This design comes from an exercise in tuning for small area and a short achievable clock period on the open sky130 flow, not from production work.
In this exercise RTL edits were held to simulation tests only and were not proved equivalent to the original.
Some runs may be left out. An edit can pass the tests and still lose a function that they never use.
Power and IR drop assume default switching activity.

==> flow/config.mk <==
export PLATFORM = sky130hd
export DESIGN_NAME = ex_unit
export DESIGN_NICKNAME = ex_unit
export VERILOG_FILES = /design/flow/design.v
export SDC_FILE = /design/flow/constraint.sdc
export NUM_CORES = 4
export LEC_CHECK = 0
export CAP_MARGIN = 20
export CORE_MARGIN = 2
export CORE_UTILIZATION = 40
export SETUP_SLACK_MARGIN = 0.25
export SLEW_MARGIN = 20
==> flow/constraint.sdc <==
create_clock -name core_clock -period 7.5 [get_ports {clk}]
set_input_delay 1.5000 -clock core_clock [delete_from_list [all_inputs] [get_ports {clk}]]
set_output_delay 1.5000 -clock core_clock [all_outputs]
set_load 0.01 [all_outputs]
==> flow/design.v <==
`timescale 1ns / 1ps
module mux_2_to_1 #(
    DATA_WIDTH = 32
    )(
        input [DATA_WIDTH - 1 : 0] data0,
        input [DATA_WIDTH - 1 : 0] data1,
        input sel,
        output reg [DATA_WIDTH - 1 : 0] out
    );
    always @(*) begin
        case (sel)
            1'b0: out = data0;
            1'b1: out = data1;
        endcase
    end
endmodule
`timescale 1ns / 1ps
module mux_3_to_1 #(
    DATA_WIDTH = 32
    )(
        input [DATA_WIDTH - 1 : 0] data0,
        input [DATA_WIDTH - 1 : 0] data1,
        input [DATA_WIDTH - 1 : 0] data2,
        input [1:0]sel,
        output reg [DATA_WIDTH - 1 : 0] out
    );
    always @(*) begin
        case (sel)
            2'b00: out = data0;
            2'b01: out = data1;
            2'b10: out = data2;
            default: out = {DATA_WIDTH{1'b0}};
        endcase
    end
endmodule
`timescale 1ns / 1ps
module alu #(
    WORD_SIZE = 32
    )(
    input [3:0] alu_op,
    input [WORD_SIZE - 1 : 0] A,  
    input [WORD_SIZE - 1 : 0] B,  
    output reg [WORD_SIZE - 1 : 0] result,
    output zero
    );
    wire signed [WORD_SIZE - 1 : 0] signed_A = $signed(A);  
    wire signed [WORD_SIZE - 1 : 0] signed_B = $signed(B);
    always @(*) begin
        case (alu_op)
            4'b0000:    result = A + B;  
            4'b1000:    result = A - B;
            4'b0001:    result = A << B[4:0];
            4'b0010:    result = (signed_A < signed_B) ? {{(WORD_SIZE - 1){1'b0}}, 1'b1} : {WORD_SIZE{1'b0}};
            4'b0011:   result = (A < B) ? {{(WORD_SIZE - 1){1'b0}}, 1'b1} : {WORD_SIZE{1'b0}};
            4'b0100:    result = A ^ B;
            4'b0101:    result = A >> B[4:0];             
            4'b1101:    result = signed_A >>> B[4:0];     
            4'b0110:     result = A | B;
            4'b0111:    result = A & B;
            4'b1111:   result = B;
            default:        result = {WORD_SIZE{1'b0}};  
        endcase
    end
    assign zero = (result == {WORD_SIZE{1'b0}}) ? 1 : 0; 
endmodule
`timescale 1ns / 1ps
module ex_stage #(
    WORD_SIZE = 32,
    NUM_REGS = 32,
    NUM_WORDS = 1024,
    REG_SEL = $clog2(NUM_REGS),
    ADDR_SIZE = $clog2(NUM_WORDS)
    )(
    input [ADDR_SIZE - 1 : 0] pc,    
    input [WORD_SIZE - 1 : 0] data1,
    input [WORD_SIZE - 1 : 0] mem_forward1,
    input [WORD_SIZE - 1 : 0] wb_forward1,
    input [WORD_SIZE - 1 : 0] data2,
    input [WORD_SIZE - 1 : 0] mem_forward2,
    input [WORD_SIZE - 1 : 0] wb_forward2,
    input [WORD_SIZE - 1 : 0] immd,
    input [1 : 0] sel_forward1,
    input [1 : 0] sel_forward2,
    input [3:0] alu_op,
    input alu_src,
    input branch, 
    input jump,
    output zero,     
    output [ADDR_SIZE - 1 : 0] branch_target,    
    output [WORD_SIZE - 1 : 0] result,           
    output [WORD_SIZE - 1 : 0] write_data        
    );
    wire [WORD_SIZE - 1 : 0] alu1, alu2, alu_src2, alu_res;
    wire alu_zero;
    assign write_data = alu_src2;
    assign result = alu_res;
    assign branch_target = (branch || jump) ? (pc - 4) + immd : (pc - 4);
    assign zero = (alu_op == 4'b0010 || alu_op == 4'b0011) ? alu_res : alu_zero;
    mux_3_to_1 #(
        .DATA_WIDTH(WORD_SIZE)
    ) data1_mux (
        .data0(data1),
        .data1(mem_forward1),
        .data2(wb_forward1),
        .sel(sel_forward1),
        .out(alu1)
    );
    mux_3_to_1 #(
        .DATA_WIDTH(WORD_SIZE)
    ) data2_mux (
        .data0(data2),
        .data1(mem_forward2),
        .data2(wb_forward2),
        .sel(sel_forward2),
        .out(alu_src2)
    );
    mux_2_to_1 #(
        .DATA_WIDTH(WORD_SIZE)
    ) alu_src_mux (
        .data0(alu_src2),
        .data1(immd),
        .sel(alu_src),
        .out(alu2)
    );
    alu alu(
        .alu_op(alu_op),
        .A(alu1),
        .B(alu2),
        .result(alu_res),
        .zero(alu_zero)
    );
endmodule
`timescale 1ns / 1ps
module forwarding_unit #(
    NUM_REGS = 32,
    REG_SEL = $clog2(NUM_REGS)
    )(
    input [REG_SEL - 1 : 0] ex_rs1,
    input [REG_SEL - 1 : 0] ex_rs2,
    input [REG_SEL - 1 : 0] mem_rd,
    input [REG_SEL - 1 : 0] wb_rd,
    input mem_reg_write,
    input wb_reg_write,
    output reg [1 : 0] forward1,  
    output reg [1 : 0] forward2   
    );
    always @(*) begin
        forward1 = 2'b00;
        forward2 = 2'b00;
        if(mem_reg_write && (mem_rd != 0) && (mem_rd == ex_rs1)) forward1 = 2'b10;
        if(mem_reg_write && (mem_rd != 0) && (mem_rd == ex_rs2)) forward2 = 2'b10;
        if(wb_reg_write && (wb_rd != 0) && !(mem_reg_write && (mem_rd == ex_rs1)) && (wb_rd == ex_rs1)) forward1 = 2'b01;
        if(wb_reg_write && (wb_rd != 0) && !(mem_reg_write && (mem_rd == ex_rs2)) && (wb_rd == ex_rs2)) forward2 = 2'b01;
    end
endmodule
`timescale 1ns / 1ps
module id_ex_reg #(
    WORD_SIZE = 32,
    NUM_REGS = 32,
    NUM_WORDS = 1024,
    REG_SEL = $clog2(NUM_REGS),
    ADDR_SIZE = $clog2(NUM_WORDS)
    )(
    input clk,
    input rst,
    input flush,
    input stall,
    input [ADDR_SIZE - 1 : 0] pc,
    input [WORD_SIZE - 1 : 0] immd,
    input [WORD_SIZE - 1 : 0] data1,
    input [WORD_SIZE - 1 : 0] data2,
    input [3:0] alu_op,
    input [REG_SEL - 1 : 0] rd,  
    input [REG_SEL - 1 : 0] rs1, 
    input [REG_SEL - 1 : 0] rs2,  
    input mem_read,     
    input mem_write,    
    input mem_to_reg,   
    input reg_write,
    input alu_src,      
    input branch,       
    input jump,         
    input [1:0] data_size,
    input data_sign,
    output reg [WORD_SIZE - 1:0] pc_out,
    output reg [WORD_SIZE - 1:0] data1_out,
    output reg [WORD_SIZE - 1:0] data2_out,
    output reg [WORD_SIZE - 1:0] immd_out,
    output reg [3:0] alu_op_out,
    output reg [REG_SEL - 1:0] rs1_out,
    output reg [REG_SEL - 1:0] rs2_out,
    output reg [REG_SEL - 1:0] rd_out,
    output reg mem_read_out,
    output reg mem_write_out,
    output reg mem_to_reg_out,
    output reg reg_write_out,
    output reg alu_src_out,
    output reg branch_out,
    output reg jump_out,
    output reg [1:0] data_size_out,
    output reg data_sign_out
    );
    always @(posedge clk or posedge rst) begin
        if (rst) begin
            pc_out <= {WORD_SIZE{1'b0}};
            data1_out <= {WORD_SIZE{1'b0}};
            data2_out <= {WORD_SIZE{1'b0}};
            immd_out <= {WORD_SIZE{1'b0}};
            rd_out <= {REG_SEL{1'b0}};
            rs1_out <= {REG_SEL{1'b0}};
            rs2_out <= {REG_SEL{1'b0}};
            alu_op_out <= 4'b0000;  
            mem_read_out <= 1'b0;
            mem_write_out <= 1'b0;
            mem_to_reg_out <= 1'b0;
            reg_write_out <= 1'b0;
            alu_src_out <= 1'b1;  
            branch_out <= 1'b0;
            jump_out <= 1'b0;
            data_size_out <= 2'd0;
            data_sign_out <= 1'b0;
        end else if (flush) begin
            pc_out <= {WORD_SIZE{1'b0}};
            data1_out <= {WORD_SIZE{1'b0}};
            data2_out <= {WORD_SIZE{1'b0}};
            immd_out <= {WORD_SIZE{1'b0}};
            rd_out <= {REG_SEL{1'b0}};
            rs1_out <= {REG_SEL{1'b0}};
            rs2_out <= {REG_SEL{1'b0}};
            alu_op_out <= 4'b0000;  
            mem_read_out <= 1'b0;
            mem_write_out <= 1'b0;
            mem_to_reg_out <= 1'b0;
            reg_write_out <= 1'b0;
            alu_src_out <= 1'b1;  
            branch_out <= 1'b0;
            jump_out <= 1'b0;
            data_size_out <= 2'd0;
            data_sign_out <= 1'b0;
        end else if (!stall) begin
            pc_out <= pc;
            data1_out <= data1;
            data2_out <= data2;
            immd_out <= immd;
            rd_out <= rd;
            rs1_out <= rs1;
            rs2_out <= rs2;
            alu_op_out <= alu_op;
            mem_read_out <= mem_read;
            mem_write_out <= mem_write;
            mem_to_reg_out <= mem_to_reg;
            reg_write_out <= reg_write;
            alu_src_out <= alu_src;
            branch_out <= branch;
            jump_out <= jump;
            data_size_out <= data_size;
            data_sign_out <= data_sign;
        end
    end
endmodule
`timescale 1ns / 1ps
module ex_mem_reg #(
    WORD_SIZE = 32,
    NUM_REGS = 32,
    NUM_WORDS = 1024,
    REG_SEL = $clog2(NUM_REGS),
    ADDR_SIZE = $clog2(NUM_WORDS)
    )(
    input clk,
    input rst,
    input flush,
    input stall,
    input [ADDR_SIZE - 1 : 0] pc,
    input [ADDR_SIZE - 1 : 0] branch_target,     
    input [WORD_SIZE - 1 : 0] alu_result,        
    input [REG_SEL - 1 : 0] rd,                  
    input mem_read,              
    input mem_write,             
    input mem_to_reg,            
    input reg_write,             
    input alu_zero,              
    input branch,                
    input jump,                  
    input [WORD_SIZE - 1 : 0] write_data,    
    input [1:0] data_size,                   
    input data_sign,                         
    output reg [ADDR_SIZE - 1 : 0] pc_out,
    output reg [ADDR_SIZE - 1 : 0] branch_target_out,    
    output reg [WORD_SIZE - 1 : 0] alu_result_out,       
    output reg [REG_SEL - 1 : 0] rd_out,  
    output reg mem_read_out,             
    output reg mem_write_out,            
    output reg mem_to_reg_out,
    output reg reg_write_out,
    output reg alu_zero_out,             
    output reg branch_out,   
    output reg jump_out, 
    output reg [WORD_SIZE - 1 : 0] write_data_out,       
    output reg [1:0] data_size_out,
    output reg data_sign_out
    );
    always @(posedge clk or posedge rst) begin
        if (rst) begin
            pc_out <= {ADDR_SIZE{1'b0}};
            branch_target_out <= {ADDR_SIZE{1'b0}};
            alu_result_out <= {WORD_SIZE{1'b0}};
            write_data_out <= {WORD_SIZE{1'b0}};
            rd_out <= {REG_SEL{1'b0}};
            alu_zero_out <= 1'b0; 
            branch_out <= 1'b0;
            jump_out <= 1'b0;
            mem_read_out <= 1'b0;
            mem_to_reg_out <= 1'b0;
            mem_write_out <= 1'b0;
            reg_write_out <= 1'b0;
            data_sign_out <= 1'b0;
            data_size_out <= 2'b00;
        end else if (flush) begin
            pc_out <= {ADDR_SIZE{1'b0}};
            branch_target_out <= {ADDR_SIZE{1'b0}};
            alu_result_out <= {WORD_SIZE{1'b0}};
            write_data_out <= {WORD_SIZE{1'b0}};
            rd_out <= {REG_SEL{1'b0}};
            alu_zero_out <= 1'b0; 
            branch_out <= 1'b0;
            jump_out <= 1'b0;
            mem_read_out <= 1'b0;
            mem_to_reg_out <= 1'b0;
            mem_write_out <= 1'b0;
            reg_write_out <= 1'b0;
            data_sign_out <= 1'b0;
            data_size_out <= 2'b00;
        end else if(!stall) begin
            pc_out <= pc;
            branch_target_out <= branch_target;
            alu_result_out <= alu_result;
            write_data_out <= write_data;
            rd_out <= rd;
            alu_zero_out <= alu_zero; 
            branch_out <= branch;
            jump_out <= jump;
            mem_read_out <= mem_read;
            mem_to_reg_out <= mem_to_reg;
            mem_write_out <= mem_write;
            reg_write_out <= reg_write;
            data_sign_out <= data_sign;
            data_size_out <= data_size;
        end
    end
endmodule
`timescale 1ns / 1ps
module ex_unit #(
    WORD_SIZE = 32,
    NUM_REGS = 32,
    REG_SEL = $clog2(NUM_REGS),
    NUM_WORDS = 1024,
    ADDR_SIZE = $clog2(NUM_WORDS)
    )(
    input clk,
    input rst,
    input flush_idex,
    input stall_idex,
    input flush_exmem,
    input stall_exmem,
    input [ADDR_SIZE - 1 : 0] pc,
    input [WORD_SIZE - 1 : 0] immd,
    input [WORD_SIZE - 1 : 0] data1,
    input [WORD_SIZE - 1 : 0] data2,
    input [3:0] alu_op,
    input [REG_SEL - 1 : 0] rd,
    input [REG_SEL - 1 : 0] rs1,
    input [REG_SEL - 1 : 0] rs2,
    input mem_read,
    input mem_write,
    input mem_to_reg,
    input reg_write,
    input alu_src,
    input branch,
    input jump,
    input [1:0] data_size,
    input data_sign,
    input [WORD_SIZE - 1 : 0] wb_data,
    input [REG_SEL - 1 : 0] wb_rd,
    input wb_reg_write,
    output [ADDR_SIZE - 1 : 0] pc_mem,
    output [ADDR_SIZE - 1 : 0] branch_target_mem,
    output [WORD_SIZE - 1 : 0] alu_result_mem,
    output [REG_SEL - 1 : 0] rd_mem,
    output mem_read_mem,
    output mem_write_mem,
    output mem_to_reg_mem,
    output reg_write_mem,
    output alu_zero_mem,
    output branch_mem,
    output jump_mem,
    output [WORD_SIZE - 1 : 0] write_data_mem,
    output [1:0] data_size_mem,
    output data_sign_mem
    );
    wire [WORD_SIZE - 1 : 0] pc_ex;
    wire [WORD_SIZE - 1 : 0] immd_ex, data1_ex, data2_ex;
    wire [3:0] alu_op_ex;
    wire [REG_SEL - 1 : 0] rd_ex, rs1_ex, rs2_ex;
    wire mem_read_ex, mem_write_ex, mem_to_reg_ex, reg_write_ex;
    wire alu_src_ex, branch_ex, jump_ex;
    wire [1:0] data_size_ex;
    wire data_sign_ex;
    wire [1:0] forward_select1, forward_select2;
    wire alu_zero_ex;
    wire [ADDR_SIZE - 1 : 0] branch_target_ex;
    wire [WORD_SIZE - 1 : 0] alu_result_ex, write_data_ex;
    id_ex_reg #(
        .WORD_SIZE(WORD_SIZE),
        .NUM_REGS(NUM_REGS),
        .NUM_WORDS(NUM_WORDS),
        .REG_SEL(REG_SEL),
        .ADDR_SIZE(ADDR_SIZE)
    ) IDEX_register (
        .clk(clk),
        .rst(rst),
        .flush(flush_idex),
        .stall(stall_idex),
        .pc(pc),
        .immd(immd),
        .data1(data1),
        .data2(data2),
        .alu_op(alu_op),
        .rd(rd),
        .rs1(rs1),
        .rs2(rs2),
        .mem_read(mem_read),
        .mem_write(mem_write),
        .mem_to_reg(mem_to_reg),
        .reg_write(reg_write),
        .alu_src(alu_src),
        .branch(branch),
        .jump(jump),
        .data_size(data_size),
        .data_sign(data_sign),
        .pc_out(pc_ex),
        .immd_out(immd_ex),
        .data1_out(data1_ex),
        .data2_out(data2_ex),
        .alu_op_out(alu_op_ex),
        .rs1_out(rs1_ex),
        .rs2_out(rs2_ex),
        .rd_out(rd_ex),
        .mem_read_out(mem_read_ex),
        .mem_write_out(mem_write_ex),
        .mem_to_reg_out(mem_to_reg_ex),
        .reg_write_out(reg_write_ex),
        .alu_src_out(alu_src_ex),
        .branch_out(branch_ex),
        .jump_out(jump_ex),
        .data_size_out(data_size_ex),
        .data_sign_out(data_sign_ex)
    );
    forwarding_unit #(
        .NUM_REGS(NUM_REGS),
        .REG_SEL(REG_SEL)
    ) forwarding_unit (
        .ex_rs1(rs1_ex),
        .ex_rs2(rs2_ex),
        .mem_rd(rd_mem),
        .wb_rd(wb_rd),
        .mem_reg_write(reg_write_mem),
        .wb_reg_write(wb_reg_write),
        .forward1(forward_select1),
        .forward2(forward_select2)
    );
    ex_stage #(
        .WORD_SIZE(WORD_SIZE),
        .NUM_REGS(NUM_REGS),
        .NUM_WORDS(NUM_WORDS),
        .REG_SEL(REG_SEL),
        .ADDR_SIZE(ADDR_SIZE)
    ) execution (
        .pc(pc_ex[ADDR_SIZE - 1 : 0]),
        .data1(data1_ex),
        .mem_forward1(alu_result_mem),
        .wb_forward1(wb_data),
        .sel_forward1({forward_select1[0], forward_select1[1]}),
        .data2(data2_ex),
        .mem_forward2(alu_result_mem),
        .wb_forward2(wb_data),
        .sel_forward2({forward_select2[0], forward_select2[1]}),
        .alu_src(alu_src_ex),
        .immd(immd_ex),
        .alu_op(alu_op_ex),
        .zero(alu_zero_ex),
        .branch(branch_ex),
        .jump(jump_ex),
        .branch_target(branch_target_ex),
        .result(alu_result_ex),
        .write_data(write_data_ex)
    );
    ex_mem_reg #(
        .WORD_SIZE(WORD_SIZE),
        .NUM_REGS(NUM_REGS),
        .NUM_WORDS(NUM_WORDS),
        .REG_SEL(REG_SEL),
        .ADDR_SIZE(ADDR_SIZE)
    ) EXMEM_register (
        .clk(clk),
        .rst(rst),
        .flush(flush_exmem),
        .stall(stall_exmem),
        .pc(pc_ex[ADDR_SIZE - 1 : 0]),
        .branch_target(branch_target_ex),
        .alu_result(alu_result_ex),
        .rd(rd_ex),
        .mem_read(mem_read_ex),
        .mem_write(mem_write_ex),
        .mem_to_reg(mem_to_reg_ex),
        .reg_write(reg_write_ex),
        .alu_zero(alu_zero_ex),
        .branch(branch_ex),
        .jump(jump_ex),
        .write_data(write_data_ex),
        .data_size(data_size_ex),
        .data_sign(data_sign_ex),
        .pc_out(pc_mem),
        .branch_target_out(branch_target_mem),
        .alu_result_out(alu_result_mem),
        .rd_out(rd_mem),
        .mem_read_out(mem_read_mem),
        .mem_write_out(mem_write_mem),
        .mem_to_reg_out(mem_to_reg_mem),
        .reg_write_out(reg_write_mem),
        .alu_zero_out(alu_zero_mem),
        .branch_out(branch_mem),
        .jump_out(jump_mem),
        .write_data_out(write_data_mem),
        .data_size_out(data_size_mem),
        .data_sign_out(data_sign_mem)
    );
endmodule
==> flow/run.sh <==
#!/bin/bash
# synth_recipe.tcl (not shown) runs the flow's synth.tcl, then flattens the netlist and writes it again
# the make line also repeats each setting of config.mk as NAME=value (left out here)
make -C /OpenROAD-flow-scripts/flow DESIGN_CONFIG=/design/flow/config.mk WORK_HOME=/design/flow/orfs CLKGATE_MAP_FILE= SYNTH_SCRIPT=/design/flow/synth_recipe.tcl finish
==> results.cfg, run 1 <==
[outcome]
status = complete, no violations

[critical_path]
worstPathRequired_ns = 7.97
endpoint_kind = register
rr_startpoint = EXMEM_register.rd_out[1]
path_class = primary input to register
cp_max_fo = 7
startpoint = wb_rd[1]
crit_path_start_kind = primary input
r2r_slack_ns = 0.91
path_delay_family = compound AO/OA/AOI/OAI gates
crit_buf_inv = 4

[cts]
postCtsSetupBuffers = 1
clkTransAtPathRegs_ns = 0.08
h-tree-depth = 1
cts_tree = built
numCtsBuffers = 25
clockRootBuffer = clkbuf_16
ctsLongestPathBuffers = 3

[power]
p_sw_frac = 0.390
maxPowerGroup = combinational cells
clockPowerShare = 0.264
ir_drop_v = 0.000177
p_sw_mw = 1.92
power.density_nw_per_um2 = 178
seq_power_mw = 1.42

[global_routing]
busiest_layer = met2
grt_usage = 0.388

[timing]
slew_headroom = 0.133
fin_crit_sh = 0.956
max_freq_mhz = 139
finalSetupTns_ns = 0
grt_setup_unrepaired = false
layout_min_cycle_time_ns = 7.17

[placed_design]
dpl_worst_slack_ns = -0.456
placedCellCount = 3633
dpl_cell_area_um2 = 26300

[yosys]
synth_cells = 2561
synth_most_common_cell = nor2_1
yosys-top-cells-area = dfrtp_1, mux2i_1, nor2_1
synth_top_area_cell = dfrtp_1

[min_path]
holdPathEnd = EXMEM_register.reg_write_out
holdPathStages = 2

[finish]
stdcell_count = 3692

[drt]
drc = 0
## run 1: area by class of cell
type                    instances  area [µm²]
well taps                     688         861
repair buffers                597        5260
diodes                          1        2.50
multi-input cells            2023       14400
flip-flops and latches        234        5860
clock inverters                11         136
inverters                     106         412
fillers                      5031       24800
clock buffers                  32         692
## run 1: cells by family after synthesis
| group | Yosys count | synth area share |
|---|---|---|
| and+or+nand+nor | 815 | 0.170 |
| adders and majority gates | 113 | 0.0680 |
| buffers and inverters | 305 | 0.0616 |
| AOI/OAI and AO/OA | 691 | 0.228 |
| muxes | 349 | 0.173 |
| DFF | 234 | 0.277 |
| xor gates and xnor gates | 54 | 0.0224 |
## run 1: layer usage
layer,vias to the layer above,share of wire
met5,-,0.00045
met4,8,0.053
met3,268,0.094
met2,1309,0.45
met1,11500,0.40
li1,10200,-
## run 1: sequential cells by signal, indices dropped and copies added, names as in the netlist, 10 cells and up
name and cells:
EXMEM_register.write_data_out 32, EXMEM_register.alu_result_out 32, IDEX_register.pc_out 10, IDEX_register.data1_out 32, EXMEM_register.branch_target_out 10, EXMEM_register.pc_out 10
IDEX_register.immd_out 32, IDEX_register.data2_out 32
==> run_1/placement_by_type.png <==
Fill, decap, tap and diode cells in grey.
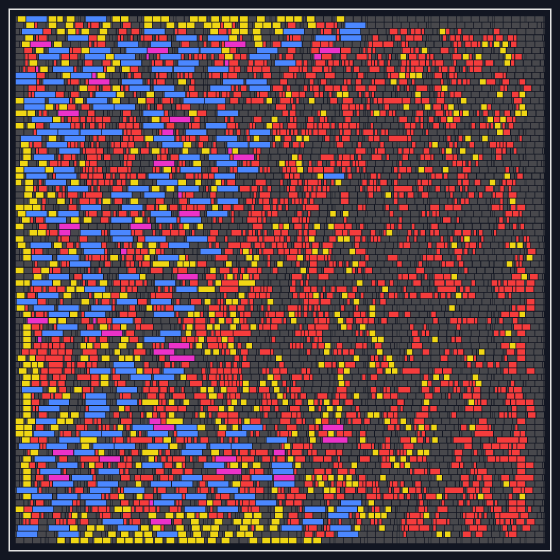
- combinational and other logic: red (cells 2,129; share of their area 55%)
- clock drivers and dummy loads: magenta (cells 43; share of their area 3.1%)
- flops: blue (cells 234; share of their area 22%)
- other buffers and delay cells: yellow (cells 597; share of their area 20%)
# rows: 84
Seq/total area: 0.212

==> run_1/layout.png <==
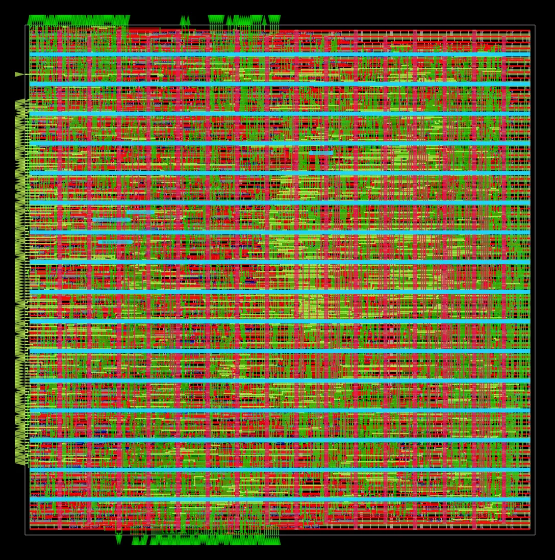
Routed WL: 108 mm
final instance area: 27,600 µm²
die width: 234 µm

==> run_1/cell_density.png <==
Scale bar: 50 µm. 23 x 23 tiles, from dark purple (low) to yellow (high), 0 to 100% covered.
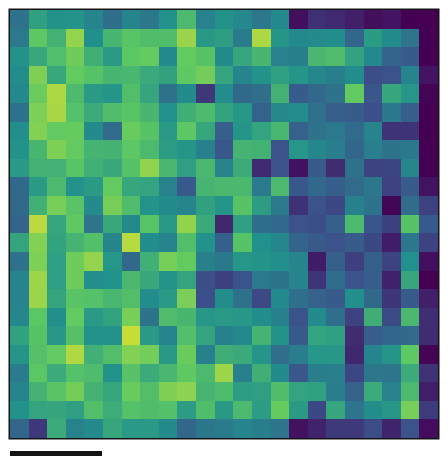
- fullest tile: 92%
- nearly empty tiles: 2.3%
- tiles over 75% full: 10%
- emptiest ninth of the die: east
CORE AREA: 52,300 µm²
Starting Density: 0.403
Final Util: 0.527

==> run_1/logic_types.png <==
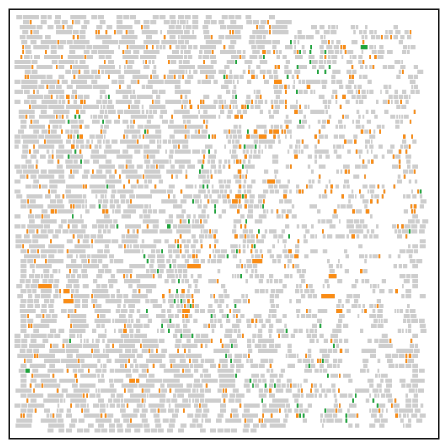

==> run 2: a larger rewrite; changed files in full <==
==> flow/design.v <==
`timescale 1ns / 1ps
module ex_unit #(
    parameter WORD_SIZE = 32,
    NUM_REGS = 32,
    REG_SEL = $clog2(NUM_REGS),
    NUM_WORDS = 1024,
    ADDR_SIZE = $clog2(NUM_WORDS)
    )(
    input clk,
    input rst,
    input flush_idex,
    input stall_idex,
    input flush_exmem,
    input stall_exmem,
    input [ADDR_SIZE - 1 : 0] pc,
    input [WORD_SIZE - 1 : 0] immd,
    input [WORD_SIZE - 1 : 0] data1,
    input [WORD_SIZE - 1 : 0] data2,
    input [3:0] alu_op,
    input [REG_SEL - 1 : 0] rd,
    input [REG_SEL - 1 : 0] rs1,
    input [REG_SEL - 1 : 0] rs2,
    input mem_read,
    input mem_write,
    input mem_to_reg,
    input reg_write,
    input alu_src,
    input branch,
    input jump,
    input [1:0] data_size,
    input data_sign,
    input [WORD_SIZE - 1 : 0] wb_data,
    input [REG_SEL - 1 : 0] wb_rd,
    input wb_reg_write,
    output reg [ADDR_SIZE - 1 : 0] pc_mem,
    output reg [ADDR_SIZE - 1 : 0] branch_target_mem,
    output reg [WORD_SIZE - 1 : 0] alu_result_mem,
    output reg [REG_SEL - 1 : 0] rd_mem,
    output reg mem_read_mem,
    output reg mem_write_mem,
    output reg mem_to_reg_mem,
    output reg reg_write_mem,
    output reg alu_zero_mem,
    output reg branch_mem,
    output reg jump_mem,
    output reg [WORD_SIZE - 1 : 0] write_data_mem,
    output reg [1:0] data_size_mem,
    output reg data_sign_mem
    );
    reg bubble_ex;
    always @(posedge clk or posedge rst) begin
        if (rst)              bubble_ex <= 1'b1;
        else if (flush_idex)  bubble_ex <= 1'b1;
        else if (!stall_idex) bubble_ex <= 1'b0;
    end
    reg [ADDR_SIZE - 1 : 0] pc_ex;
    reg [WORD_SIZE - 1 : 0] immd_ex, data1_ex, data2_ex;
    reg [3:0] alu_op_ex;
    reg [REG_SEL - 1 : 0] rd_ex, rs1_ex, rs2_ex;
    reg mem_read_ex, mem_write_ex, mem_to_reg_ex, reg_write_ex;
    reg alu_src_ex, branch_ex, jump_ex;
    reg [1:0] data_size_ex;
    reg data_sign_ex;
    always @(posedge clk) begin
        if (!stall_idex) begin
            pc_ex <= pc;
            immd_ex <= immd;
            data1_ex <= data1;
            data2_ex <= data2;
            alu_op_ex <= alu_op;
            rd_ex <= rd;
            rs1_ex <= rs1;
            rs2_ex <= rs2;
            mem_read_ex <= mem_read;
            mem_write_ex <= mem_write;
            mem_to_reg_ex <= mem_to_reg;
            reg_write_ex <= reg_write;
            alu_src_ex <= alu_src;
            branch_ex <= branch;
            jump_ex <= jump;
            data_size_ex <= data_size;
            data_sign_ex <= data_sign;
        end
    end
    wire mem_hit1 = reg_write_mem && (rd_mem != 0) && (rd_mem == rs1_ex);
    wire mem_hit2 = reg_write_mem && (rd_mem != 0) && (rd_mem == rs2_ex);
    wire wb_hit1 = wb_reg_write && (wb_rd != 0) && (wb_rd == rs1_ex) && !mem_hit1;
    wire wb_hit2 = wb_reg_write && (wb_rd != 0) && (wb_rd == rs2_ex) && !mem_hit2;
    wire [WORD_SIZE - 1 : 0] a_early = mem_hit1 ? alu_result_mem : data1_ex;
    wire [WORD_SIZE - 1 : 0] s2_early = mem_hit2 ? alu_result_mem : data2_ex;
    wire [WORD_SIZE - 1 : 0] op_a = wb_hit1 ? wb_data : a_early;
    wire [WORD_SIZE - 1 : 0] src2 = wb_hit2 ? wb_data : s2_early;
    wire [WORD_SIZE - 1 : 0] op_b = alu_src_ex ? immd_ex : src2;
    wire [3:0] op = alu_op_ex;
    wire is_add  = (op == 4'b0000);
    wire is_sub  = (op == 4'b1000);
    wire is_sll  = (op == 4'b0001);
    wire is_slt  = (op == 4'b0010);
    wire is_sltu = (op == 4'b0011);
    wire is_xor  = (op == 4'b0100);
    wire is_srl  = (op == 4'b0101);
    wire is_sra  = (op == 4'b1101);
    wire is_or   = (op == 4'b0110);
    wire is_and  = (op == 4'b0111);
    wire is_pass = (op == 4'b1111);
    wire subtract = is_sub | is_slt | is_sltu;
    wire [WORD_SIZE - 1 : 0] b_inv = op_b ^ {WORD_SIZE{subtract}};
    wire [WORD_SIZE : 0] sum = {1'b0, op_a} + {1'b0, b_inv} + {{WORD_SIZE{1'b0}}, subtract};
    wire ltu = ~sum[WORD_SIZE];
    wire lts = (op_a[WORD_SIZE - 1] ^ op_b[WORD_SIZE - 1]) ? op_a[WORD_SIZE - 1] : sum[WORD_SIZE - 1];
    function [WORD_SIZE - 1 : 0] reverse(input [WORD_SIZE - 1 : 0] v);
        integer i;
        for (i = 0; i < WORD_SIZE; i = i + 1) reverse[i] = v[WORD_SIZE - 1 - i];
    endfunction
    wire [WORD_SIZE - 1 : 0] sh_in = is_sll ? reverse(op_a) : op_a;
    wire sh_fill = is_sra & op_a[WORD_SIZE - 1];
    wire [2 * WORD_SIZE - 1 : 0] sh_wide = {{WORD_SIZE{sh_fill}}, sh_in} >> op_b[4:0];
    wire [WORD_SIZE - 1 : 0] sh_out = sh_wide[WORD_SIZE - 1 : 0];
    wire [WORD_SIZE - 1 : 0] alu_res =
          ({WORD_SIZE{is_add | is_sub}} & sum[WORD_SIZE - 1 : 0])
        | ({WORD_SIZE{is_srl | is_sra}} & sh_out)
        | ({WORD_SIZE{is_sll}} & reverse(sh_out))
        | ({WORD_SIZE{is_xor}} & (op_a ^ op_b))
        | ({WORD_SIZE{is_or}} & (op_a | op_b))
        | ({WORD_SIZE{is_and}} & (op_a & op_b))
        | ({WORD_SIZE{is_pass}} & op_b)
        | {{(WORD_SIZE - 1){1'b0}}, (is_slt & lts) | (is_sltu & ltu)};
    wire alu_zero = (is_slt | is_sltu) ? alu_res[0] : ~|alu_res;
    wire [ADDR_SIZE - 1 : 0] pc_m4 = pc_ex - 4;
    wire [ADDR_SIZE - 1 : 0] branch_target = (branch_ex | jump_ex) ? pc_m4 + immd_ex[ADDR_SIZE - 1 : 0] : pc_m4;
    wire live = !bubble_ex;
    always @(posedge clk or posedge rst) begin
        if (rst) begin
            pc_mem <= 0;
            branch_target_mem <= 0;
            alu_result_mem <= 0;
            write_data_mem <= 0;
            rd_mem <= 0;
            alu_zero_mem <= 1'b0;
            branch_mem <= 1'b0;
            jump_mem <= 1'b0;
            mem_read_mem <= 1'b0;
            mem_to_reg_mem <= 1'b0;
            mem_write_mem <= 1'b0;
            reg_write_mem <= 1'b0;
            data_sign_mem <= 1'b0;
            data_size_mem <= 2'b00;
        end else if (flush_exmem) begin
            pc_mem <= 0;
            branch_target_mem <= 0;
            alu_result_mem <= 0;
            write_data_mem <= 0;
            rd_mem <= 0;
            alu_zero_mem <= 1'b0;
            branch_mem <= 1'b0;
            jump_mem <= 1'b0;
            mem_read_mem <= 1'b0;
            mem_to_reg_mem <= 1'b0;
            mem_write_mem <= 1'b0;
            reg_write_mem <= 1'b0;
            data_sign_mem <= 1'b0;
            data_size_mem <= 2'b00;
        end else if (!stall_exmem) begin
            pc_mem <= live ? pc_ex : {ADDR_SIZE{1'b0}};
            branch_target_mem <= live ? branch_target : {{(ADDR_SIZE - 2){1'b1}}, 2'b00};
            alu_result_mem <= live ? alu_res : {WORD_SIZE{1'b0}};
            write_data_mem <= live ? src2 : {WORD_SIZE{1'b0}};
            rd_mem <= live ? rd_ex : {REG_SEL{1'b0}};
            alu_zero_mem <= live ? alu_zero : 1'b1;
            branch_mem <= live & branch_ex;
            jump_mem <= live & jump_ex;
            mem_read_mem <= live & mem_read_ex;
            mem_to_reg_mem <= live & mem_to_reg_ex;
            mem_write_mem <= live & mem_write_ex;
            reg_write_mem <= live & reg_write_ex;
            data_sign_mem <= live & data_sign_ex;
            data_size_mem <= live ? data_size_ex : 2'b00;
        end
    end
endmodule
==> run_2/logic_types.png <==
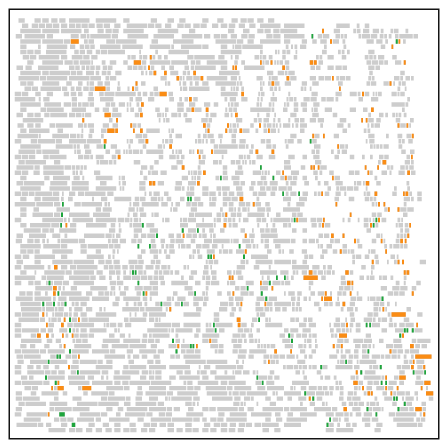
- NOR gates: orange (cells 207; most used nor2_1; where widely spread)
- inverters: green (cells 93; most used inv_1)

==> run_2/layout.png <==
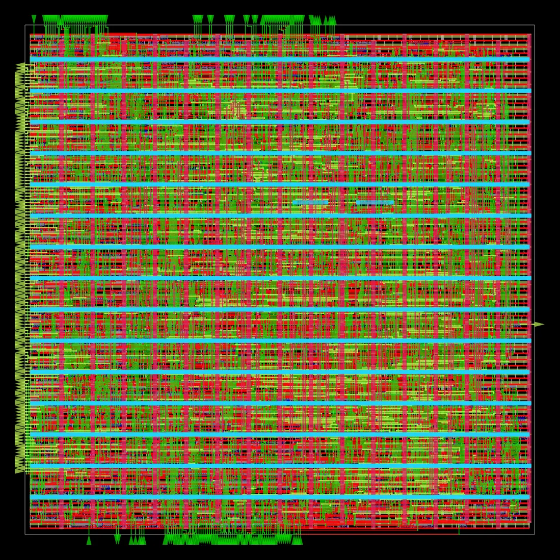
Final Util: 0.540
Routed WL: 96.6 mm
IO Count: 278
# rows: 79

==> run_2/placement_by_type.png <==
Fill, decap, tap and diode cells in grey.
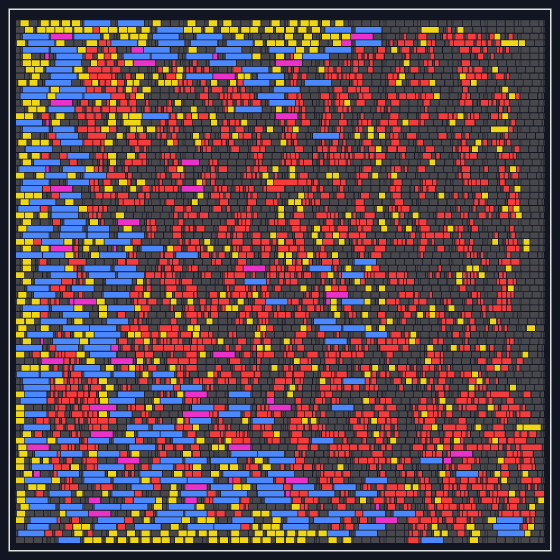
- combinational and other logic: red (cells 1,756; share of their area 49%)
- other buffers and delay cells: yellow (cells 558; share of their area 20%)
- flops: blue (cells 235; share of their area 27%)
- clock drivers and dummy loads: magenta (cells 50; share of their area 3.8%)

==> results.cfg, run 2 <==
[outcome]
status = complete, no violations

[yosys]
yosys-top-cells-area = edfxtp_1, dfrtp_1, mux2i_1
synthFlopType = edfxtp_1
synth_cells = 2155
synth_most_common_cell = nand2_1

[critical_path]
crit_path_start_kind = primary input
startpoint = wb_rd[2]
rr_startpoint = rd_mem[1]
cp_max_fo = 7
endpoint_kind = register
worstPathRequired_ns = 8.00

[power]
p_sw_frac = 0.383
power.density_nw_per_um2 = 205
clockPowerShare = 0.271
maxPowerGroup = combinational cells
seq_power_mw = 1.55
p_sw_mw = 1.98
ir_drop_v = 0.000210

[floorplan]
tap_cells = 607
die_area_um2 = 49100
initial_core_util = 0.406

[drt]
wl_met1_mm = 37.9
drc = 0
wl_met3_mm = 9.00
wl_met2_mm = 43.6
maxUsedRoutingLayer = met5

[finish]
nNonClkBuffers = 558
multi_input_comb_cells = 1663
multi_input_area_share = 0.462
seq_area_um2 = 6560
inverters = 93
clock_area_frac = 0.0366
num-nets-final = 2869
fill_cells = 4343
num_antenna_cells = 0
multiInputGateArea_um2 = 11600
nClkBuffers = 33
nFlopsAndLatches = 235
seq_area_frac = 0.260
nonClkBufAreaFrac = 0.197
design_area_um2 = 25200
largestClassByArea = multi-input gates

[cts]
clockRootBuffer = clkbuf_16
h-tree-depth = 1
clkTransAtPathRegs_ns = 0.08
ctsLongestPathBuffers = 3
cts_tree = built
postCtsSetupBuffers = 0

[min_path]
holdPathEnd = mem_write_mem
holdPathStages = 1

[timing]
finalSetupTns_ns = 0
layout_min_cycle_time_ns = 7.02
fin_crit_sh = 0.936
grt_setup_unrepaired = false
max_freq_mhz = 142

[placed_design]
dpl_cell_area_um2 = 24000
dpl_worst_slack_ns = -0.425

[global_routing]
busiest_layer = met2
grt_usage = 0.381
run 2: changes by cell type after synthesis, sizes merged, moves of 74 or more:
cell and change:
nor2 -261, a21oi -77, o21ai +74, mux2i -156
edfxtp +135, dfrtp -134
run 2: critical path, stage by stage:
cell             delay [ns]
clkdlybuf4s50_1        0.46
buf_4                  0.18
xnor2_2                0.16
nand2_1                0.10
buf_4                  0.17
nor3_4                 0.19
buf_12                 0.16
buf_8                  0.14
mux2i_1                0.18
o21ai_0                0.14
mux2i_2                0.31
xor2_1                 0.11
ha_1                   0.38
a21boi_0               0.31
o211ai_1               0.18
a21oi_1                0.21
o21ai_2                0.13
o2111a_1               0.30
or3_1                  0.41
a21oi_2                0.16
nor2_1                 0.06
mux2_2                 0.26
and2_4                 0.16
or3_1                  0.39
or4_4                  0.55
o41ai_2                0.19
run 2: kinds of logic after synthesis:
logic type      count (synthesis)  synth area share
xor+xnor                       87            0.0402
flops                         235             0.346
buf+inv                       257            0.0542
fa+ha+maj                     112            0.0747
mux                           175            0.0931
compound gates                671             0.243
simple gates                  618             0.149
==> run_2/cell_density.png <==
Scale bar: 50 µm. 22 x 22 tiles, from dark purple (low) to yellow (high), 0 to 100% covered.
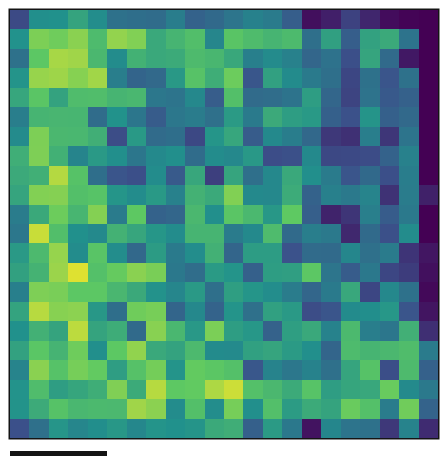

--- run 3 (diff from run 2) ---
--- a/flow/design.v
+++ b/flow/design.v
@@ -83,13 +83,17 @@
         end
     end
-    wire mem_hit1 = reg_write_mem && (rd_mem != 0) && (rd_mem == rs1_ex);
-    wire mem_hit2 = reg_write_mem && (rd_mem != 0) && (rd_mem == rs2_ex);
-    wire wb_hit1 = wb_reg_write && (wb_rd != 0) && (wb_rd == rs1_ex) && !mem_hit1;
-    wire wb_hit2 = wb_reg_write && (wb_rd != 0) && (wb_rd == rs2_ex) && !mem_hit2;
+    wire mem_ok = reg_write_mem && (rd_mem != 0);
+    wire mem_hit1 = mem_ok && (rd_mem == rs1_ex);
+    wire mem_hit2 = mem_ok && (rd_mem == rs2_ex);
+    wire wb_may1 = (rs1_ex != 0) && !mem_hit1;
+    wire wb_may2 = (rs2_ex != 0) && !mem_hit2;
+    wire wb_hit1 = wb_reg_write && (wb_rd == rs1_ex) && wb_may1;
+    wire wb_hit2 = wb_reg_write && (wb_rd == rs2_ex) && wb_may2;
+    wire wb_hitb = wb_reg_write && (wb_rd == rs2_ex) && wb_may2 && !alu_src_ex;
     wire [WORD_SIZE - 1 : 0] a_early = mem_hit1 ? alu_result_mem : data1_ex;
     wire [WORD_SIZE - 1 : 0] s2_early = mem_hit2 ? alu_result_mem : data2_ex;
+    wire [WORD_SIZE - 1 : 0] b_early = alu_src_ex ? immd_ex : s2_early;
     wire [WORD_SIZE - 1 : 0] op_a = wb_hit1 ? wb_data : a_early;
     wire [WORD_SIZE - 1 : 0] src2 = wb_hit2 ? wb_data : s2_early;
-    wire [WORD_SIZE - 1 : 0] op_b = alu_src_ex ? immd_ex : src2;
     wire [3:0] op = alu_op_ex;
     wire is_add  = (op == 4'b0000);
@@ -105,8 +109,13 @@
     wire is_pass = (op == 4'b1111);
     wire subtract = is_sub | is_slt | is_sltu;
-    wire [WORD_SIZE - 1 : 0] b_inv = op_b ^ {WORD_SIZE{subtract}};
-    wire [WORD_SIZE : 0] sum = {1'b0, op_a} + {1'b0, b_inv} + {{WORD_SIZE{1'b0}}, subtract};
+    wire [WORD_SIZE - 1 : 0] b_inv = wb_hitb ? (wb_data ^ {WORD_SIZE{subtract}})
+                                             : (b_early ^ {WORD_SIZE{subtract}});
+    wire [WORD_SIZE - 1 : 0] op_b = b_inv;   
+    wire [WORD_SIZE - 1 : 0] prop = op_a ^ b_inv;
+    wire [WORD_SIZE - 1 : 0] gen = op_a & b_inv;
+    wire [WORD_SIZE + 1 : 0] sum_x = {1'b0, op_a, 1'b1} + {1'b0, b_inv, subtract};
+    wire [WORD_SIZE : 0] sum = sum_x[WORD_SIZE + 1 : 1];
     wire ltu = ~sum[WORD_SIZE];
-    wire lts = (op_a[WORD_SIZE - 1] ^ op_b[WORD_SIZE - 1]) ? op_a[WORD_SIZE - 1] : sum[WORD_SIZE - 1];
+    wire lts = (op_a[WORD_SIZE - 1] ^ ~b_inv[WORD_SIZE - 1]) ? op_a[WORD_SIZE - 1] : sum[WORD_SIZE - 1];
     function [WORD_SIZE - 1 : 0] reverse(input [WORD_SIZE - 1 : 0] v);
         integer i;
@@ -117,14 +126,20 @@
     wire [2 * WORD_SIZE - 1 : 0] sh_wide = {{WORD_SIZE{sh_fill}}, sh_in} >> op_b[4:0];
     wire [WORD_SIZE - 1 : 0] sh_out = sh_wide[WORD_SIZE - 1 : 0];
+    wire [WORD_SIZE - 1 : 0] res_other =
+          ({WORD_SIZE{is_srl | is_sra}} & sh_out)
+        | ({WORD_SIZE{is_sll}} & reverse(sh_out))
+        | ({WORD_SIZE{is_xor | is_or}} & prop)
+        | ({WORD_SIZE{is_and | is_or}} & gen)
+        | ({WORD_SIZE{is_pass}} & op_b);
+    wire is_cmp = is_slt | is_sltu;
+    wire cmp = (is_slt & lts) | (is_sltu & ltu);
+    wire is_addsub = is_add | is_sub;
     wire [WORD_SIZE - 1 : 0] alu_res =
-          ({WORD_SIZE{is_add | is_sub}} & sum[WORD_SIZE - 1 : 0])
-        | ({WORD_SIZE{is_srl | is_sra}} & sh_out)
-        | ({WORD_SIZE{is_sll}} & reverse(sh_out))
-        | ({WORD_SIZE{is_xor}} & (op_a ^ op_b))
-        | ({WORD_SIZE{is_or}} & (op_a | op_b))
-        | ({WORD_SIZE{is_and}} & (op_a & op_b))
-        | ({WORD_SIZE{is_pass}} & op_b)
-        | {{(WORD_SIZE - 1){1'b0}}, (is_slt & lts) | (is_sltu & ltu)};
-    wire alu_zero = (is_slt | is_sltu) ? alu_res[0] : ~|alu_res;
+          ({WORD_SIZE{is_addsub}} & sum[WORD_SIZE - 1 : 0])
+        | res_other
+        | {{(WORD_SIZE - 1){1'b0}}, cmp};
+    wire [WORD_SIZE - 1 : 0] zero_carry = {op_a[WORD_SIZE - 2 : 0] | b_inv[WORD_SIZE - 2 : 0], subtract};
+    wire [WORD_SIZE - 1 : 0] zero_bit = is_addsub ? ~(prop ^ zero_carry) : ~res_other;
+    wire alu_zero = is_cmp ? cmp : &zero_bit;
     wire [ADDR_SIZE - 1 : 0] pc_m4 = pc_ex - 4;
     wire [ADDR_SIZE - 1 : 0] branch_target = (branch_ex | jump_ex) ? pc_m4 + immd_ex[ADDR_SIZE - 1 : 0] : pc_m4;
--- a/flow/config.mk
+++ b/flow/config.mk
@@ -6,7 +6,8 @@
 export NUM_CORES = 4
 export LEC_CHECK = 0
+export ABC_AREA = 1
 export CAP_MARGIN = 20
 export CORE_MARGIN = 2
 export CORE_UTILIZATION = 40
-export SETUP_SLACK_MARGIN = 0.25
+export SETUP_SLACK_MARGIN = 2.0
 export SLEW_MARGIN = 20
==> run_3/cell_density.png <==
Scale bar: 50 µm. 22 x 22 tiles, from dark purple (low) to yellow (high), 0 to 100% covered.
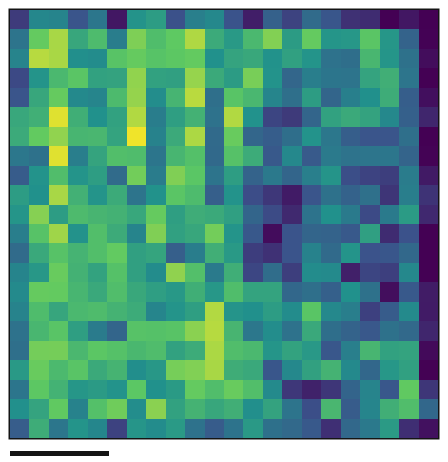
Starting Density: 0.406
CORE AREA: 44,300 µm²
Final Util: 0.535

==> run_3/layer_met4.png <==
Scale bar: 50 µm. Supply wires on this layer in grey.
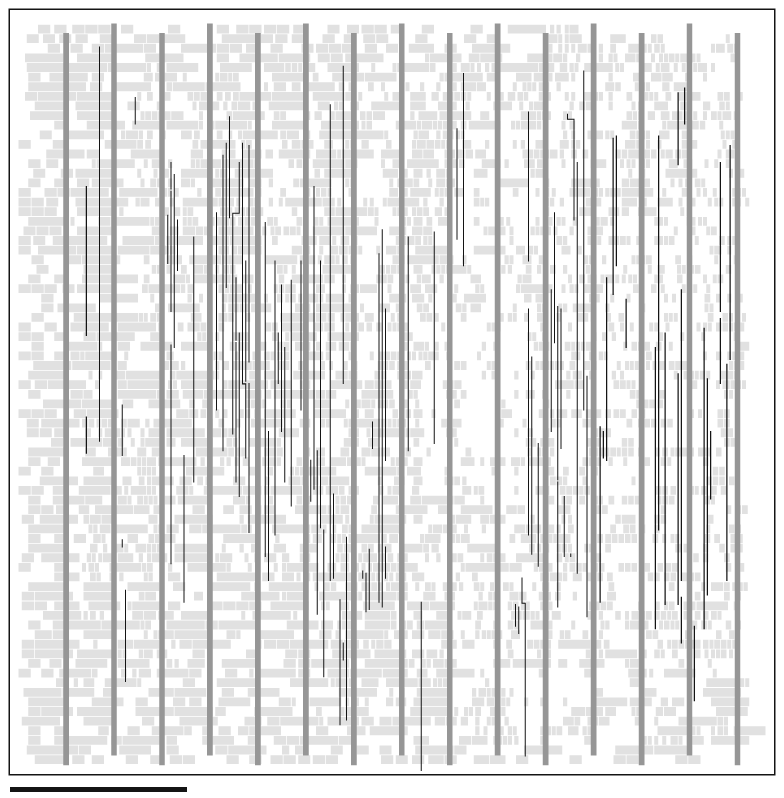
- nets with wire on the layer: 87
- longest straight run: 135 µm
- wire length on this layer: 4,510 µm
- share of all routed wire: 5.2%
Routed WL: 87.2 mm
DR vias: 19,800

==> results.cfg, run 3 <==
[cts]
numCtsBuffers = 29
clockRootBuffer = clkbuf_16
postCtsSetupBuffers = 8
clkTransAtPathRegs_ns = 0.06
ctsLongestPathBuffers = 3
h-tree-depth = 1
cts_tree = built

[power]
power.density_nw_per_um2 = 224
ir_drop_v = 0.000182
p_sw_mw = 2.13
clockPowerShare = 0.283
maxPowerGroup = combinational cells
seq_power_mw = 1.52
p_sw_frac = 0.402

[timing]
layout_min_cycle_time_ns = 5.27
skew_ns = 0.0228
grt_setup_unrepaired = false
max_freq_mhz = 190
finalSetupTns_ns = 0
slew_headroom = 0.284
fin_crit_sh = 0.703

[finish]
layout_commonest_cell = nand2_1
num_antenna_cells = 0
num-nets-final = 3045
stdcell_count = 3407

[placed_design]
placedCellCount = 3285
dpl_worst_slack_ns = 0.713
dpl_cell_area_um2 = 21200
portBuffers = 277

[global_routing]
grt_usage = 0.359
grt_pass1_vias = 18600

[yosys]
synth_top_family_by_area = simple AND/OR/NAND/NOR gates
yosys-top-cells-area = edfxtp_1, dfrtp_1, nand2_1
synthFlopType = edfxtp_1
synth_compound_area_frac = 0.117
synth-adder-area-share = 0.0522
synth_top_area_cell = edfxtp_1
synth_cells = 2516
muxShareOfSynthArea = 0.00278
yosys.area_share.simple = 0.323

[critical_path]
r2r_slack_ns = 2.39
cp_max_fo = 8
startpoint = wb_reg_write
worstPathRequired_ns = 8.00
endpoint_kind = register
rr_startpoint = rd_mem[1]
crit_path_start_kind = primary input

[outcome]
status = complete, no violations

[floorplan]
die_w_um = 216
top_level_ports = 278

[min_path]
holdPathEnd = rd_mem[4]

[drt]
drc = 0
==> run_3/placement_by_type.png <==
Fill, decap, tap and diode cells in grey.
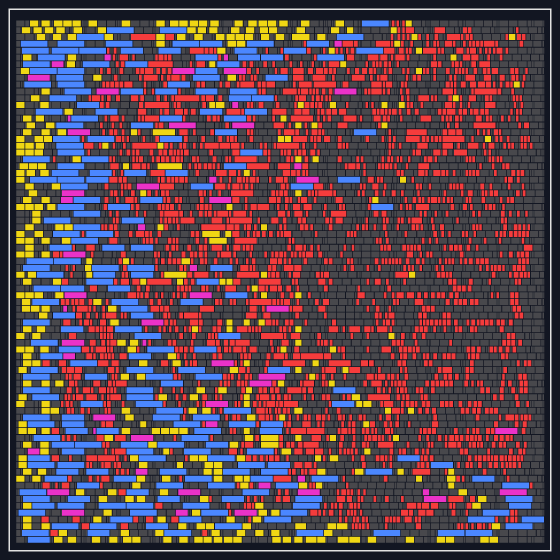
final instance area: 23,700 µm²
Seq/total area: 0.277
# rows: 77

==> run 3: layout make-up <==
class | count | area, µm² | share of cell area
Clock buffer | 38 | 840 | 0.0354
Sequential cell | 235 | 6560 | 0.277
Multi-Input combinational cell | 1839 | 10500 | 0.444
Inverter | 307 | 1170 | 0.0496
Timing Repair Buffer | 380 | 3680 | 0.155
Tap cell | 592 | 741 | 0.0312
Clock inverter | 16 | 184 | 0.00776
==> run 3: critical path, cell delays in order <==
cell,delay (ns)
clkdlybuf4s50_1,0.50
nand2_1,0.08
nor2_2,0.12
nand3_2,0.12
clkinv_4,0.16
buf_12,0.16
o21ai_1,0.07
o21ai_1,0.14
nand3_1,0.09
nand2_1,0.12
xor2_2,0.22
inv_2,0.06
ha_2,0.41
nand2_1,0.14
nor2_1,0.13
inv_1,0.08
nor3_1,0.48
nand3_1,0.15
nand2_1,0.27
nand2_1,0.13
nand3_1,0.08
nand2_1,0.05
o21ai_1,0.12
nand2_1,0.19
o21ai_1,0.17
==> run 3: metal layers <==
metal,vias to the layer above,share of wire,GRT usage
li1,8896,-,-
met1,9414,0.42,0.503
met2,1246,0.43,0.541
met3,208,0.11,0.0717
met4,2,0.052,0.148
met5,-,0.00017,0
==> run_3/layout.png <==
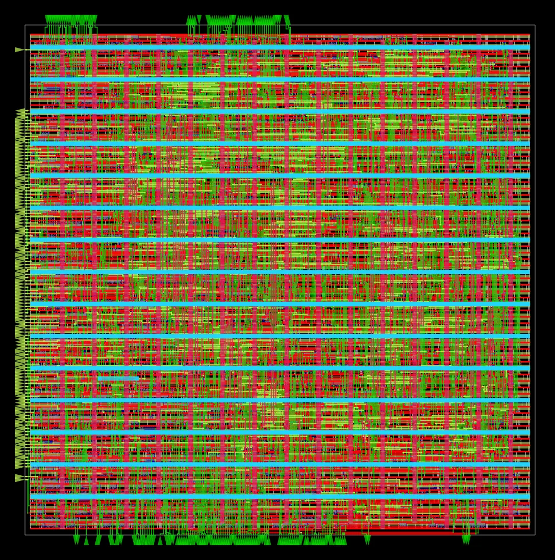

--- run 4 (diff from run 3) ---
==> flow/flow/run.sh (new file) <==
#!/bin/bash
# Standard layout, with plain buf_1 cells (not delay buffers) as the port buffers.
set -euo pipefail
export BUFFER_PORTS_ARGS="-buffer_cell sky130_fd_sc_hd__buf_1"
bash standard.sh > standard_flow.log 2>&1
==> flow/standard.sh (new file) <==
#!/bin/bash
# synth_recipe.tcl (not shown) runs the flow's synth.tcl, then flattens the netlist and writes it again
# the make line also repeats each setting of config.mk as NAME=value (left out here)
make -C /OpenROAD-flow-scripts/flow DESIGN_CONFIG=/design/flow/config.mk WORK_HOME=/design/flow/orfs CLKGATE_MAP_FILE= SYNTH_SCRIPT=/design/flow/synth_recipe.tcl "${@:-finish}"
removed: flow/run.sh
==> run_4/layout.png <==
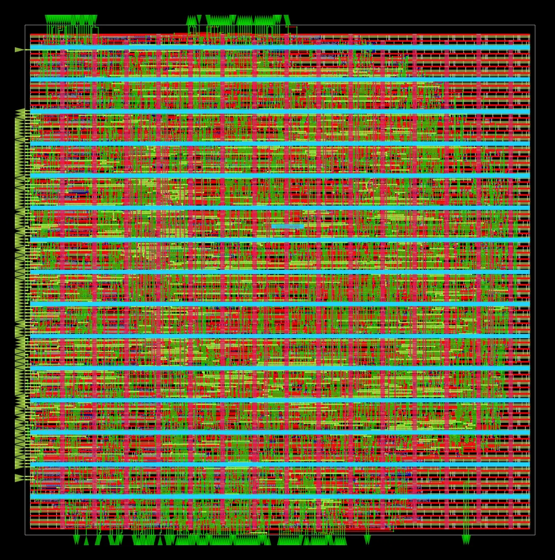
Final Util: 0.476
final instance area: 21,100 µm²
Die ar.: 46,700 µm²
Routed WL: 82.0 mm
die width: 216 µm

==> run_4/placement_by_type.png <==
Fill, decap, tap and diode cells in grey.
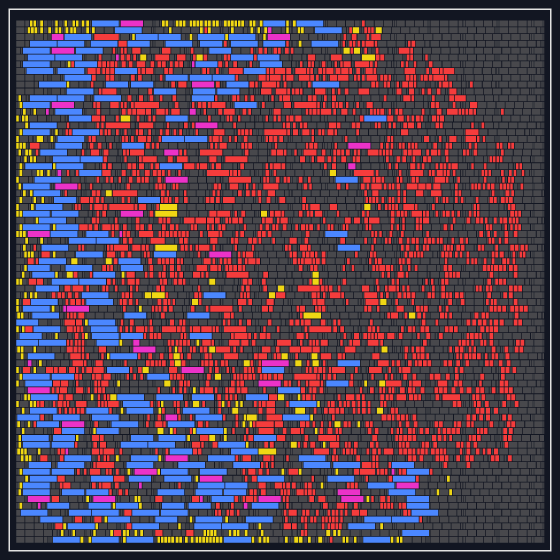
- other buffers and delay cells: yellow (cells 332; share of their area 7.6%)
- flops: blue (cells 235; share of their area 32%)
- combinational and other logic: red (cells 2,145; share of their area 56%)
- clock drivers and dummy loads: magenta (cells 48; share of their area 4.1%)
Seq/total area: 0.311

==> results.cfg, run 4 <==
[outcome]
status = complete, no violations

[global_routing]
grt_pass1_vias = 18300
grt_usage = 0.341

[yosys]
yosys-top-cells-area = edfxtp_1, dfrtp_1, nand2_1
synth_cells = 2516
synth_xor_area_frac = 0.0403
synthFlopType = edfxtp_1
yosys.area_share.simple = 0.323
synth_top_area_cell = edfxtp_1
muxShareOfSynthArea = 0.00278
synth_top_family_by_area = simple AND/OR/NAND/NOR gates

[finish]
nFlopsAndLatches = 235
seq_area_um2 = 6560
fill_cells = 4661
nonClkBufAreaFrac = 0.0738
stdcell_count = 3352
layout_commonest_cell = nand2_1
multiInputGateArea_um2 = 10200
nNonClkBuffers = 332
multi_input_comb_cells = 1838
num_antenna_cells = 0
inverters = 307
num-nets-final = 2993
clock_area_frac = 0.0394

[power]
seq_power_mw = 1.52
ir_drop_v = 0.000204
p_sw_frac = 0.415
p_sw_mw = 2.00
clockPowerShare = 0.263

[critical_path]
cp_slowest_cell = fa_2
path_delay_family = simple AND/OR/NAND/NOR gates
path_class = primary input to register
crit_top_cell = nand2_1
worstPathRequired_ns = 7.91
cp_max_fo = 7

[timing]
slew_headroom = 0.231
fin_crit_sh = 0.704
finalSetupTns_ns = 0
skew_ns = 0.0158
grt_setup_unrepaired = false
layout_min_cycle_time_ns = 5.28

[placed_design]
placedCellCount = 3279
dpl_worst_slack_ns = 1.12
portBuffers = 277

[cts]
h-tree-depth = 1
clkTransAtPathRegs_ns = 0.06
cts_tree = built
ctsLongestPathBuffers = 3

[floorplan]
tap_cells = 592
top_level_ports = 278
initial_core_util = 0.406
==> run_4/layer_met4.png <==
Scale bar: 50 µm. Supply wires on this layer in grey.
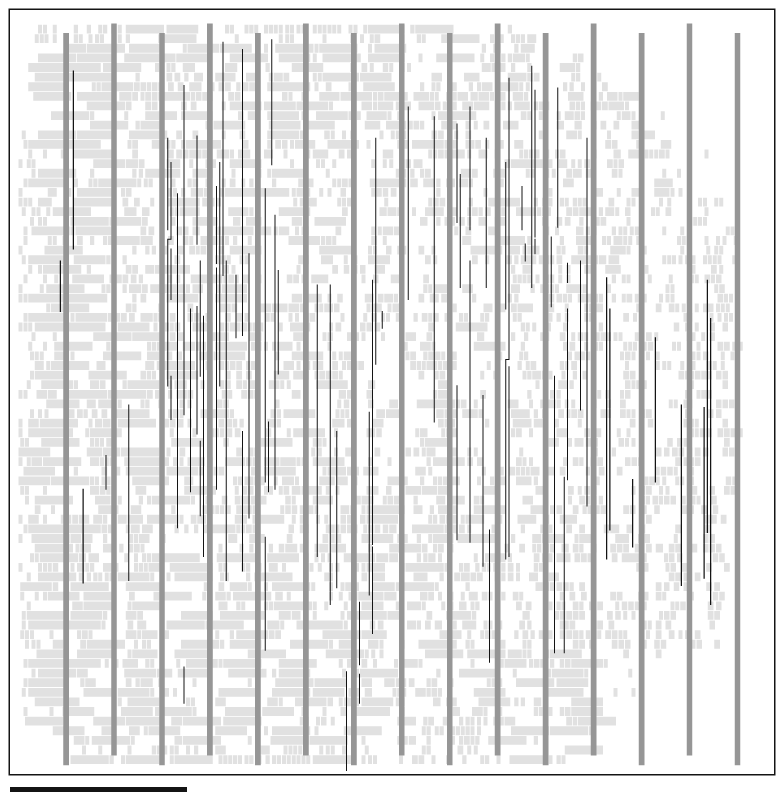
DR vias: 19,100

-- run 4: what timing repair did --
item | in CTS | in global routing
setup endpoints to repair | 3 | 12
pin swaps | 1 | 19
buffers inserted | 1 | 20
gates resized for setup | 14 | 118
cloned | 0 | 4
-- run 4: worst paths after layout --
| path | startpoint | to | cells after the start | slack (ns) |
|---|---|---|---|---|
| worst max-delay path | wb_rd[0] | alu_result_mem[0] | 29 | 2.22 |
| worst min-delay path | rd_ex[0] | rd_mem[0] | 2 | 0.47 |
| worst max register to register | alu_op_ex[2] | alu_result_mem[0] | 25 | 2.28 |
| worst min register to register | rd_ex[0] | rd_mem[0] | 2 | 0.47 |
| max in group asynchronous | rst | alu_result_mem[19] | 3 | 5.13 |
| min in group asynchronous | rst | data_size_mem[0] | 2 | 1.04 |
-- run 4: per-layer routing --
layer | up-vias | track usage | part of all wire
met4 | 2 | 0.133 | 0.045
met1 | 9132 | 0.466 | 0.42
met3 | 163 | 0.0803 | 0.099
met5 | - | 0 | 0.00013
met2 | 1011 | 0.522 | 0.44
li1 | 8791 | - | -
==> run_4/logic_types.png <==
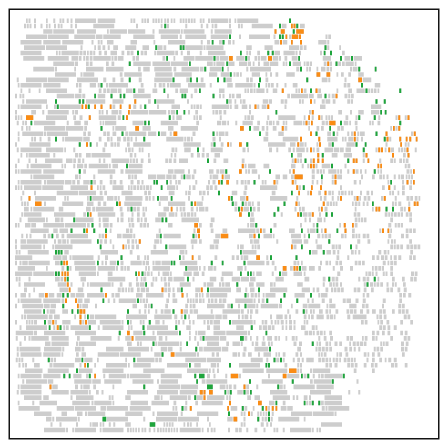

--- run 5 (diff from run 4) ---
--- a/flow/design.v
+++ b/flow/design.v
@@ -114,8 +114,28 @@
     wire [WORD_SIZE - 1 : 0] prop = op_a ^ b_inv;
     wire [WORD_SIZE - 1 : 0] gen = op_a & b_inv;
-    wire [WORD_SIZE + 1 : 0] sum_x = {1'b0, op_a, 1'b1} + {1'b0, b_inv, subtract};
-    wire [WORD_SIZE : 0] sum = sum_x[WORD_SIZE + 1 : 1];
+    localparam NPOS = WORD_SIZE + 1;
+    wire [NPOS - 1 : 0] pg_g [0 : 6];
+    wire [NPOS - 1 : 0] pg_p [0 : 6];
+    assign pg_g[0] = {gen, subtract};
+    assign pg_p[0] = {prop, 1'b0};
+    genvar lv, j;
+    generate
+        for (lv = 0; lv < 6; lv = lv + 1) begin : prefix
+            for (j = 0; j < NPOS; j = j + 1) begin : node
+                if ((j >> lv) & 1) begin : combine
+                    localparam integer K = ((j >> lv) << lv) - 1;
+                    assign pg_g[lv + 1][j] = pg_g[lv][j] | (pg_p[lv][j] & pg_g[lv][K]);
+                    assign pg_p[lv + 1][j] = pg_p[lv][j] & pg_p[lv][K];
+                end else begin : pass
+                    assign pg_g[lv + 1][j] = pg_g[lv][j];
+                    assign pg_p[lv + 1][j] = pg_p[lv][j];
+                end
+            end
+        end
+    endgenerate
+    wire [WORD_SIZE : 0] carry = pg_g[6];
+    wire [WORD_SIZE : 0] sum = {carry[WORD_SIZE], prop ^ carry[WORD_SIZE - 1 : 0]};
     wire ltu = ~sum[WORD_SIZE];
-    wire lts = (op_a[WORD_SIZE - 1] ^ ~b_inv[WORD_SIZE - 1]) ? op_a[WORD_SIZE - 1] : sum[WORD_SIZE - 1];
+    wire lts = sum[WORD_SIZE] ^ prop[WORD_SIZE - 1];
     function [WORD_SIZE - 1 : 0] reverse(input [WORD_SIZE - 1 : 0] v);
         integer i;
@@ -135,8 +155,4 @@
     wire cmp = (is_slt & lts) | (is_sltu & ltu);
     wire is_addsub = is_add | is_sub;
-    wire [WORD_SIZE - 1 : 0] alu_res =
-          ({WORD_SIZE{is_addsub}} & sum[WORD_SIZE - 1 : 0])
-        | res_other
-        | {{(WORD_SIZE - 1){1'b0}}, cmp};
     wire [WORD_SIZE - 1 : 0] zero_carry = {op_a[WORD_SIZE - 2 : 0] | b_inv[WORD_SIZE - 2 : 0], subtract};
     wire [WORD_SIZE - 1 : 0] zero_bit = is_addsub ? ~(prop ^ zero_carry) : ~res_other;
@@ -144,5 +160,21 @@
     wire [ADDR_SIZE - 1 : 0] pc_m4 = pc_ex - 4;
     wire [ADDR_SIZE - 1 : 0] branch_target = (branch_ex | jump_ex) ? pc_m4 + immd_ex[ADDR_SIZE - 1 : 0] : pc_m4;
-    wire live = !bubble_ex;
+    wire hold = !flush_exmem && stall_exmem;
+    wire load = !flush_exmem && !stall_exmem;
+    wire load_live = load && !bubble_ex;
+    wire load_bubble = load && bubble_ex;
+    wire load_sum = load_live && is_addsub;
+    wire [WORD_SIZE - 1 : 0] res_next_other =
+          ({WORD_SIZE{hold}} & alu_result_mem)
+        | ({WORD_SIZE{load_live}} & (res_other | {{(WORD_SIZE - 1){1'b0}}, cmp}));
+    wire [WORD_SIZE - 1 : 0] res_next_c0 = ({WORD_SIZE{load_sum}} & prop) | res_next_other;
+    wire [WORD_SIZE - 1 : 0] res_next_c1 = ({WORD_SIZE{load_sum}} & ~prop) | res_next_other;
+    wire [WORD_SIZE - 1 : 0] res_next;
+    generate
+        for (j = 0; j < WORD_SIZE; j = j + 1) begin : res_sel
+            assign res_next[j] = carry[j] ? res_next_c1[j] : res_next_c0[j];
+        end
+    endgenerate
+    wire [ADDR_SIZE - 1 : 0] bubble_target = {{(ADDR_SIZE - 2){1'b1}}, 2'b00};   
     always @(posedge clk or posedge rst) begin
         if (rst) begin
@@ -161,34 +193,21 @@
             data_sign_mem <= 1'b0;
             data_size_mem <= 2'b00;
-        end else if (flush_exmem) begin
-            pc_mem <= 0;
-            branch_target_mem <= 0;
-            alu_result_mem <= 0;
-            write_data_mem <= 0;
-            rd_mem <= 0;
-            alu_zero_mem <= 1'b0;
-            branch_mem <= 1'b0;
-            jump_mem <= 1'b0;
-            mem_read_mem <= 1'b0;
-            mem_to_reg_mem <= 1'b0;
-            mem_write_mem <= 1'b0;
-            reg_write_mem <= 1'b0;
-            data_sign_mem <= 1'b0;
-            data_size_mem <= 2'b00;
-        end else if (!stall_exmem) begin
-            pc_mem <= live ? pc_ex : {ADDR_SIZE{1'b0}};
-            branch_target_mem <= live ? branch_target : {{(ADDR_SIZE - 2){1'b1}}, 2'b00};
-            alu_result_mem <= live ? alu_res : {WORD_SIZE{1'b0}};
-            write_data_mem <= live ? src2 : {WORD_SIZE{1'b0}};
-            rd_mem <= live ? rd_ex : {REG_SEL{1'b0}};
-            alu_zero_mem <= live ? alu_zero : 1'b1;
-            branch_mem <= live & branch_ex;
-            jump_mem <= live & jump_ex;
-            mem_read_mem <= live & mem_read_ex;
-            mem_to_reg_mem <= live & mem_to_reg_ex;
-            mem_write_mem <= live & mem_write_ex;
-            reg_write_mem <= live & reg_write_ex;
-            data_sign_mem <= live & data_sign_ex;
-            data_size_mem <= live ? data_size_ex : 2'b00;
+        end else begin
+            pc_mem <= ({ADDR_SIZE{hold}} & pc_mem) | ({ADDR_SIZE{load_live}} & pc_ex);
+            branch_target_mem <= ({ADDR_SIZE{hold}} & branch_target_mem)
+                               | ({ADDR_SIZE{load_live}} & branch_target)
+                               | ({ADDR_SIZE{load_bubble}} & bubble_target);
+            alu_result_mem <= res_next;
+            write_data_mem <= ({WORD_SIZE{hold}} & write_data_mem) | ({WORD_SIZE{load_live}} & src2);
+            rd_mem <= ({REG_SEL{hold}} & rd_mem) | ({REG_SEL{load_live}} & rd_ex);
+            alu_zero_mem <= (hold & alu_zero_mem) | (load_live & alu_zero) | load_bubble;
+            branch_mem <= (hold & branch_mem) | (load_live & branch_ex);
+            jump_mem <= (hold & jump_mem) | (load_live & jump_ex);
+            mem_read_mem <= (hold & mem_read_mem) | (load_live & mem_read_ex);
+            mem_to_reg_mem <= (hold & mem_to_reg_mem) | (load_live & mem_to_reg_ex);
+            mem_write_mem <= (hold & mem_write_mem) | (load_live & mem_write_ex);
+            reg_write_mem <= (hold & reg_write_mem) | (load_live & reg_write_ex);
+            data_sign_mem <= (hold & data_sign_mem) | (load_live & data_sign_ex);
+            data_size_mem <= ({2{hold}} & data_size_mem) | ({2{load_live}} & data_size_ex);
         end
     end
==> run_5/logic_types.png <==
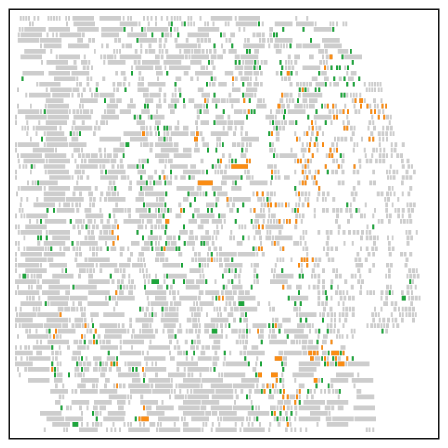
- NOR gates: orange (cells 156; most used nor2_1)
- inverters: green (cells 315; most used inv_1)
Post-Layout Cell Count: 3,191
commonest non-fill, non-tap cell in the layout: nand2_1
fraction of area in multi-input gates: 0.470

==> run_5/cell_density.png <==
Scale bar: 50 µm. 21 x 21 tiles, from dark purple (low) to yellow (high), 0 to 100% covered.
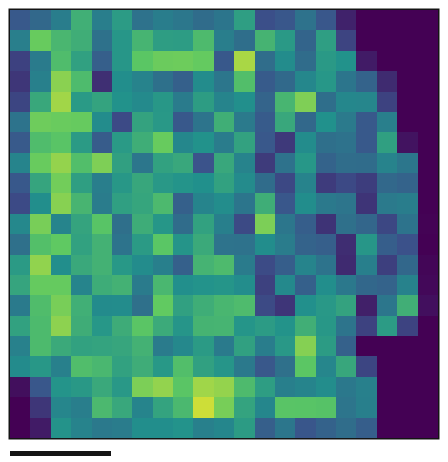
- tiles over 75% full: 7.5%
- nearly empty tiles: 9.8%
- emptiest ninth of the die: north-east
- fullest tile: 92%

==> results.cfg, run 5 <==
[power]
p_sw_frac = 0.414
ir_drop_v = 0.000174
maxPowerGroup = combinational cells
seq_power_mw = 1.52

[critical_path]
ff2ff_path_depth = 27
path_delay_family = simple AND/OR/NAND/NOR gates
critPathMaxStageDelay_ns = 0.42
cp_max_fo = 16
r2r_slack_ns = 2.44
crit_buf_inv = 5
crit_path_start_kind = primary input
path_class = primary input to register

[yosys]
yosys-top-cells-area = edfxtp_1, dfrtp_1, nand2_1
synth-adder-area-share = 0.0524
synth_top_area_cell = edfxtp_1
synth_cells = 2356
synth_xor_area_frac = 0.0317

[drt]
via_count = 18000
drt_wl_total_mm = 74.4

[outcome]
status = complete, no violations

[cts]
ctsLongestPathBuffers = 3
numCtsBuffers = 27
cts_tree = built
h-tree-depth = 1
clkTransAtPathRegs_ns = 0.07

[global_routing]
use_met2 = 0.486
gr-usage-met1 = 0.468
grt_usage = 0.325
busiest_layer = met2

[min_path]
hp-start = data_size_ex[0]
holdPathEnd = data_size_mem[0]

[finish]
multi_input_comb_cells = 1692
nFlopsAndLatches = 235
multiInputGateArea_um2 = 9530
seq_area_um2 = 6560
num_antenna_cells = 1
seq_area_frac = 0.324
largestClassByArea = multi-input gates
inverters = 315

[timing]
finalSetupTns_ns = 0
max_freq_mhz = 189
fin_crit_sh = 0.704
skew_ns = 0.0437
layout_min_cycle_time_ns = 5.28
slew_headroom = 0.336

[placed_design]
dpl_cell_area_um2 = 18700
dpl_worst_slack_ns = 0.424

[floorplan]
initial_core_util = 0.404
die_area_um2 = 45100
==> run_5/layout.png <==
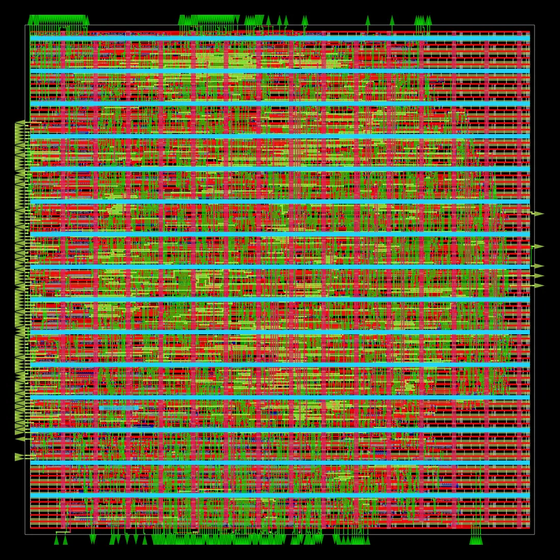
final instance area: 20,300 µm²
die width: 212 µm
die height: 212 µm
# rows: 76

run 5: changes by cell type after synthesis, moves of 14 or more:
| cell | previous run | this run |
|---|---|---|
| o221ai_1 | 9 | 36 |
| nand3_1 | 434 | 420 |
| nand2_1 | 654 | 617 |
| clkbuf_1 | 72 | 50 |
| a21oi_1 | 60 | 35 |
| inv_1 | 274 | 288 |
| nand3b_1 | 4 | 19 |
| o21ai_0 | 152 | 100 |
| nor2_1 | 179 | 140 |
| xnor2_1 | 35 | 6 |
run 5: per-layer routing:
metal  part of all wire  wire length [µm]
met1               0.43             32100
met2               0.43             32000
met3              0.098              7270
met4              0.040              2990
met5            0.00019                14
run 5: worst max path at each step:
| stage | startpoint | endpoint | slack [ns] | depth (start not counted) |
|---|---|---|---|---|
| floorplan | wb_rd[3] | alu_result_mem[28] | 2.63 | 26 |
| global placement | wb_rd[1] | alu_zero_mem | 0.48 | 28 |
| detailed placement | wb_rd[1] | alu_zero_mem | 0.42 | 27 |
| CTS | wb_rd[1] | alu_zero_mem | 2.06 | 28 |
| global route | wb_rd[0] | alu_zero_mem | 1.96 | 26 |
| finish | wb_rd[0] | alu_zero_mem | 2.22 | 26 |
==> run_5/layer_met4.png <==
Scale bar: 50 µm. Supply wires on this layer in grey.
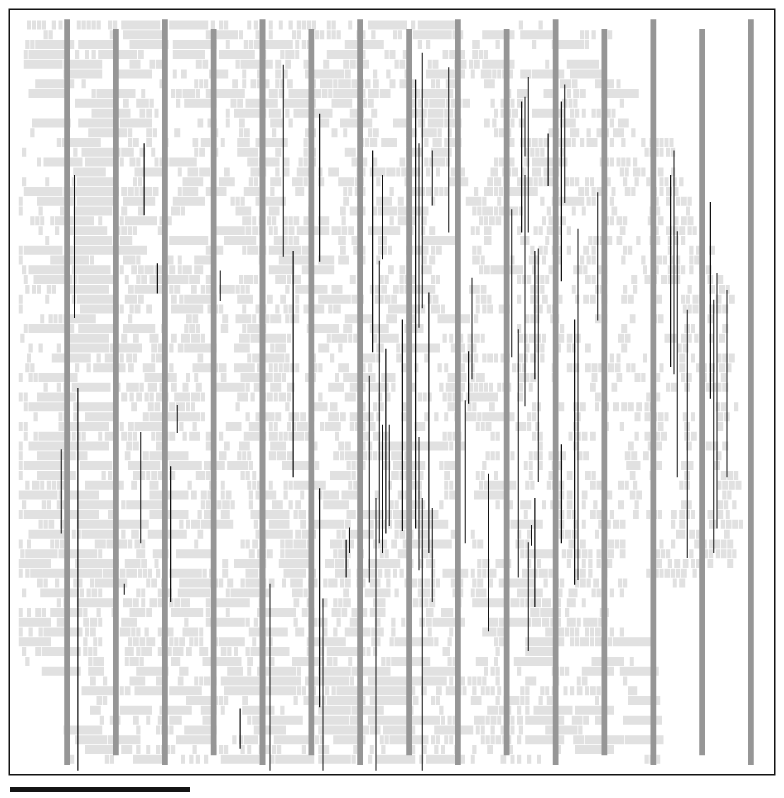

--- run 6 (diff from run 5) ---
--- a/flow/config.mk
+++ b/flow/config.mk
@@ -10,4 +10,4 @@
 export CORE_MARGIN = 2
 export CORE_UTILIZATION = 40
-export SETUP_SLACK_MARGIN = 2.0
+export SETUP_SLACK_MARGIN = 3.0
 export SLEW_MARGIN = 20
==> run_6/layer_met4.png <==
Scale bar: 50 µm. Supply wires on this layer in grey.
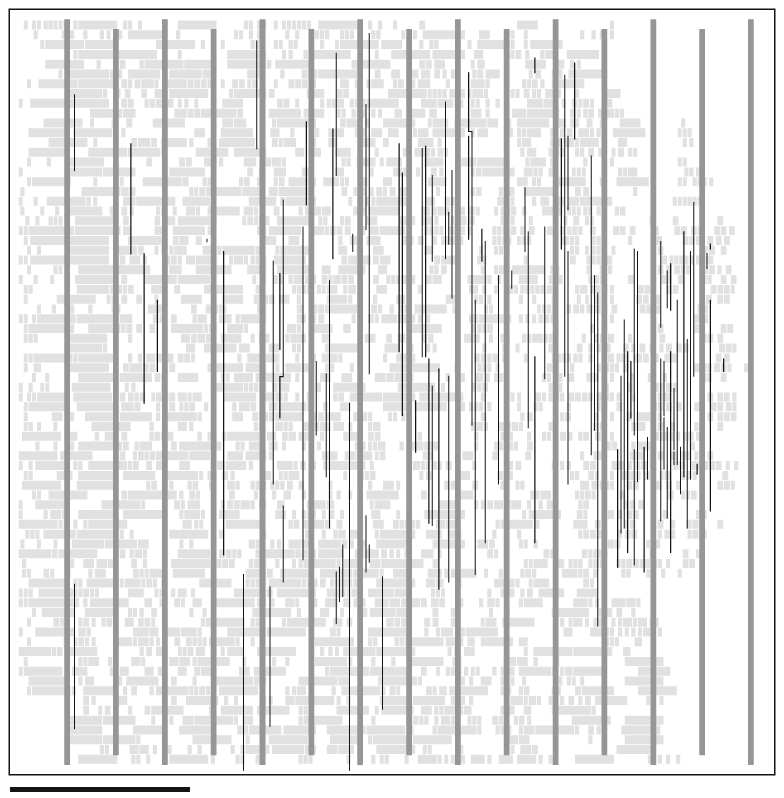
- nets with wire on the layer: 84
- wire length on this layer: 3,680 µm
- main direction: vertical
Routed WL: 77.2 mm
DR vias: 18,600

==> run_6/cell_density.png <==
Scale bar: 50 µm. 21 x 21 tiles, from dark purple (low) to yellow (high), 0 to 100% covered.
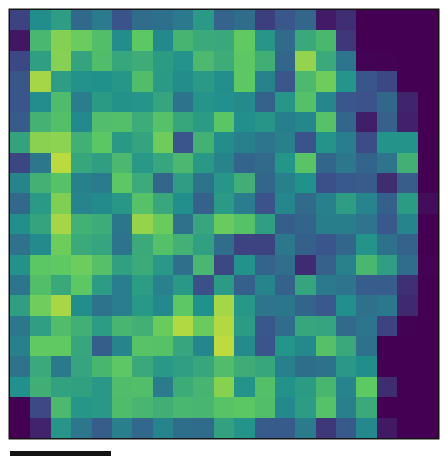
- fullest tile: 90%
- mean over tiles: 45%
- tiles over 75% full: 6.8%
- nearly empty tiles: 9.3%
Starting Density: 0.404
CORE AREA: 43,000 µm²
Final Util: 0.492

==> run_6/placement_by_type.png <==
Fill, decap, tap and diode cells in grey.
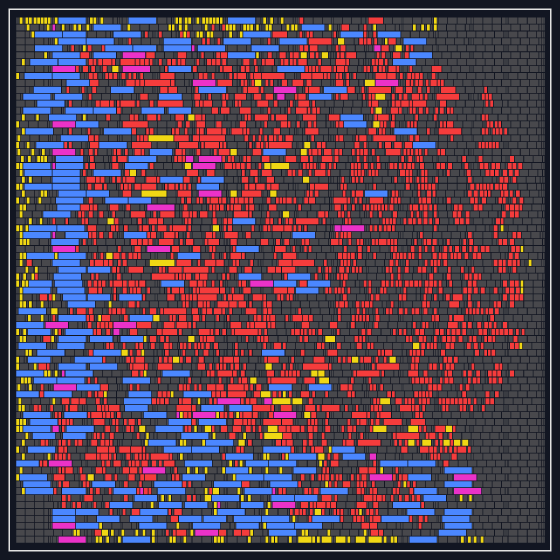
- clock drivers and dummy loads: magenta (cells 48; share of their area 4.4%)
- combinational and other logic: red (cells 2,011; share of their area 55%)
- flops: blue (cells 235; share of their area 32%)
- other buffers and delay cells: yellow (cells 343; share of their area 8.4%)
final instance area: 21,200 µm²
Seq/total area: 0.310

==> results.cfg, run 6 <==
[finish]
fill_cells = 4384
num-nets-final = 2868
seq_area_um2 = 6560
layout_commonest_cell = nand2_1
stdcell_count = 3225
multiInputGateArea_um2 = 10000

[power]
ir_drop_v = 0.000188
power.density_nw_per_um2 = 232

[floorplan]
top_level_ports = 278
rows = 76
die_w_um = 212
die_area_um2 = 45100

[drt]
wl_met1_mm = 32.6
drtIter0Drc = 2273
wl_met3_mm = 7.95
drc = 0
wl_met2_mm = 33.0
maxUsedRoutingLayer = met5

[timing]
max_freq_mhz = 199
grt_setup_unrepaired = true
finalHoldViolations = 0
layout_min_cycle_time_ns = 5.02
slew_headroom = 0.286
skew_ns = 0.0156
finalSetupTns_ns = 0
fin_crit_sh = 0.669

[cts]
clockRootBuffer = clkbuf_16
h-tree-depth = 1
numCtsBuffers = 26
ctsLongestPathBuffers = 3
postCtsSetupBuffers = 28
clkTransAtPathRegs_ns = 0.07
cts-resized-gates = 167

[outcome]
status = complete, no violations

[global_routing]
use_met2 = 0.509
use_met3 = 0.0722
gr-usage-met1 = 0.481
grt_usage = 0.342
busiest_layer = met2

[critical_path]
critPathMaxStageDelay_ns = 0.32
cp_max_fo = 8
path_class = primary input to register
path_delay_family = simple AND/OR/NAND/NOR gates
crit_top_cell = nand2_1
endpoint_kind = register
rr_startpoint = rd_mem[2]
crit_buf_inv = 5
cp_slowest_cell = ha_4

[placed_design]
placedCellCount = 3132
dpl_cell_area_um2 = 18900
portBuffers = 277
dpl_worst_slack_ns = 1.08

[yosys]
synth_cells = 2356
synthFlopType = edfxtp_1
yosys-top-cells-area = edfxtp_1, dfrtp_1, nand2_1
synth_top_area_cell = edfxtp_1

[min_path]
hp-start = rd_ex[3]
[run 6: area by class of cell]
class,count,share of cell area
Multi-Input combinational cell,1695,0.473
Sequential cell,235,0.310
Timing Repair Buffer,343,0.0814
Inverter,314,0.0580
Tap cell,585,0.0346
Clock buffer,29,0.0323
Clock inverter,19,0.00993
Timing Repair inverter,2,0.000828
Antenna cell,3,0.000355
[run 6: power by group]
part	internal, mW	switching [mW]
combinational	0.648	1.37
sequential	1.46	0.0551
clock	0.796	0.574
[run 6: worst paths after layout]
path                                           end  cells past startpoint  slack (ns)
worst min-delay path                     rd_mem[3]                      2        0.46
worst max-delay path                  alu_zero_mem                     28        2.48
worst max register to register        alu_zero_mem                     23        2.53
worst min register to register           rd_mem[3]                      2        0.46
min in group asynchronous         data_size_mem[0]                      2        0.95
max in group asynchronous       write_data_mem[23]                      3        5.37
[run 6: cell families after synthesis]
logic type,count (synthesis),share of synthesized area
and+or+nand+nor,1260,0.319
buffers and inverters,430,0.105
AOI/OAI and AO/OA,298,0.115
DFF,235,0.378
adders and majority gates,72,0.0524
xor gates and xnor gates,61,0.0317
==> run_6/logic_types.png <==
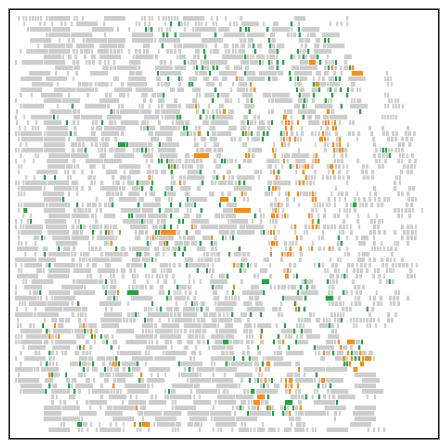

--- run 7 (diff from run 6) ---
--- a/flow/config.mk
+++ b/flow/config.mk
@@ -10,4 +10,4 @@
 export CORE_MARGIN = 2
 export CORE_UTILIZATION = 40
-export SETUP_SLACK_MARGIN = 3.0
+export SETUP_SLACK_MARGIN = 4.0
 export SLEW_MARGIN = 20
==> run_7/logic_types.png <==
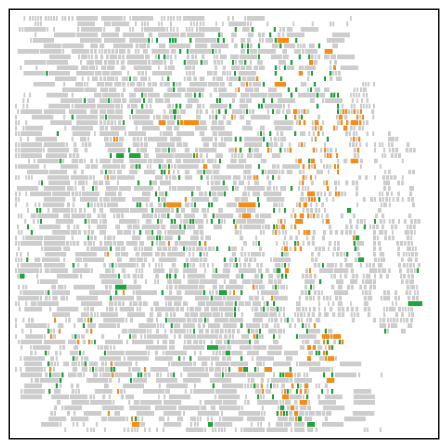
Post-Layout Cell Count: 3,331
fraction of area in multi-input gates: 0.475

==> run_7/layout.png <==
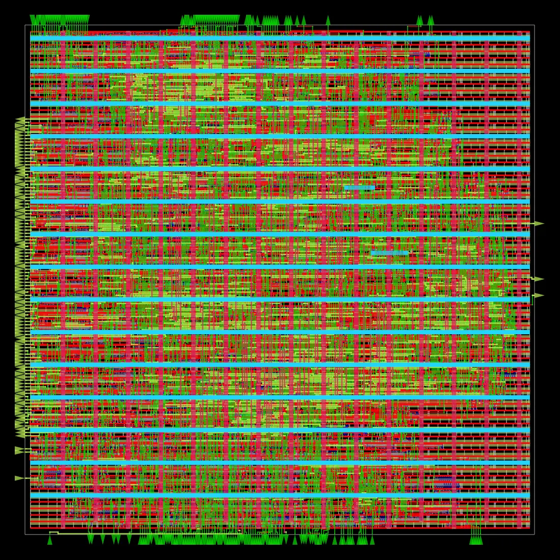
final instance area: 23,200 µm²
Die ar.: 45,100 µm²
Routed WL: 80.9 mm

==> results.cfg, run 7 <==
[min_path]
holdPathEnd = reg_write_mem
hp-start = reg_write_ex

[yosys]
synth_top_area_cell = edfxtp_1
synth_cells = 2356
yosys-top-cells-area = edfxtp_1, dfrtp_1, nand2_1

[critical_path]
cp_slowest_cell = dfrtp_1
path_class = register to register
startpoint = rd_mem[2]
cp_max_fo = 10
r2r_slack_ns = 2.74

[finish]
fill_cells = 4119
seq_area_frac = 0.283
clock_area_frac = 0.0376
multi_input_comb_cells = 1702
utilization = 0.539
largestClassByArea = multi-input gates
multiInputGateArea_um2 = 11000
inverters = 318
num_antenna_cells = 2

[power]
power.density_nw_per_um2 = 224
clockPowerShare = 0.257
p_comb_frac = 0.451
p_sw_frac = 0.411
seq_power_share = 0.292

[floorplan]
tap_cells = 585
rows = 76
top_level_ports = 278

[placed_design]
portBuffers = 277

[timing]
finalSetupTns_ns = 0
fin_crit_sh = 0.634
slew_headroom = 0.228

[drt]
drc = 0

[outcome]
status = complete, no violations

[global_routing]
use_met2 = 0.514
==> run_7/layer_met4.png <==
Scale bar: 50 µm. Supply wires on this layer in grey.
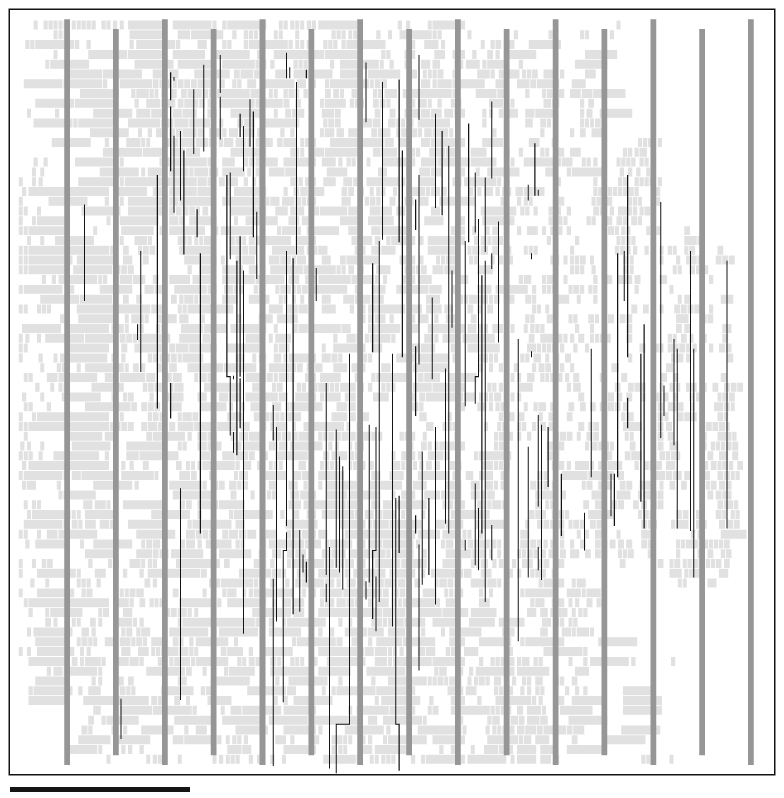
DR vias: 19,400

[run 7: what timing repair did]
action                     in CTS  in global routing
setup endpoints to repair      33                 34
setup buffers                  59                 73
gates cloned                   12                  5
pin swaps                      41                 75
gates resized for setup       168                239
[run 7: kinds of logic (layout without fill, tap and decap cells)]
kind of cell	Yosys count	count (layout)	share of synthesized area
DFF	235	235	0.378
adders and majority gates	72	72	0.0524
other	0	2	0
xor gates and xnor gates	61	61	0.0317
AOI/OAI and AO/OA	298	298	0.115
buffers and inverters	430	807	0.105
and+or+nand+nor	1260	1271	0.319
[run 7: stage by stage]
step	power (mW)	cells	instance area, µm²
3_5_place_dp	3.29	3131	19100
6_report	5.20	3331	23200
2_1_floorplan	2.76	2356	17800
3_3_place_gp	3.28	3131	19100
4_1_cts	4.86	3251	21500
5_1_grt	5.42	3329	23100
[run 7: layer usage]
layer	share of wire	up-vias
met3	0.11	261
met2	0.44	1313
met1	0.40	9123
li1	-	8662
met5	0.00030	-
met4	0.050	4
==> run_7/placement_by_type.png <==
Fill, decap, tap and diode cells in grey.
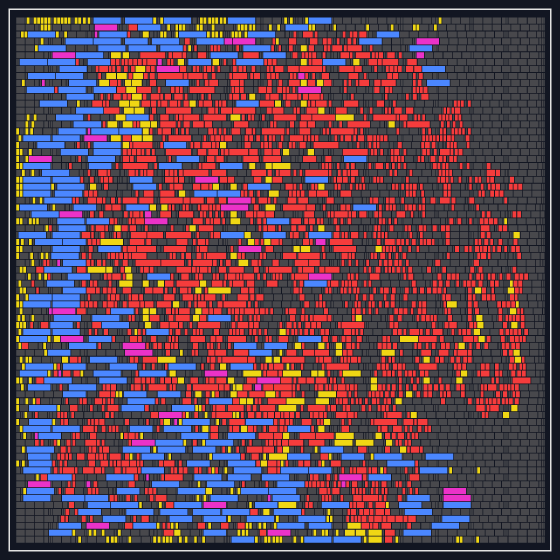

--- run 8 (diff from run 7) ---
--- a/flow/design.v
+++ b/flow/design.v
@@ -90,10 +90,16 @@
     wire wb_hit1 = wb_reg_write && (wb_rd == rs1_ex) && wb_may1;
     wire wb_hit2 = wb_reg_write && (wb_rd == rs2_ex) && wb_may2;
-    wire wb_hitb = wb_reg_write && (wb_rd == rs2_ex) && wb_may2 && !alu_src_ex;
-    wire [WORD_SIZE - 1 : 0] a_early = mem_hit1 ? alu_result_mem : data1_ex;
-    wire [WORD_SIZE - 1 : 0] s2_early = mem_hit2 ? alu_result_mem : data2_ex;
-    wire [WORD_SIZE - 1 : 0] b_early = alu_src_ex ? immd_ex : s2_early;
-    wire [WORD_SIZE - 1 : 0] op_a = wb_hit1 ? wb_data : a_early;
-    wire [WORD_SIZE - 1 : 0] src2 = wb_hit2 ? wb_data : s2_early;
+    wire sel1_mem = mem_hit1;
+    wire sel1_wb  = wb_hit1;
+    wire sel1_reg = !mem_hit1 && !wb_hit1;
+    wire sel2_mem = mem_hit2;
+    wire sel2_wb  = wb_hit2;
+    wire sel2_reg = !mem_hit2 && !wb_hit2;
+    wire [WORD_SIZE - 1 : 0] op_a = ({WORD_SIZE{sel1_mem}} & alu_result_mem)
+                                  | ({WORD_SIZE{sel1_wb}} & wb_data)
+                                  | ({WORD_SIZE{sel1_reg}} & data1_ex);
+    wire [WORD_SIZE - 1 : 0] src2 = ({WORD_SIZE{sel2_mem}} & alu_result_mem)
+                                  | ({WORD_SIZE{sel2_wb}} & wb_data)
+                                  | ({WORD_SIZE{sel2_reg}} & data2_ex);
     wire [3:0] op = alu_op_ex;
     wire is_add  = (op == 4'b0000);
@@ -109,6 +115,6 @@
     wire is_pass = (op == 4'b1111);
     wire subtract = is_sub | is_slt | is_sltu;
-    wire [WORD_SIZE - 1 : 0] b_inv = wb_hitb ? (wb_data ^ {WORD_SIZE{subtract}})
-                                             : (b_early ^ {WORD_SIZE{subtract}});
+    wire [WORD_SIZE - 1 : 0] b_inv = (({WORD_SIZE{alu_src_ex}} & immd_ex)
+                                    | ({WORD_SIZE{!alu_src_ex}} & src2)) ^ {WORD_SIZE{subtract}};
     wire [WORD_SIZE - 1 : 0] op_b = b_inv;   
     wire [WORD_SIZE - 1 : 0] prop = op_a ^ b_inv;
@@ -156,6 +162,7 @@
     wire is_addsub = is_add | is_sub;
     wire [WORD_SIZE - 1 : 0] zero_carry = {op_a[WORD_SIZE - 2 : 0] | b_inv[WORD_SIZE - 2 : 0], subtract};
-    wire [WORD_SIZE - 1 : 0] zero_bit = is_addsub ? ~(prop ^ zero_carry) : ~res_other;
-    wire alu_zero = is_cmp ? cmp : &zero_bit;
+    wire zero_sum = &(~(prop ^ zero_carry));
+    wire zero_other = ~|res_other;
+    wire alu_zero = is_cmp ? cmp : is_addsub ? zero_sum : zero_other;
     wire [ADDR_SIZE - 1 : 0] pc_m4 = pc_ex - 4;
     wire [ADDR_SIZE - 1 : 0] branch_target = (branch_ex | jump_ex) ? pc_m4 + immd_ex[ADDR_SIZE - 1 : 0] : pc_m4;
--- a/flow/config.mk
+++ b/flow/config.mk
@@ -10,4 +10,4 @@
 export CORE_MARGIN = 2
 export CORE_UTILIZATION = 40
-export SETUP_SLACK_MARGIN = 4.0
+export SETUP_SLACK_MARGIN = 1.0
 export SLEW_MARGIN = 20
==> run_8/placement_by_type.png <==
Fill, decap, tap and diode cells in grey.
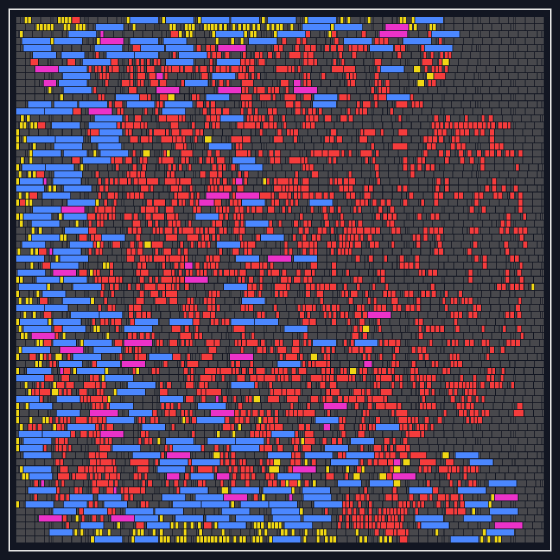
- flops: blue (cells 235; share of their area 35%)
- combinational and other logic: red (cells 1,861; share of their area 53%)
- clock drivers and dummy loads: magenta (cells 52; share of their area 5.4%)
- other buffers and delay cells: yellow (cells 301; share of their area 6.6%)
Final Util: 0.459
final instance area: 19,200 µm²
# rows: 75
CORE AREA: 41,800 µm²

==> run_8/logic_types.png <==
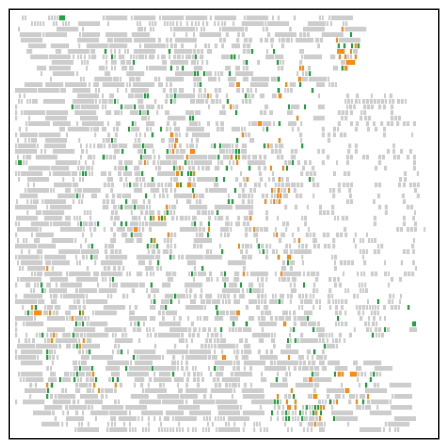
- NOR gates: orange (cells 107; most used nor2_1)
- inverters: green (cells 207; most used inv_1)
Post-Layout Cell Count: 2,988
fraction of area in multi-input gates: 0.466

==> results.cfg, run 8 <==
[placed_design]
dpl_worst_slack_ns = 1.60
dpl_cell_area_um2 = 18200

[power]
intPower_mw = 2.83
seq_power_share = 0.333
ir_drop_v = 0.000170

[yosys]
synth_top_area_cell = edfxtp_1
muxShareOfSynthArea = 0.00356
synth_xor_area_frac = 0.0405
synth_compound_area_frac = 0.0867
yosys.area_share.simple = 0.342
synthFlopType = edfxtp_1

[global_routing]
grt_pass1_vias = 16200
use_met2 = 0.467
busiest_layer = met2

[drt]
drtIter0Drc = 1982

[finish]
num_antenna_cells = 0
num-nets-final = 2680

[critical_path]
path_class = register to register
crit_buf_inv = 4
reg2reg_to = alu_result_mem[21]
worstSetupEndpoint = alu_result_mem[21]
crit_top_cell = nand2_1

[outcome]
status = complete, no violations

[cts]
h-tree-depth = 1

[timing]
fin_crit_sh = 0.755
==> run_8/layout.png <==
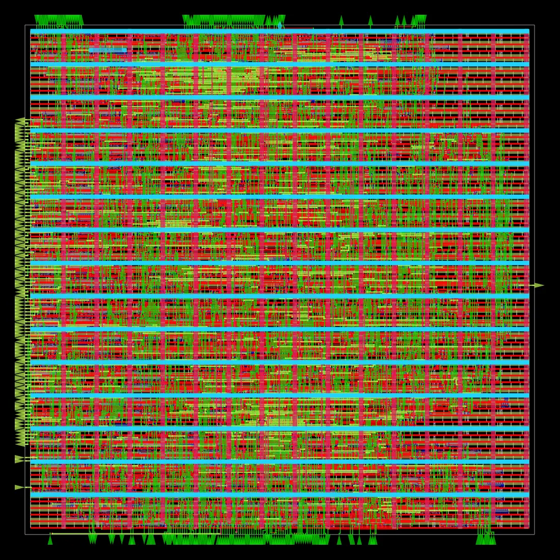
Die ar.: 43,800 µm²
die width: 209 µm

[run 8: worst min path at each step]
stage	from	endpoint	cells after the start
floorplan	rd_ex[1]	rd_mem[1]	2
global placement	rd_ex[0]	rd_mem[0]	1
detailed placement	rd_ex[0]	rd_mem[0]	1
CTS	rd_ex[0]	rd_mem[0]	1
global route	rd_ex[0]	rd_mem[0]	1
finish	rd_ex[0]	rd_mem[0]	1
[run 8: cell type report]
| cell class | instances | area (µm²) | share of cell area |
|---|---|---|---|
| flip-flops and latches | 235 | 6560 | 0.342 |
| multi-input cells | 1654 | 8940 | 0.466 |
| clock buffers | 35 | 757 | 0.0395 |
| well taps | 539 | 674 | 0.0352 |
| repair buffers | 301 | 1220 | 0.0638 |
| inverters | 207 | 787 | 0.0410 |
| clock inverters | 17 | 236 | 0.0123 |
[run 8: stage by stage]
| step | power, mW | hold slack, ns | utilization |
|---|---|---|---|
| 4_1_cts | 4.57 | 0.468 | 0.459 |
| 3_5_place_dp | 3.08 | 0.455 | 0.435 |
| 2_1_floorplan | 2.61 | 0.430 | - |
| 6_report | 4.58 | 0.465 | 0.459 |
| 3_3_place_gp | 3.08 | 0.448 | 0.435 |
| 5_1_grt | 4.80 | 0.481 | 0.459 |
==> run_8/layer_met4.png <==
Scale bar: 50 µm. Supply wires on this layer in grey.
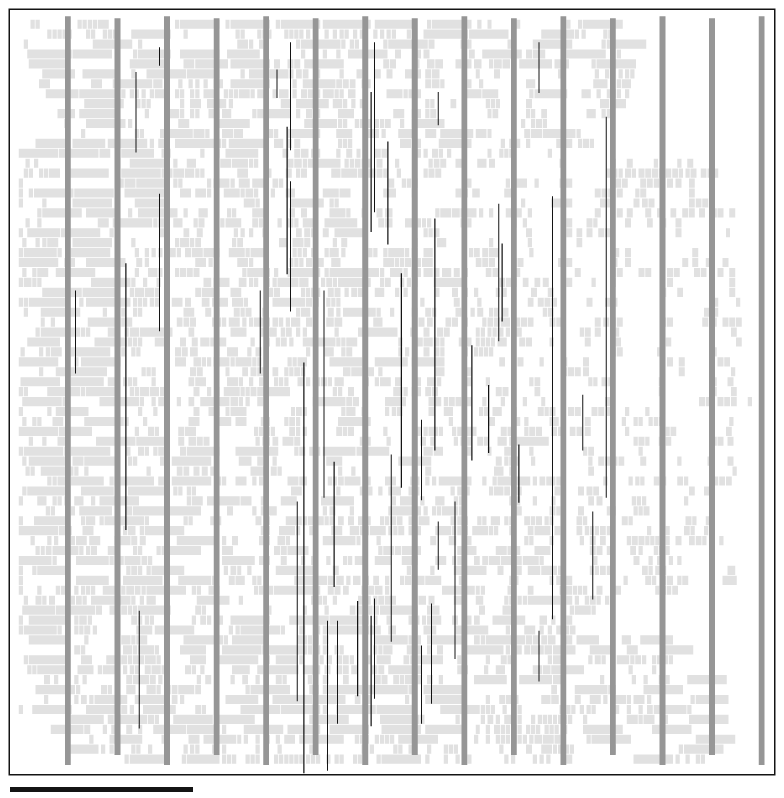

--- run 9 (diff from run 8) ---
--- a/flow/config.mk
+++ b/flow/config.mk
@@ -10,4 +10,4 @@
 export CORE_MARGIN = 2
 export CORE_UTILIZATION = 40
-export SETUP_SLACK_MARGIN = 1.0
+export SETUP_SLACK_MARGIN = 2.0
 export SLEW_MARGIN = 20
==> run_9/layer_met4.png <==
Scale bar: 50 µm. Supply wires on this layer in grey.
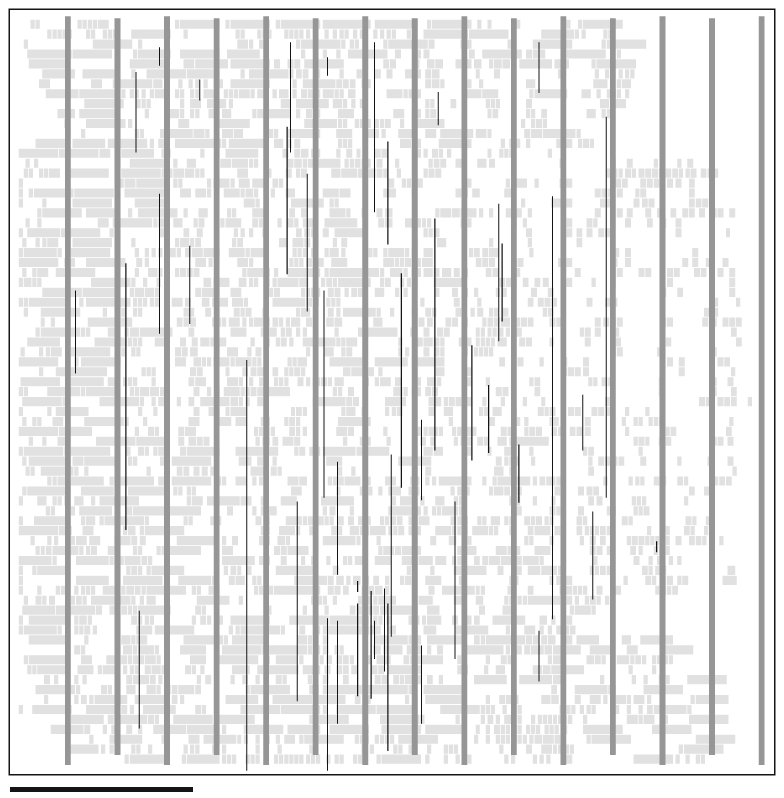
- nets with wire on the layer: 36
- main direction: vertical
- share of all routed wire: 2.2%
- longest straight run: 116 µm
- wire length on this layer: 1,540 µm

==> run_9/logic_types.png <==
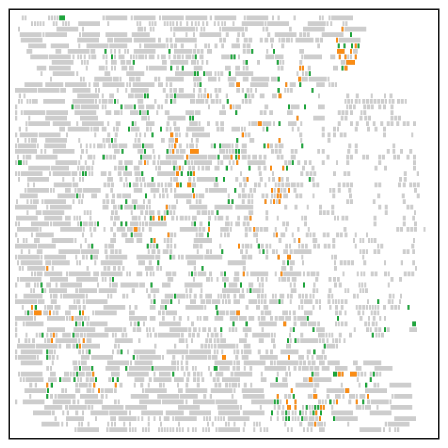
fraction of area in multi-input gates: 0.466

==> results.cfg, run 9 <==
[power]
clockPowerShare = 0.324
maxPowerGroup = combinational cells
intPower_mw = 2.83
seq_power_mw = 1.52
p_comb_frac = 0.343
powerClk_mw = 1.49
seq_power_share = 0.332
ir_drop_v = 0.000169
p_total_mw = 4.58
p_sw_frac = 0.382

[floorplan]
die_w_um = 209
die_h_um = 209
initial_core_util = 0.404
rows = 75

[yosys]
synth-adder-area-share = 0.0554
synth_top_family_by_area = simple AND/OR/NAND/NOR gates
synth_top_area_cell = edfxtp_1
synth_cells = 2215
synth_compound_area_frac = 0.0867
yosys.area_share.simple = 0.342
synthFlopType = edfxtp_1
synth_xor_area_frac = 0.0405
yosys-top-cells-area = edfxtp_1, nand3_1, dfrtp_1

[critical_path]
crit_path_start_kind = primary input
path_class = primary input to register
crit_buf_inv = 2
cp_max_fo = 35
critPathMaxStageDelay_ns = 0.66
worstPathRequired_ns = 8.02

[timing]
finalHoldViolations = 0
fin_crit_sh = 0.688
finalSetupTns_ns = 0
grt_setup_unrepaired = true
whs_ns = 0.466

[finish]
fill_cells = 4232
num_antenna_cells = 0
layout_commonest_cell = nand2_1
stdcell_count = 2988
seq_area_um2 = 6560

[global_routing]
grt_usage = 0.308
grt_pass1_vias = 16200

[cts]
h-tree-depth = 1
ctsLongestPathBuffers = 3
numCtsBuffers = 28
cts_tree = built

[placed_design]
dpl_worst_slack_ns = 1.60
dpl_cell_area_um2 = 18200
placedCellCount = 2935
portBuffers = 277

[drt]
drt_wl_total_mm = 69.2

[outcome]
status = complete, no violations
==> run_9/placement_by_type.png <==
Fill, decap, tap and diode cells in grey.
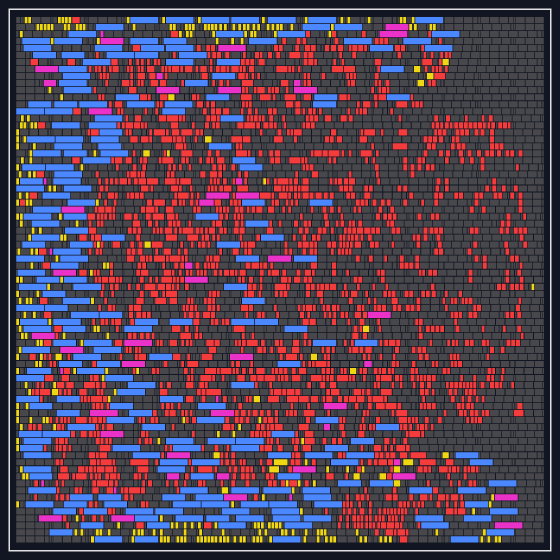
- combinational and other logic: red (cells 1,861; share of their area 53%)
- other buffers and delay cells: yellow (cells 301; share of their area 6.7%)
- flops: blue (cells 235; share of their area 35%)
- clock drivers and dummy loads: magenta (cells 52; share of their area 5.4%)

-- run 9: cell counts after synthesis --
Identical to the previous run, type by type.
-- run 9: metal layers --
| layer | vias to the layer above | share of wire | GRT usage |
|---|---|---|---|
| met3 | 98 | 0.088 | 0.0603 |
| li1 | 7964 | - | - |
| met1 | 8251 | 0.45 | 0.451 |
| met2 | 825 | 0.44 | 0.467 |
| met4 | 2 | 0.022 | 0.0734 |
| met5 | - | 0.00019 | 0 |
-- run 9: final timing paths --
path / start / end / slack, ns / cells after the start
min in group asynchronous: rst / mem_to_reg_mem / 1.12 / 2
min: rd_ex[0] / rd_mem[0] / 0.47 / 1
min reg2reg: rd_ex[0] / rd_mem[0] / 0.47 / 1
max reg2reg: rd_mem[0] / alu_zero_mem / 2.42 / 31
max in group asynchronous: rst / rd_mem[4] / 5.19 / 3
max: wb_rd[3] / alu_zero_mem / 2.34 / 25
-- run 9: cell type report --
cell class | count | area share
multi-input combinational | 1654 | 0.466
sequential | 235 | 0.341
timing repair buffer | 301 | 0.0643
inverter | 207 | 0.0412
clock buffer | 35 | 0.0394
tap | 539 | 0.0351
clock inverter | 17 | 0.0123
==> run_9/layout.png <==
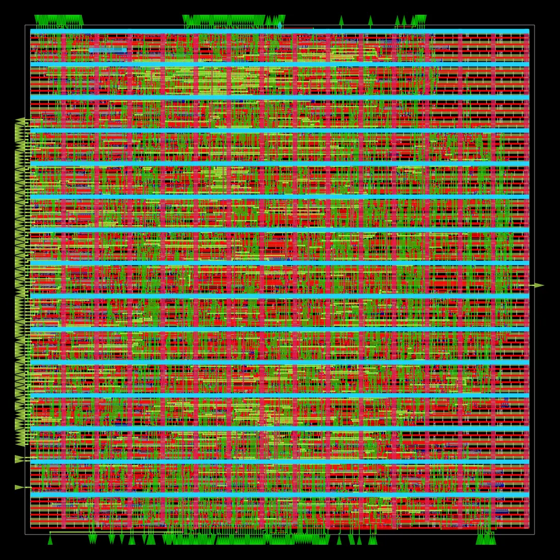

--- run 10 (diff from run 9) ---
--- a/flow/config.mk
+++ b/flow/config.mk
@@ -10,4 +10,6 @@
 export CORE_MARGIN = 2
 export CORE_UTILIZATION = 40
+export CTS_CLUSTER_DIAMETER = 120
+export CTS_CLUSTER_SIZE = 20
 export SETUP_SLACK_MARGIN = 2.0
 export SLEW_MARGIN = 20
==> run_10/layout.png <==
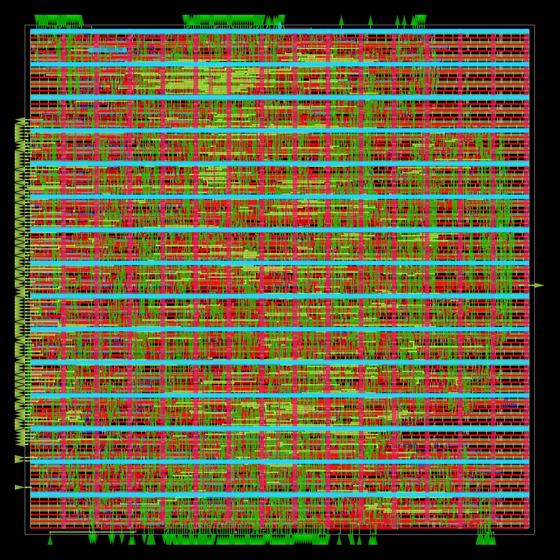
Final Util: 0.449
Routed WL: 68.9 mm
Post-Layout Cell Count: 2,965
final instance area: 18,800 µm²
die height: 209 µm

==> run_10/cell_density.png <==
Scale bar: 50 µm. 21 x 21 tiles, from dark purple (low) to yellow (high), 0 to 100% covered.
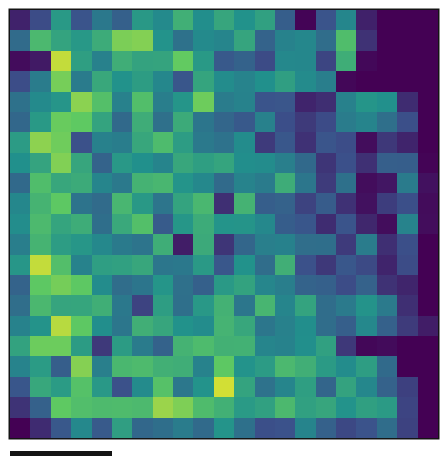
- mean over tiles: 41%
- tiles over 75% full: 4.5%
- fullest tile: 93%
- nearly empty tiles: 7.3%
Starting Density: 0.404

==> run_10/logic_types.png <==
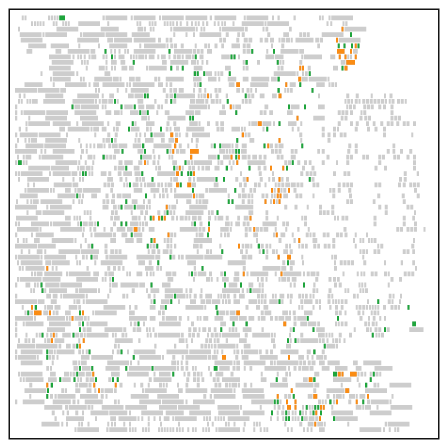
fraction of area in multi-input gates: 0.479

==> results.cfg, run 10 <==
[critical_path]
startpoint = wb_rd[3]
reg2reg_to = alu_zero_mem
cp_slowest_cell = xor2_1
r2r_slack_ns = 2.36
critPathMaxStageDelay_ns = 0.43
worstPathRequired_ns = 7.92
cp_max_fo = 30
ff2ff_path_depth = 31
rr_startpoint = rd_mem[0]
path_class = primary input to register

[timing]
max_freq_mhz = 194
skew_ns = 0.0454
grt_setup_unrepaired = true
whs_ns = 0.471

[finish]
layout_commonest_cell = nand2_1
num_antenna_cells = 0

[min_path]
holdPathEnd = data_size_mem[0]

[cts]
h-tree-depth = 1
cts_tree = built
ctsLongestPathBuffers = 3
clockRootBuffer = clkbuf_16

[global_routing]
gr-usage-met1 = 0.457
use_met3 = 0.0474
use_met2 = 0.467
busiest_layer = met2

[yosys]
synth_most_common_cell = nand2_1
synth_top_area_cell = edfxtp_1
synth_cells = 2215
yosys-top-cells-area = edfxtp_1, nand3_1, dfrtp_1

[drt]
wl_met3_mm = 5.92
wl_met1_mm = 31.2
wl_met2_mm = 30.3
via_count = 17100

[placed_design]
dpl_cell_area_um2 = 18200
dpl_worst_slack_ns = 1.60

[floorplan]
coreArea_um2 = 41800
top_level_ports = 278

[outcome]
status = complete, no violations

[power]
ir_drop_v = 0.000168
## run 10: cell counts after synthesis
Identical to the previous run, type by type.
## run 10: power by group
group / switching (mW) / internal (mW)
combinational: 1.10 / 0.481
sequential: 0.0607 / 1.46
clock: 0.507 / 0.424
total: 1.67 / 2.37
## run 10: layout make-up
class / count / area (µm²) / area share
multi-input cells: 1654 / 8980 / 0.479
flip-flops and latches: 235 / 6560 / 0.350
repair buffers: 302 / 1250 / 0.0669
inverters: 207 / 792 / 0.0422
well taps: 539 / 674 / 0.0360
clock buffers: 25 / 444 / 0.0237
clock inverters: 3 / 45.0 / 0.00240
## run 10: kinds of logic (layout without fill, tap and decap cells)
logic type / Yosys count / count (layout) / synth area share
AND/OR/NAND/NOR: 1276 / 1276 / 0.342
adder cells (fa/ha/maj): 74 / 74 / 0.0554
XOR/XNOR: 77 / 77 / 0.0405
multiplexers: 6 / 6 / 0.00356
AO/OA/AOI/OAI: 221 / 221 / 0.0867
flip-flops: 235 / 235 / 0.389
buffers and inverters: 326 / 537 / 0.0826
## run 10: worst max-delay path, delay by kind of cell
kind	cells	cell delay [ns]
compound gates	1	0.13
fa+ha+maj	1	0.36
simple gates	19	2.17
buf+inv	8	0.96
xor+xnor	1	0.43
==> run_10/placement_by_type.png <==
Fill, decap, tap and diode cells in grey.
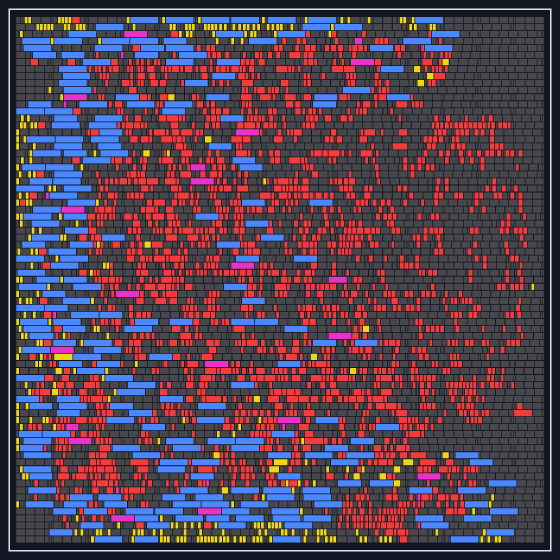

--- run 11 (diff from run 10) ---
--- a/flow/config.mk
+++ b/flow/config.mk
@@ -12,4 +12,5 @@
 export CTS_CLUSTER_DIAMETER = 120
 export CTS_CLUSTER_SIZE = 20
-export SETUP_SLACK_MARGIN = 2.0
+export SETUP_SLACK_MARGIN = 3.0
 export SLEW_MARGIN = 20
+export TNS_END_PERCENT = 0
==> run_11/placement_by_type.png <==
Fill, decap, tap and diode cells in grey.
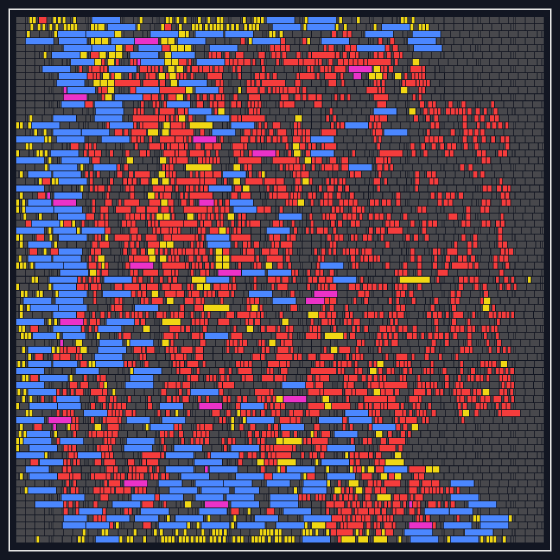
- combinational and other logic: red (cells 1,870; share of their area 54%)
- other buffers and delay cells: yellow (cells 407; share of their area 11%)
- flops: blue (cells 235; share of their area 33%)
- clock drivers and dummy loads: magenta (cells 26; share of their area 2.4%)

==> run_11/cell_density.png <==
Scale bar: 50 µm. 21 x 21 tiles, from dark purple (low) to yellow (high), 0 to 100% covered.
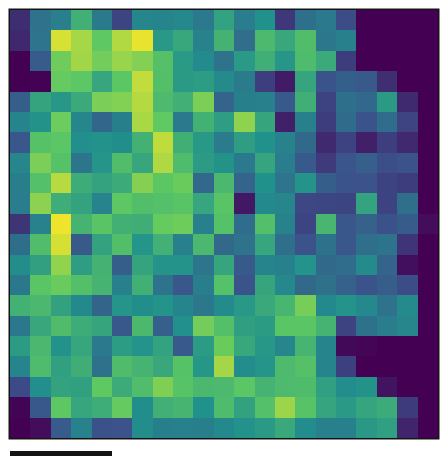
- nearly empty tiles: 9.5%
- fullest tile: 98%
- emptiest ninth of the die: north-east
Final Util: 0.494

==> run_11/logic_types.png <==
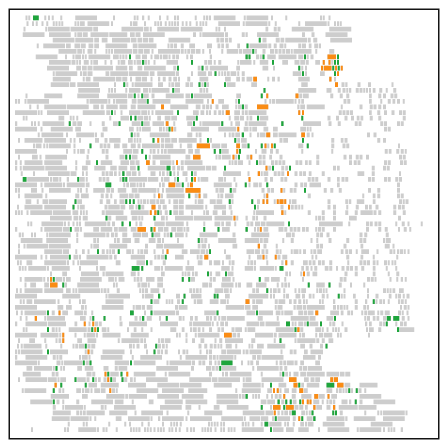
Post-Layout Cell Count: 3,077
fraction of area in multi-input gates: 0.477

==> results.cfg, run 11 <==
[finish]
nonClkBufAreaFrac = 0.108
inverters = 209
nFlopsAndLatches = 235
layout_commonest_cell = nand2_1

[yosys]
synth_top_area_cell = edfxtp_1

[critical_path]
ff2ff_path_depth = 32
startpoint = wb_rd[4]
rr_startpoint = rs2_ex[1]
cp_slowest_cell = buf_4
reg2reg_to = write_data_mem[13]
endpoint_kind = register
critPathMaxStageDelay_ns = 0.17

[floorplan]
rows = 75
coreArea_um2 = 41800
initial_core_util = 0.404
die_h_um = 209

[cts]
h-tree-depth = 1
ctsLongestPathBuffers = 3

[timing]
whs_ns = 0.443
grt_setup_unrepaired = true
layout_min_cycle_time_ns = 4.60
max_freq_mhz = 218

[global_routing]
grt_pass1_vias = 16900

[min_path]
holdPathStages = 1

[outcome]
status = complete, no violations

[drt]
drtIter0Drc = 2217
wl_met3_mm = 7.31
==> run 11: cell types whose count changed in the layout (fill, tap and decap cells not counted), moves of 9 or more <==
cell     previous run  this run
ha_1               73        53
nor2_1             82        72
nand3_4             2        11
nand2_2             5        28
xor2_1             50        32
xor2_2              1        15
buf_4              21       117
ha_4                0        17
inv_2              15        25
nand2_1           570       540
inv_1             187       170
==> run 11: cells by family (layout without fill, tap and decap cells) <==
| kind of cell | count (synthesis) | count (layout) | share of synthesized area |
|---|---|---|---|
| AOI/OAI and AO/OA | 221 | 221 | 0.0867 |
| xor gates and xnor gates | 77 | 77 | 0.0405 |
| adders and majority gates | 74 | 74 | 0.0554 |
| buffers and inverters | 326 | 642 | 0.0826 |
| DFF | 235 | 235 | 0.389 |
| muxes | 6 | 6 | 0.00356 |
| and+or+nand+nor | 1276 | 1283 | 0.342 |
==> run 11: critical path, delay by kind of cell <==
kind / cells / cell delay, ns
AO/OA/AOI/OAI: 2 / 0.31
AND/OR/NAND/NOR: 6 / 0.58
buffers and inverters: 21 / 2.59
==> run 11: what timing repair did <==
action / CTS / global route
gates cloned: 6 / 7
buffers inserted: 81 / 21
pin swaps: 52 / 47
gates resized for setup: 151 / 72
setup endpoints to repair: 33 / 26

==> layout pictures side by side <==
The metal 4 layer.
Scale bar: 50 µm. Supply wires on this layer in grey.
shot_01.png
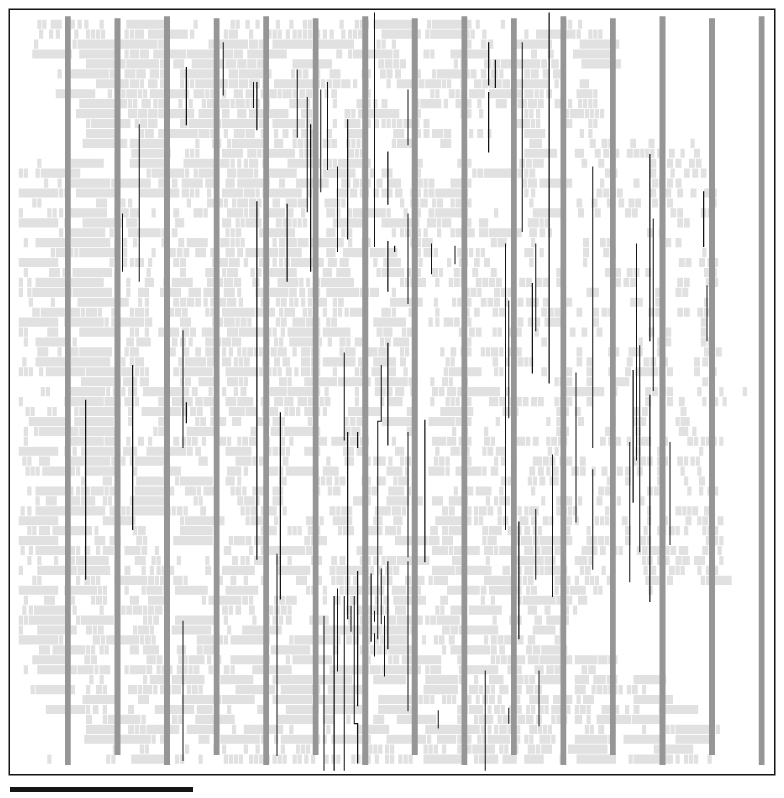
shot_02.png
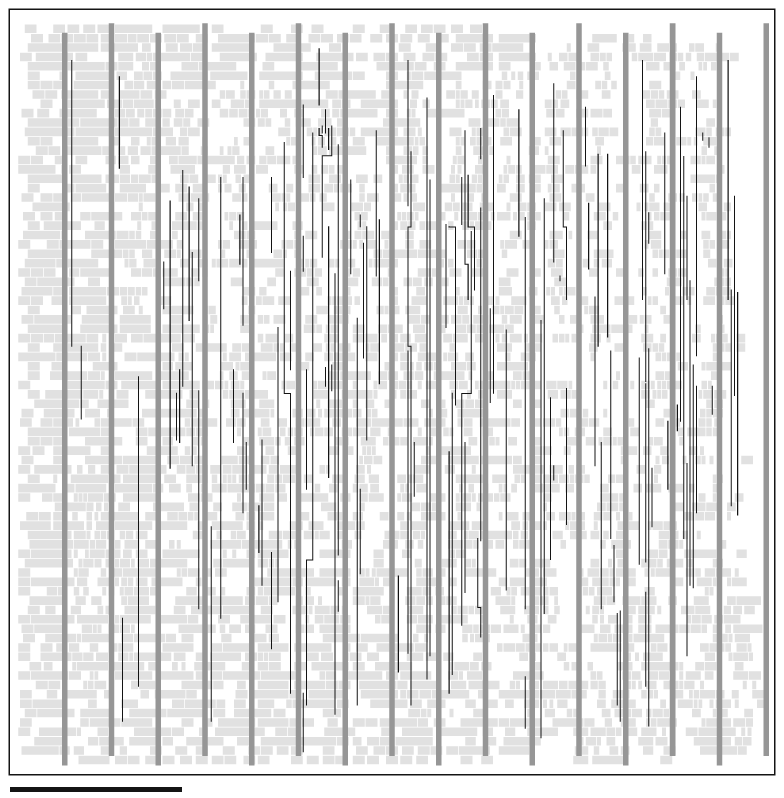
Run 2 is shot_02.png.
Run 11 is shot_01.png.

Key to shot_02.png:
- nets with wire on the layer: 95
- longest straight run: 169 µm
- main direction: vertical
- share of all routed wire: 6.3%
- wire length on this layer: 6,070 µm


==> screenshots <==
Local utilization.
Scale bar: 50 µm. 21 x 21 tiles, from dark purple (low) to yellow (high), 0 to 100% covered.
panel A
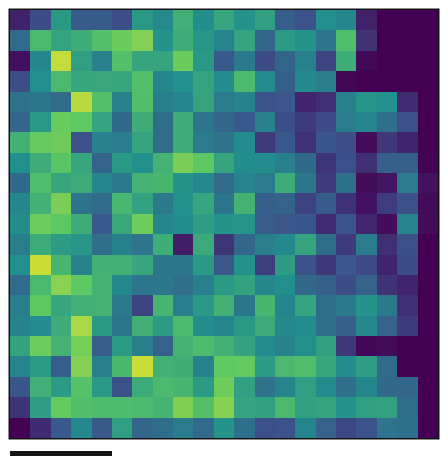
panel B
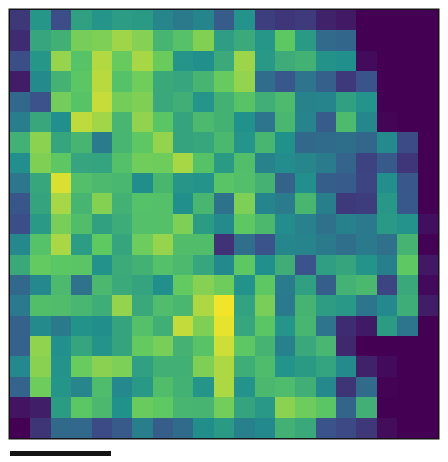
panel A -> run 9
panel B -> run 7
- highest utilization: panel B

port drivers added, routing unchanged:
The results above use ideal ports. As a check the final layouts listed here were re-extracted and re-timed, cells and wires unchanged.
Step 1: set_driving_cell puts a clkbuf_16 on clk and a buf_2 on each other input, an assumption about the parent block.
Step 2 also shifts input and output timing later by t, the mid clock arrival at the registers, as if the neighbouring blocks saw the same clock.
Three values: ideal ports, drivers, drivers and shift; two values: the first two.
run | t, ns | setup slack, ns | worst slew at a driven data input, ns
run 1 | 0.593 | 0.328 / 0.358 / -0.234 | 0.12
run 2 | 0.636 | 0.480 / 0.503 / -0.133 | 0.09
run 3 | 0.627 | 2.226 / 2.259 / 1.631 | 0.10
run 4 | 0.601 | 2.222 / 2.252 / 1.651 | 0.08
run 5 | 0.625 | 2.219 / 2.250 / 1.625 | 0.08
run 6 | 0.607 | 2.484 / 2.487 / 1.881 | 0.07
run 7 | 0.608 | 2.743 / 2.743 / 2.170 | 0.07
run 8 | 0.617 | 1.835 / 1.835 / 1.496 | 0.08
run 9 | 0.623 | 2.338 / 2.374 / 1.751 | 0.08
run 10 | 0.585 | 2.335 / 2.360 / 1.784 | 0.07
run 11 | 0.589 | 2.903 / 2.899 / 2.310 | 0.07
Met with ideal ports but missed after step 2: setup timing in run 1 and run 2. For run 2, which loses most, drivers alone change the setup slack by +0.023 ns; drivers and shift together by -0.613 ns.
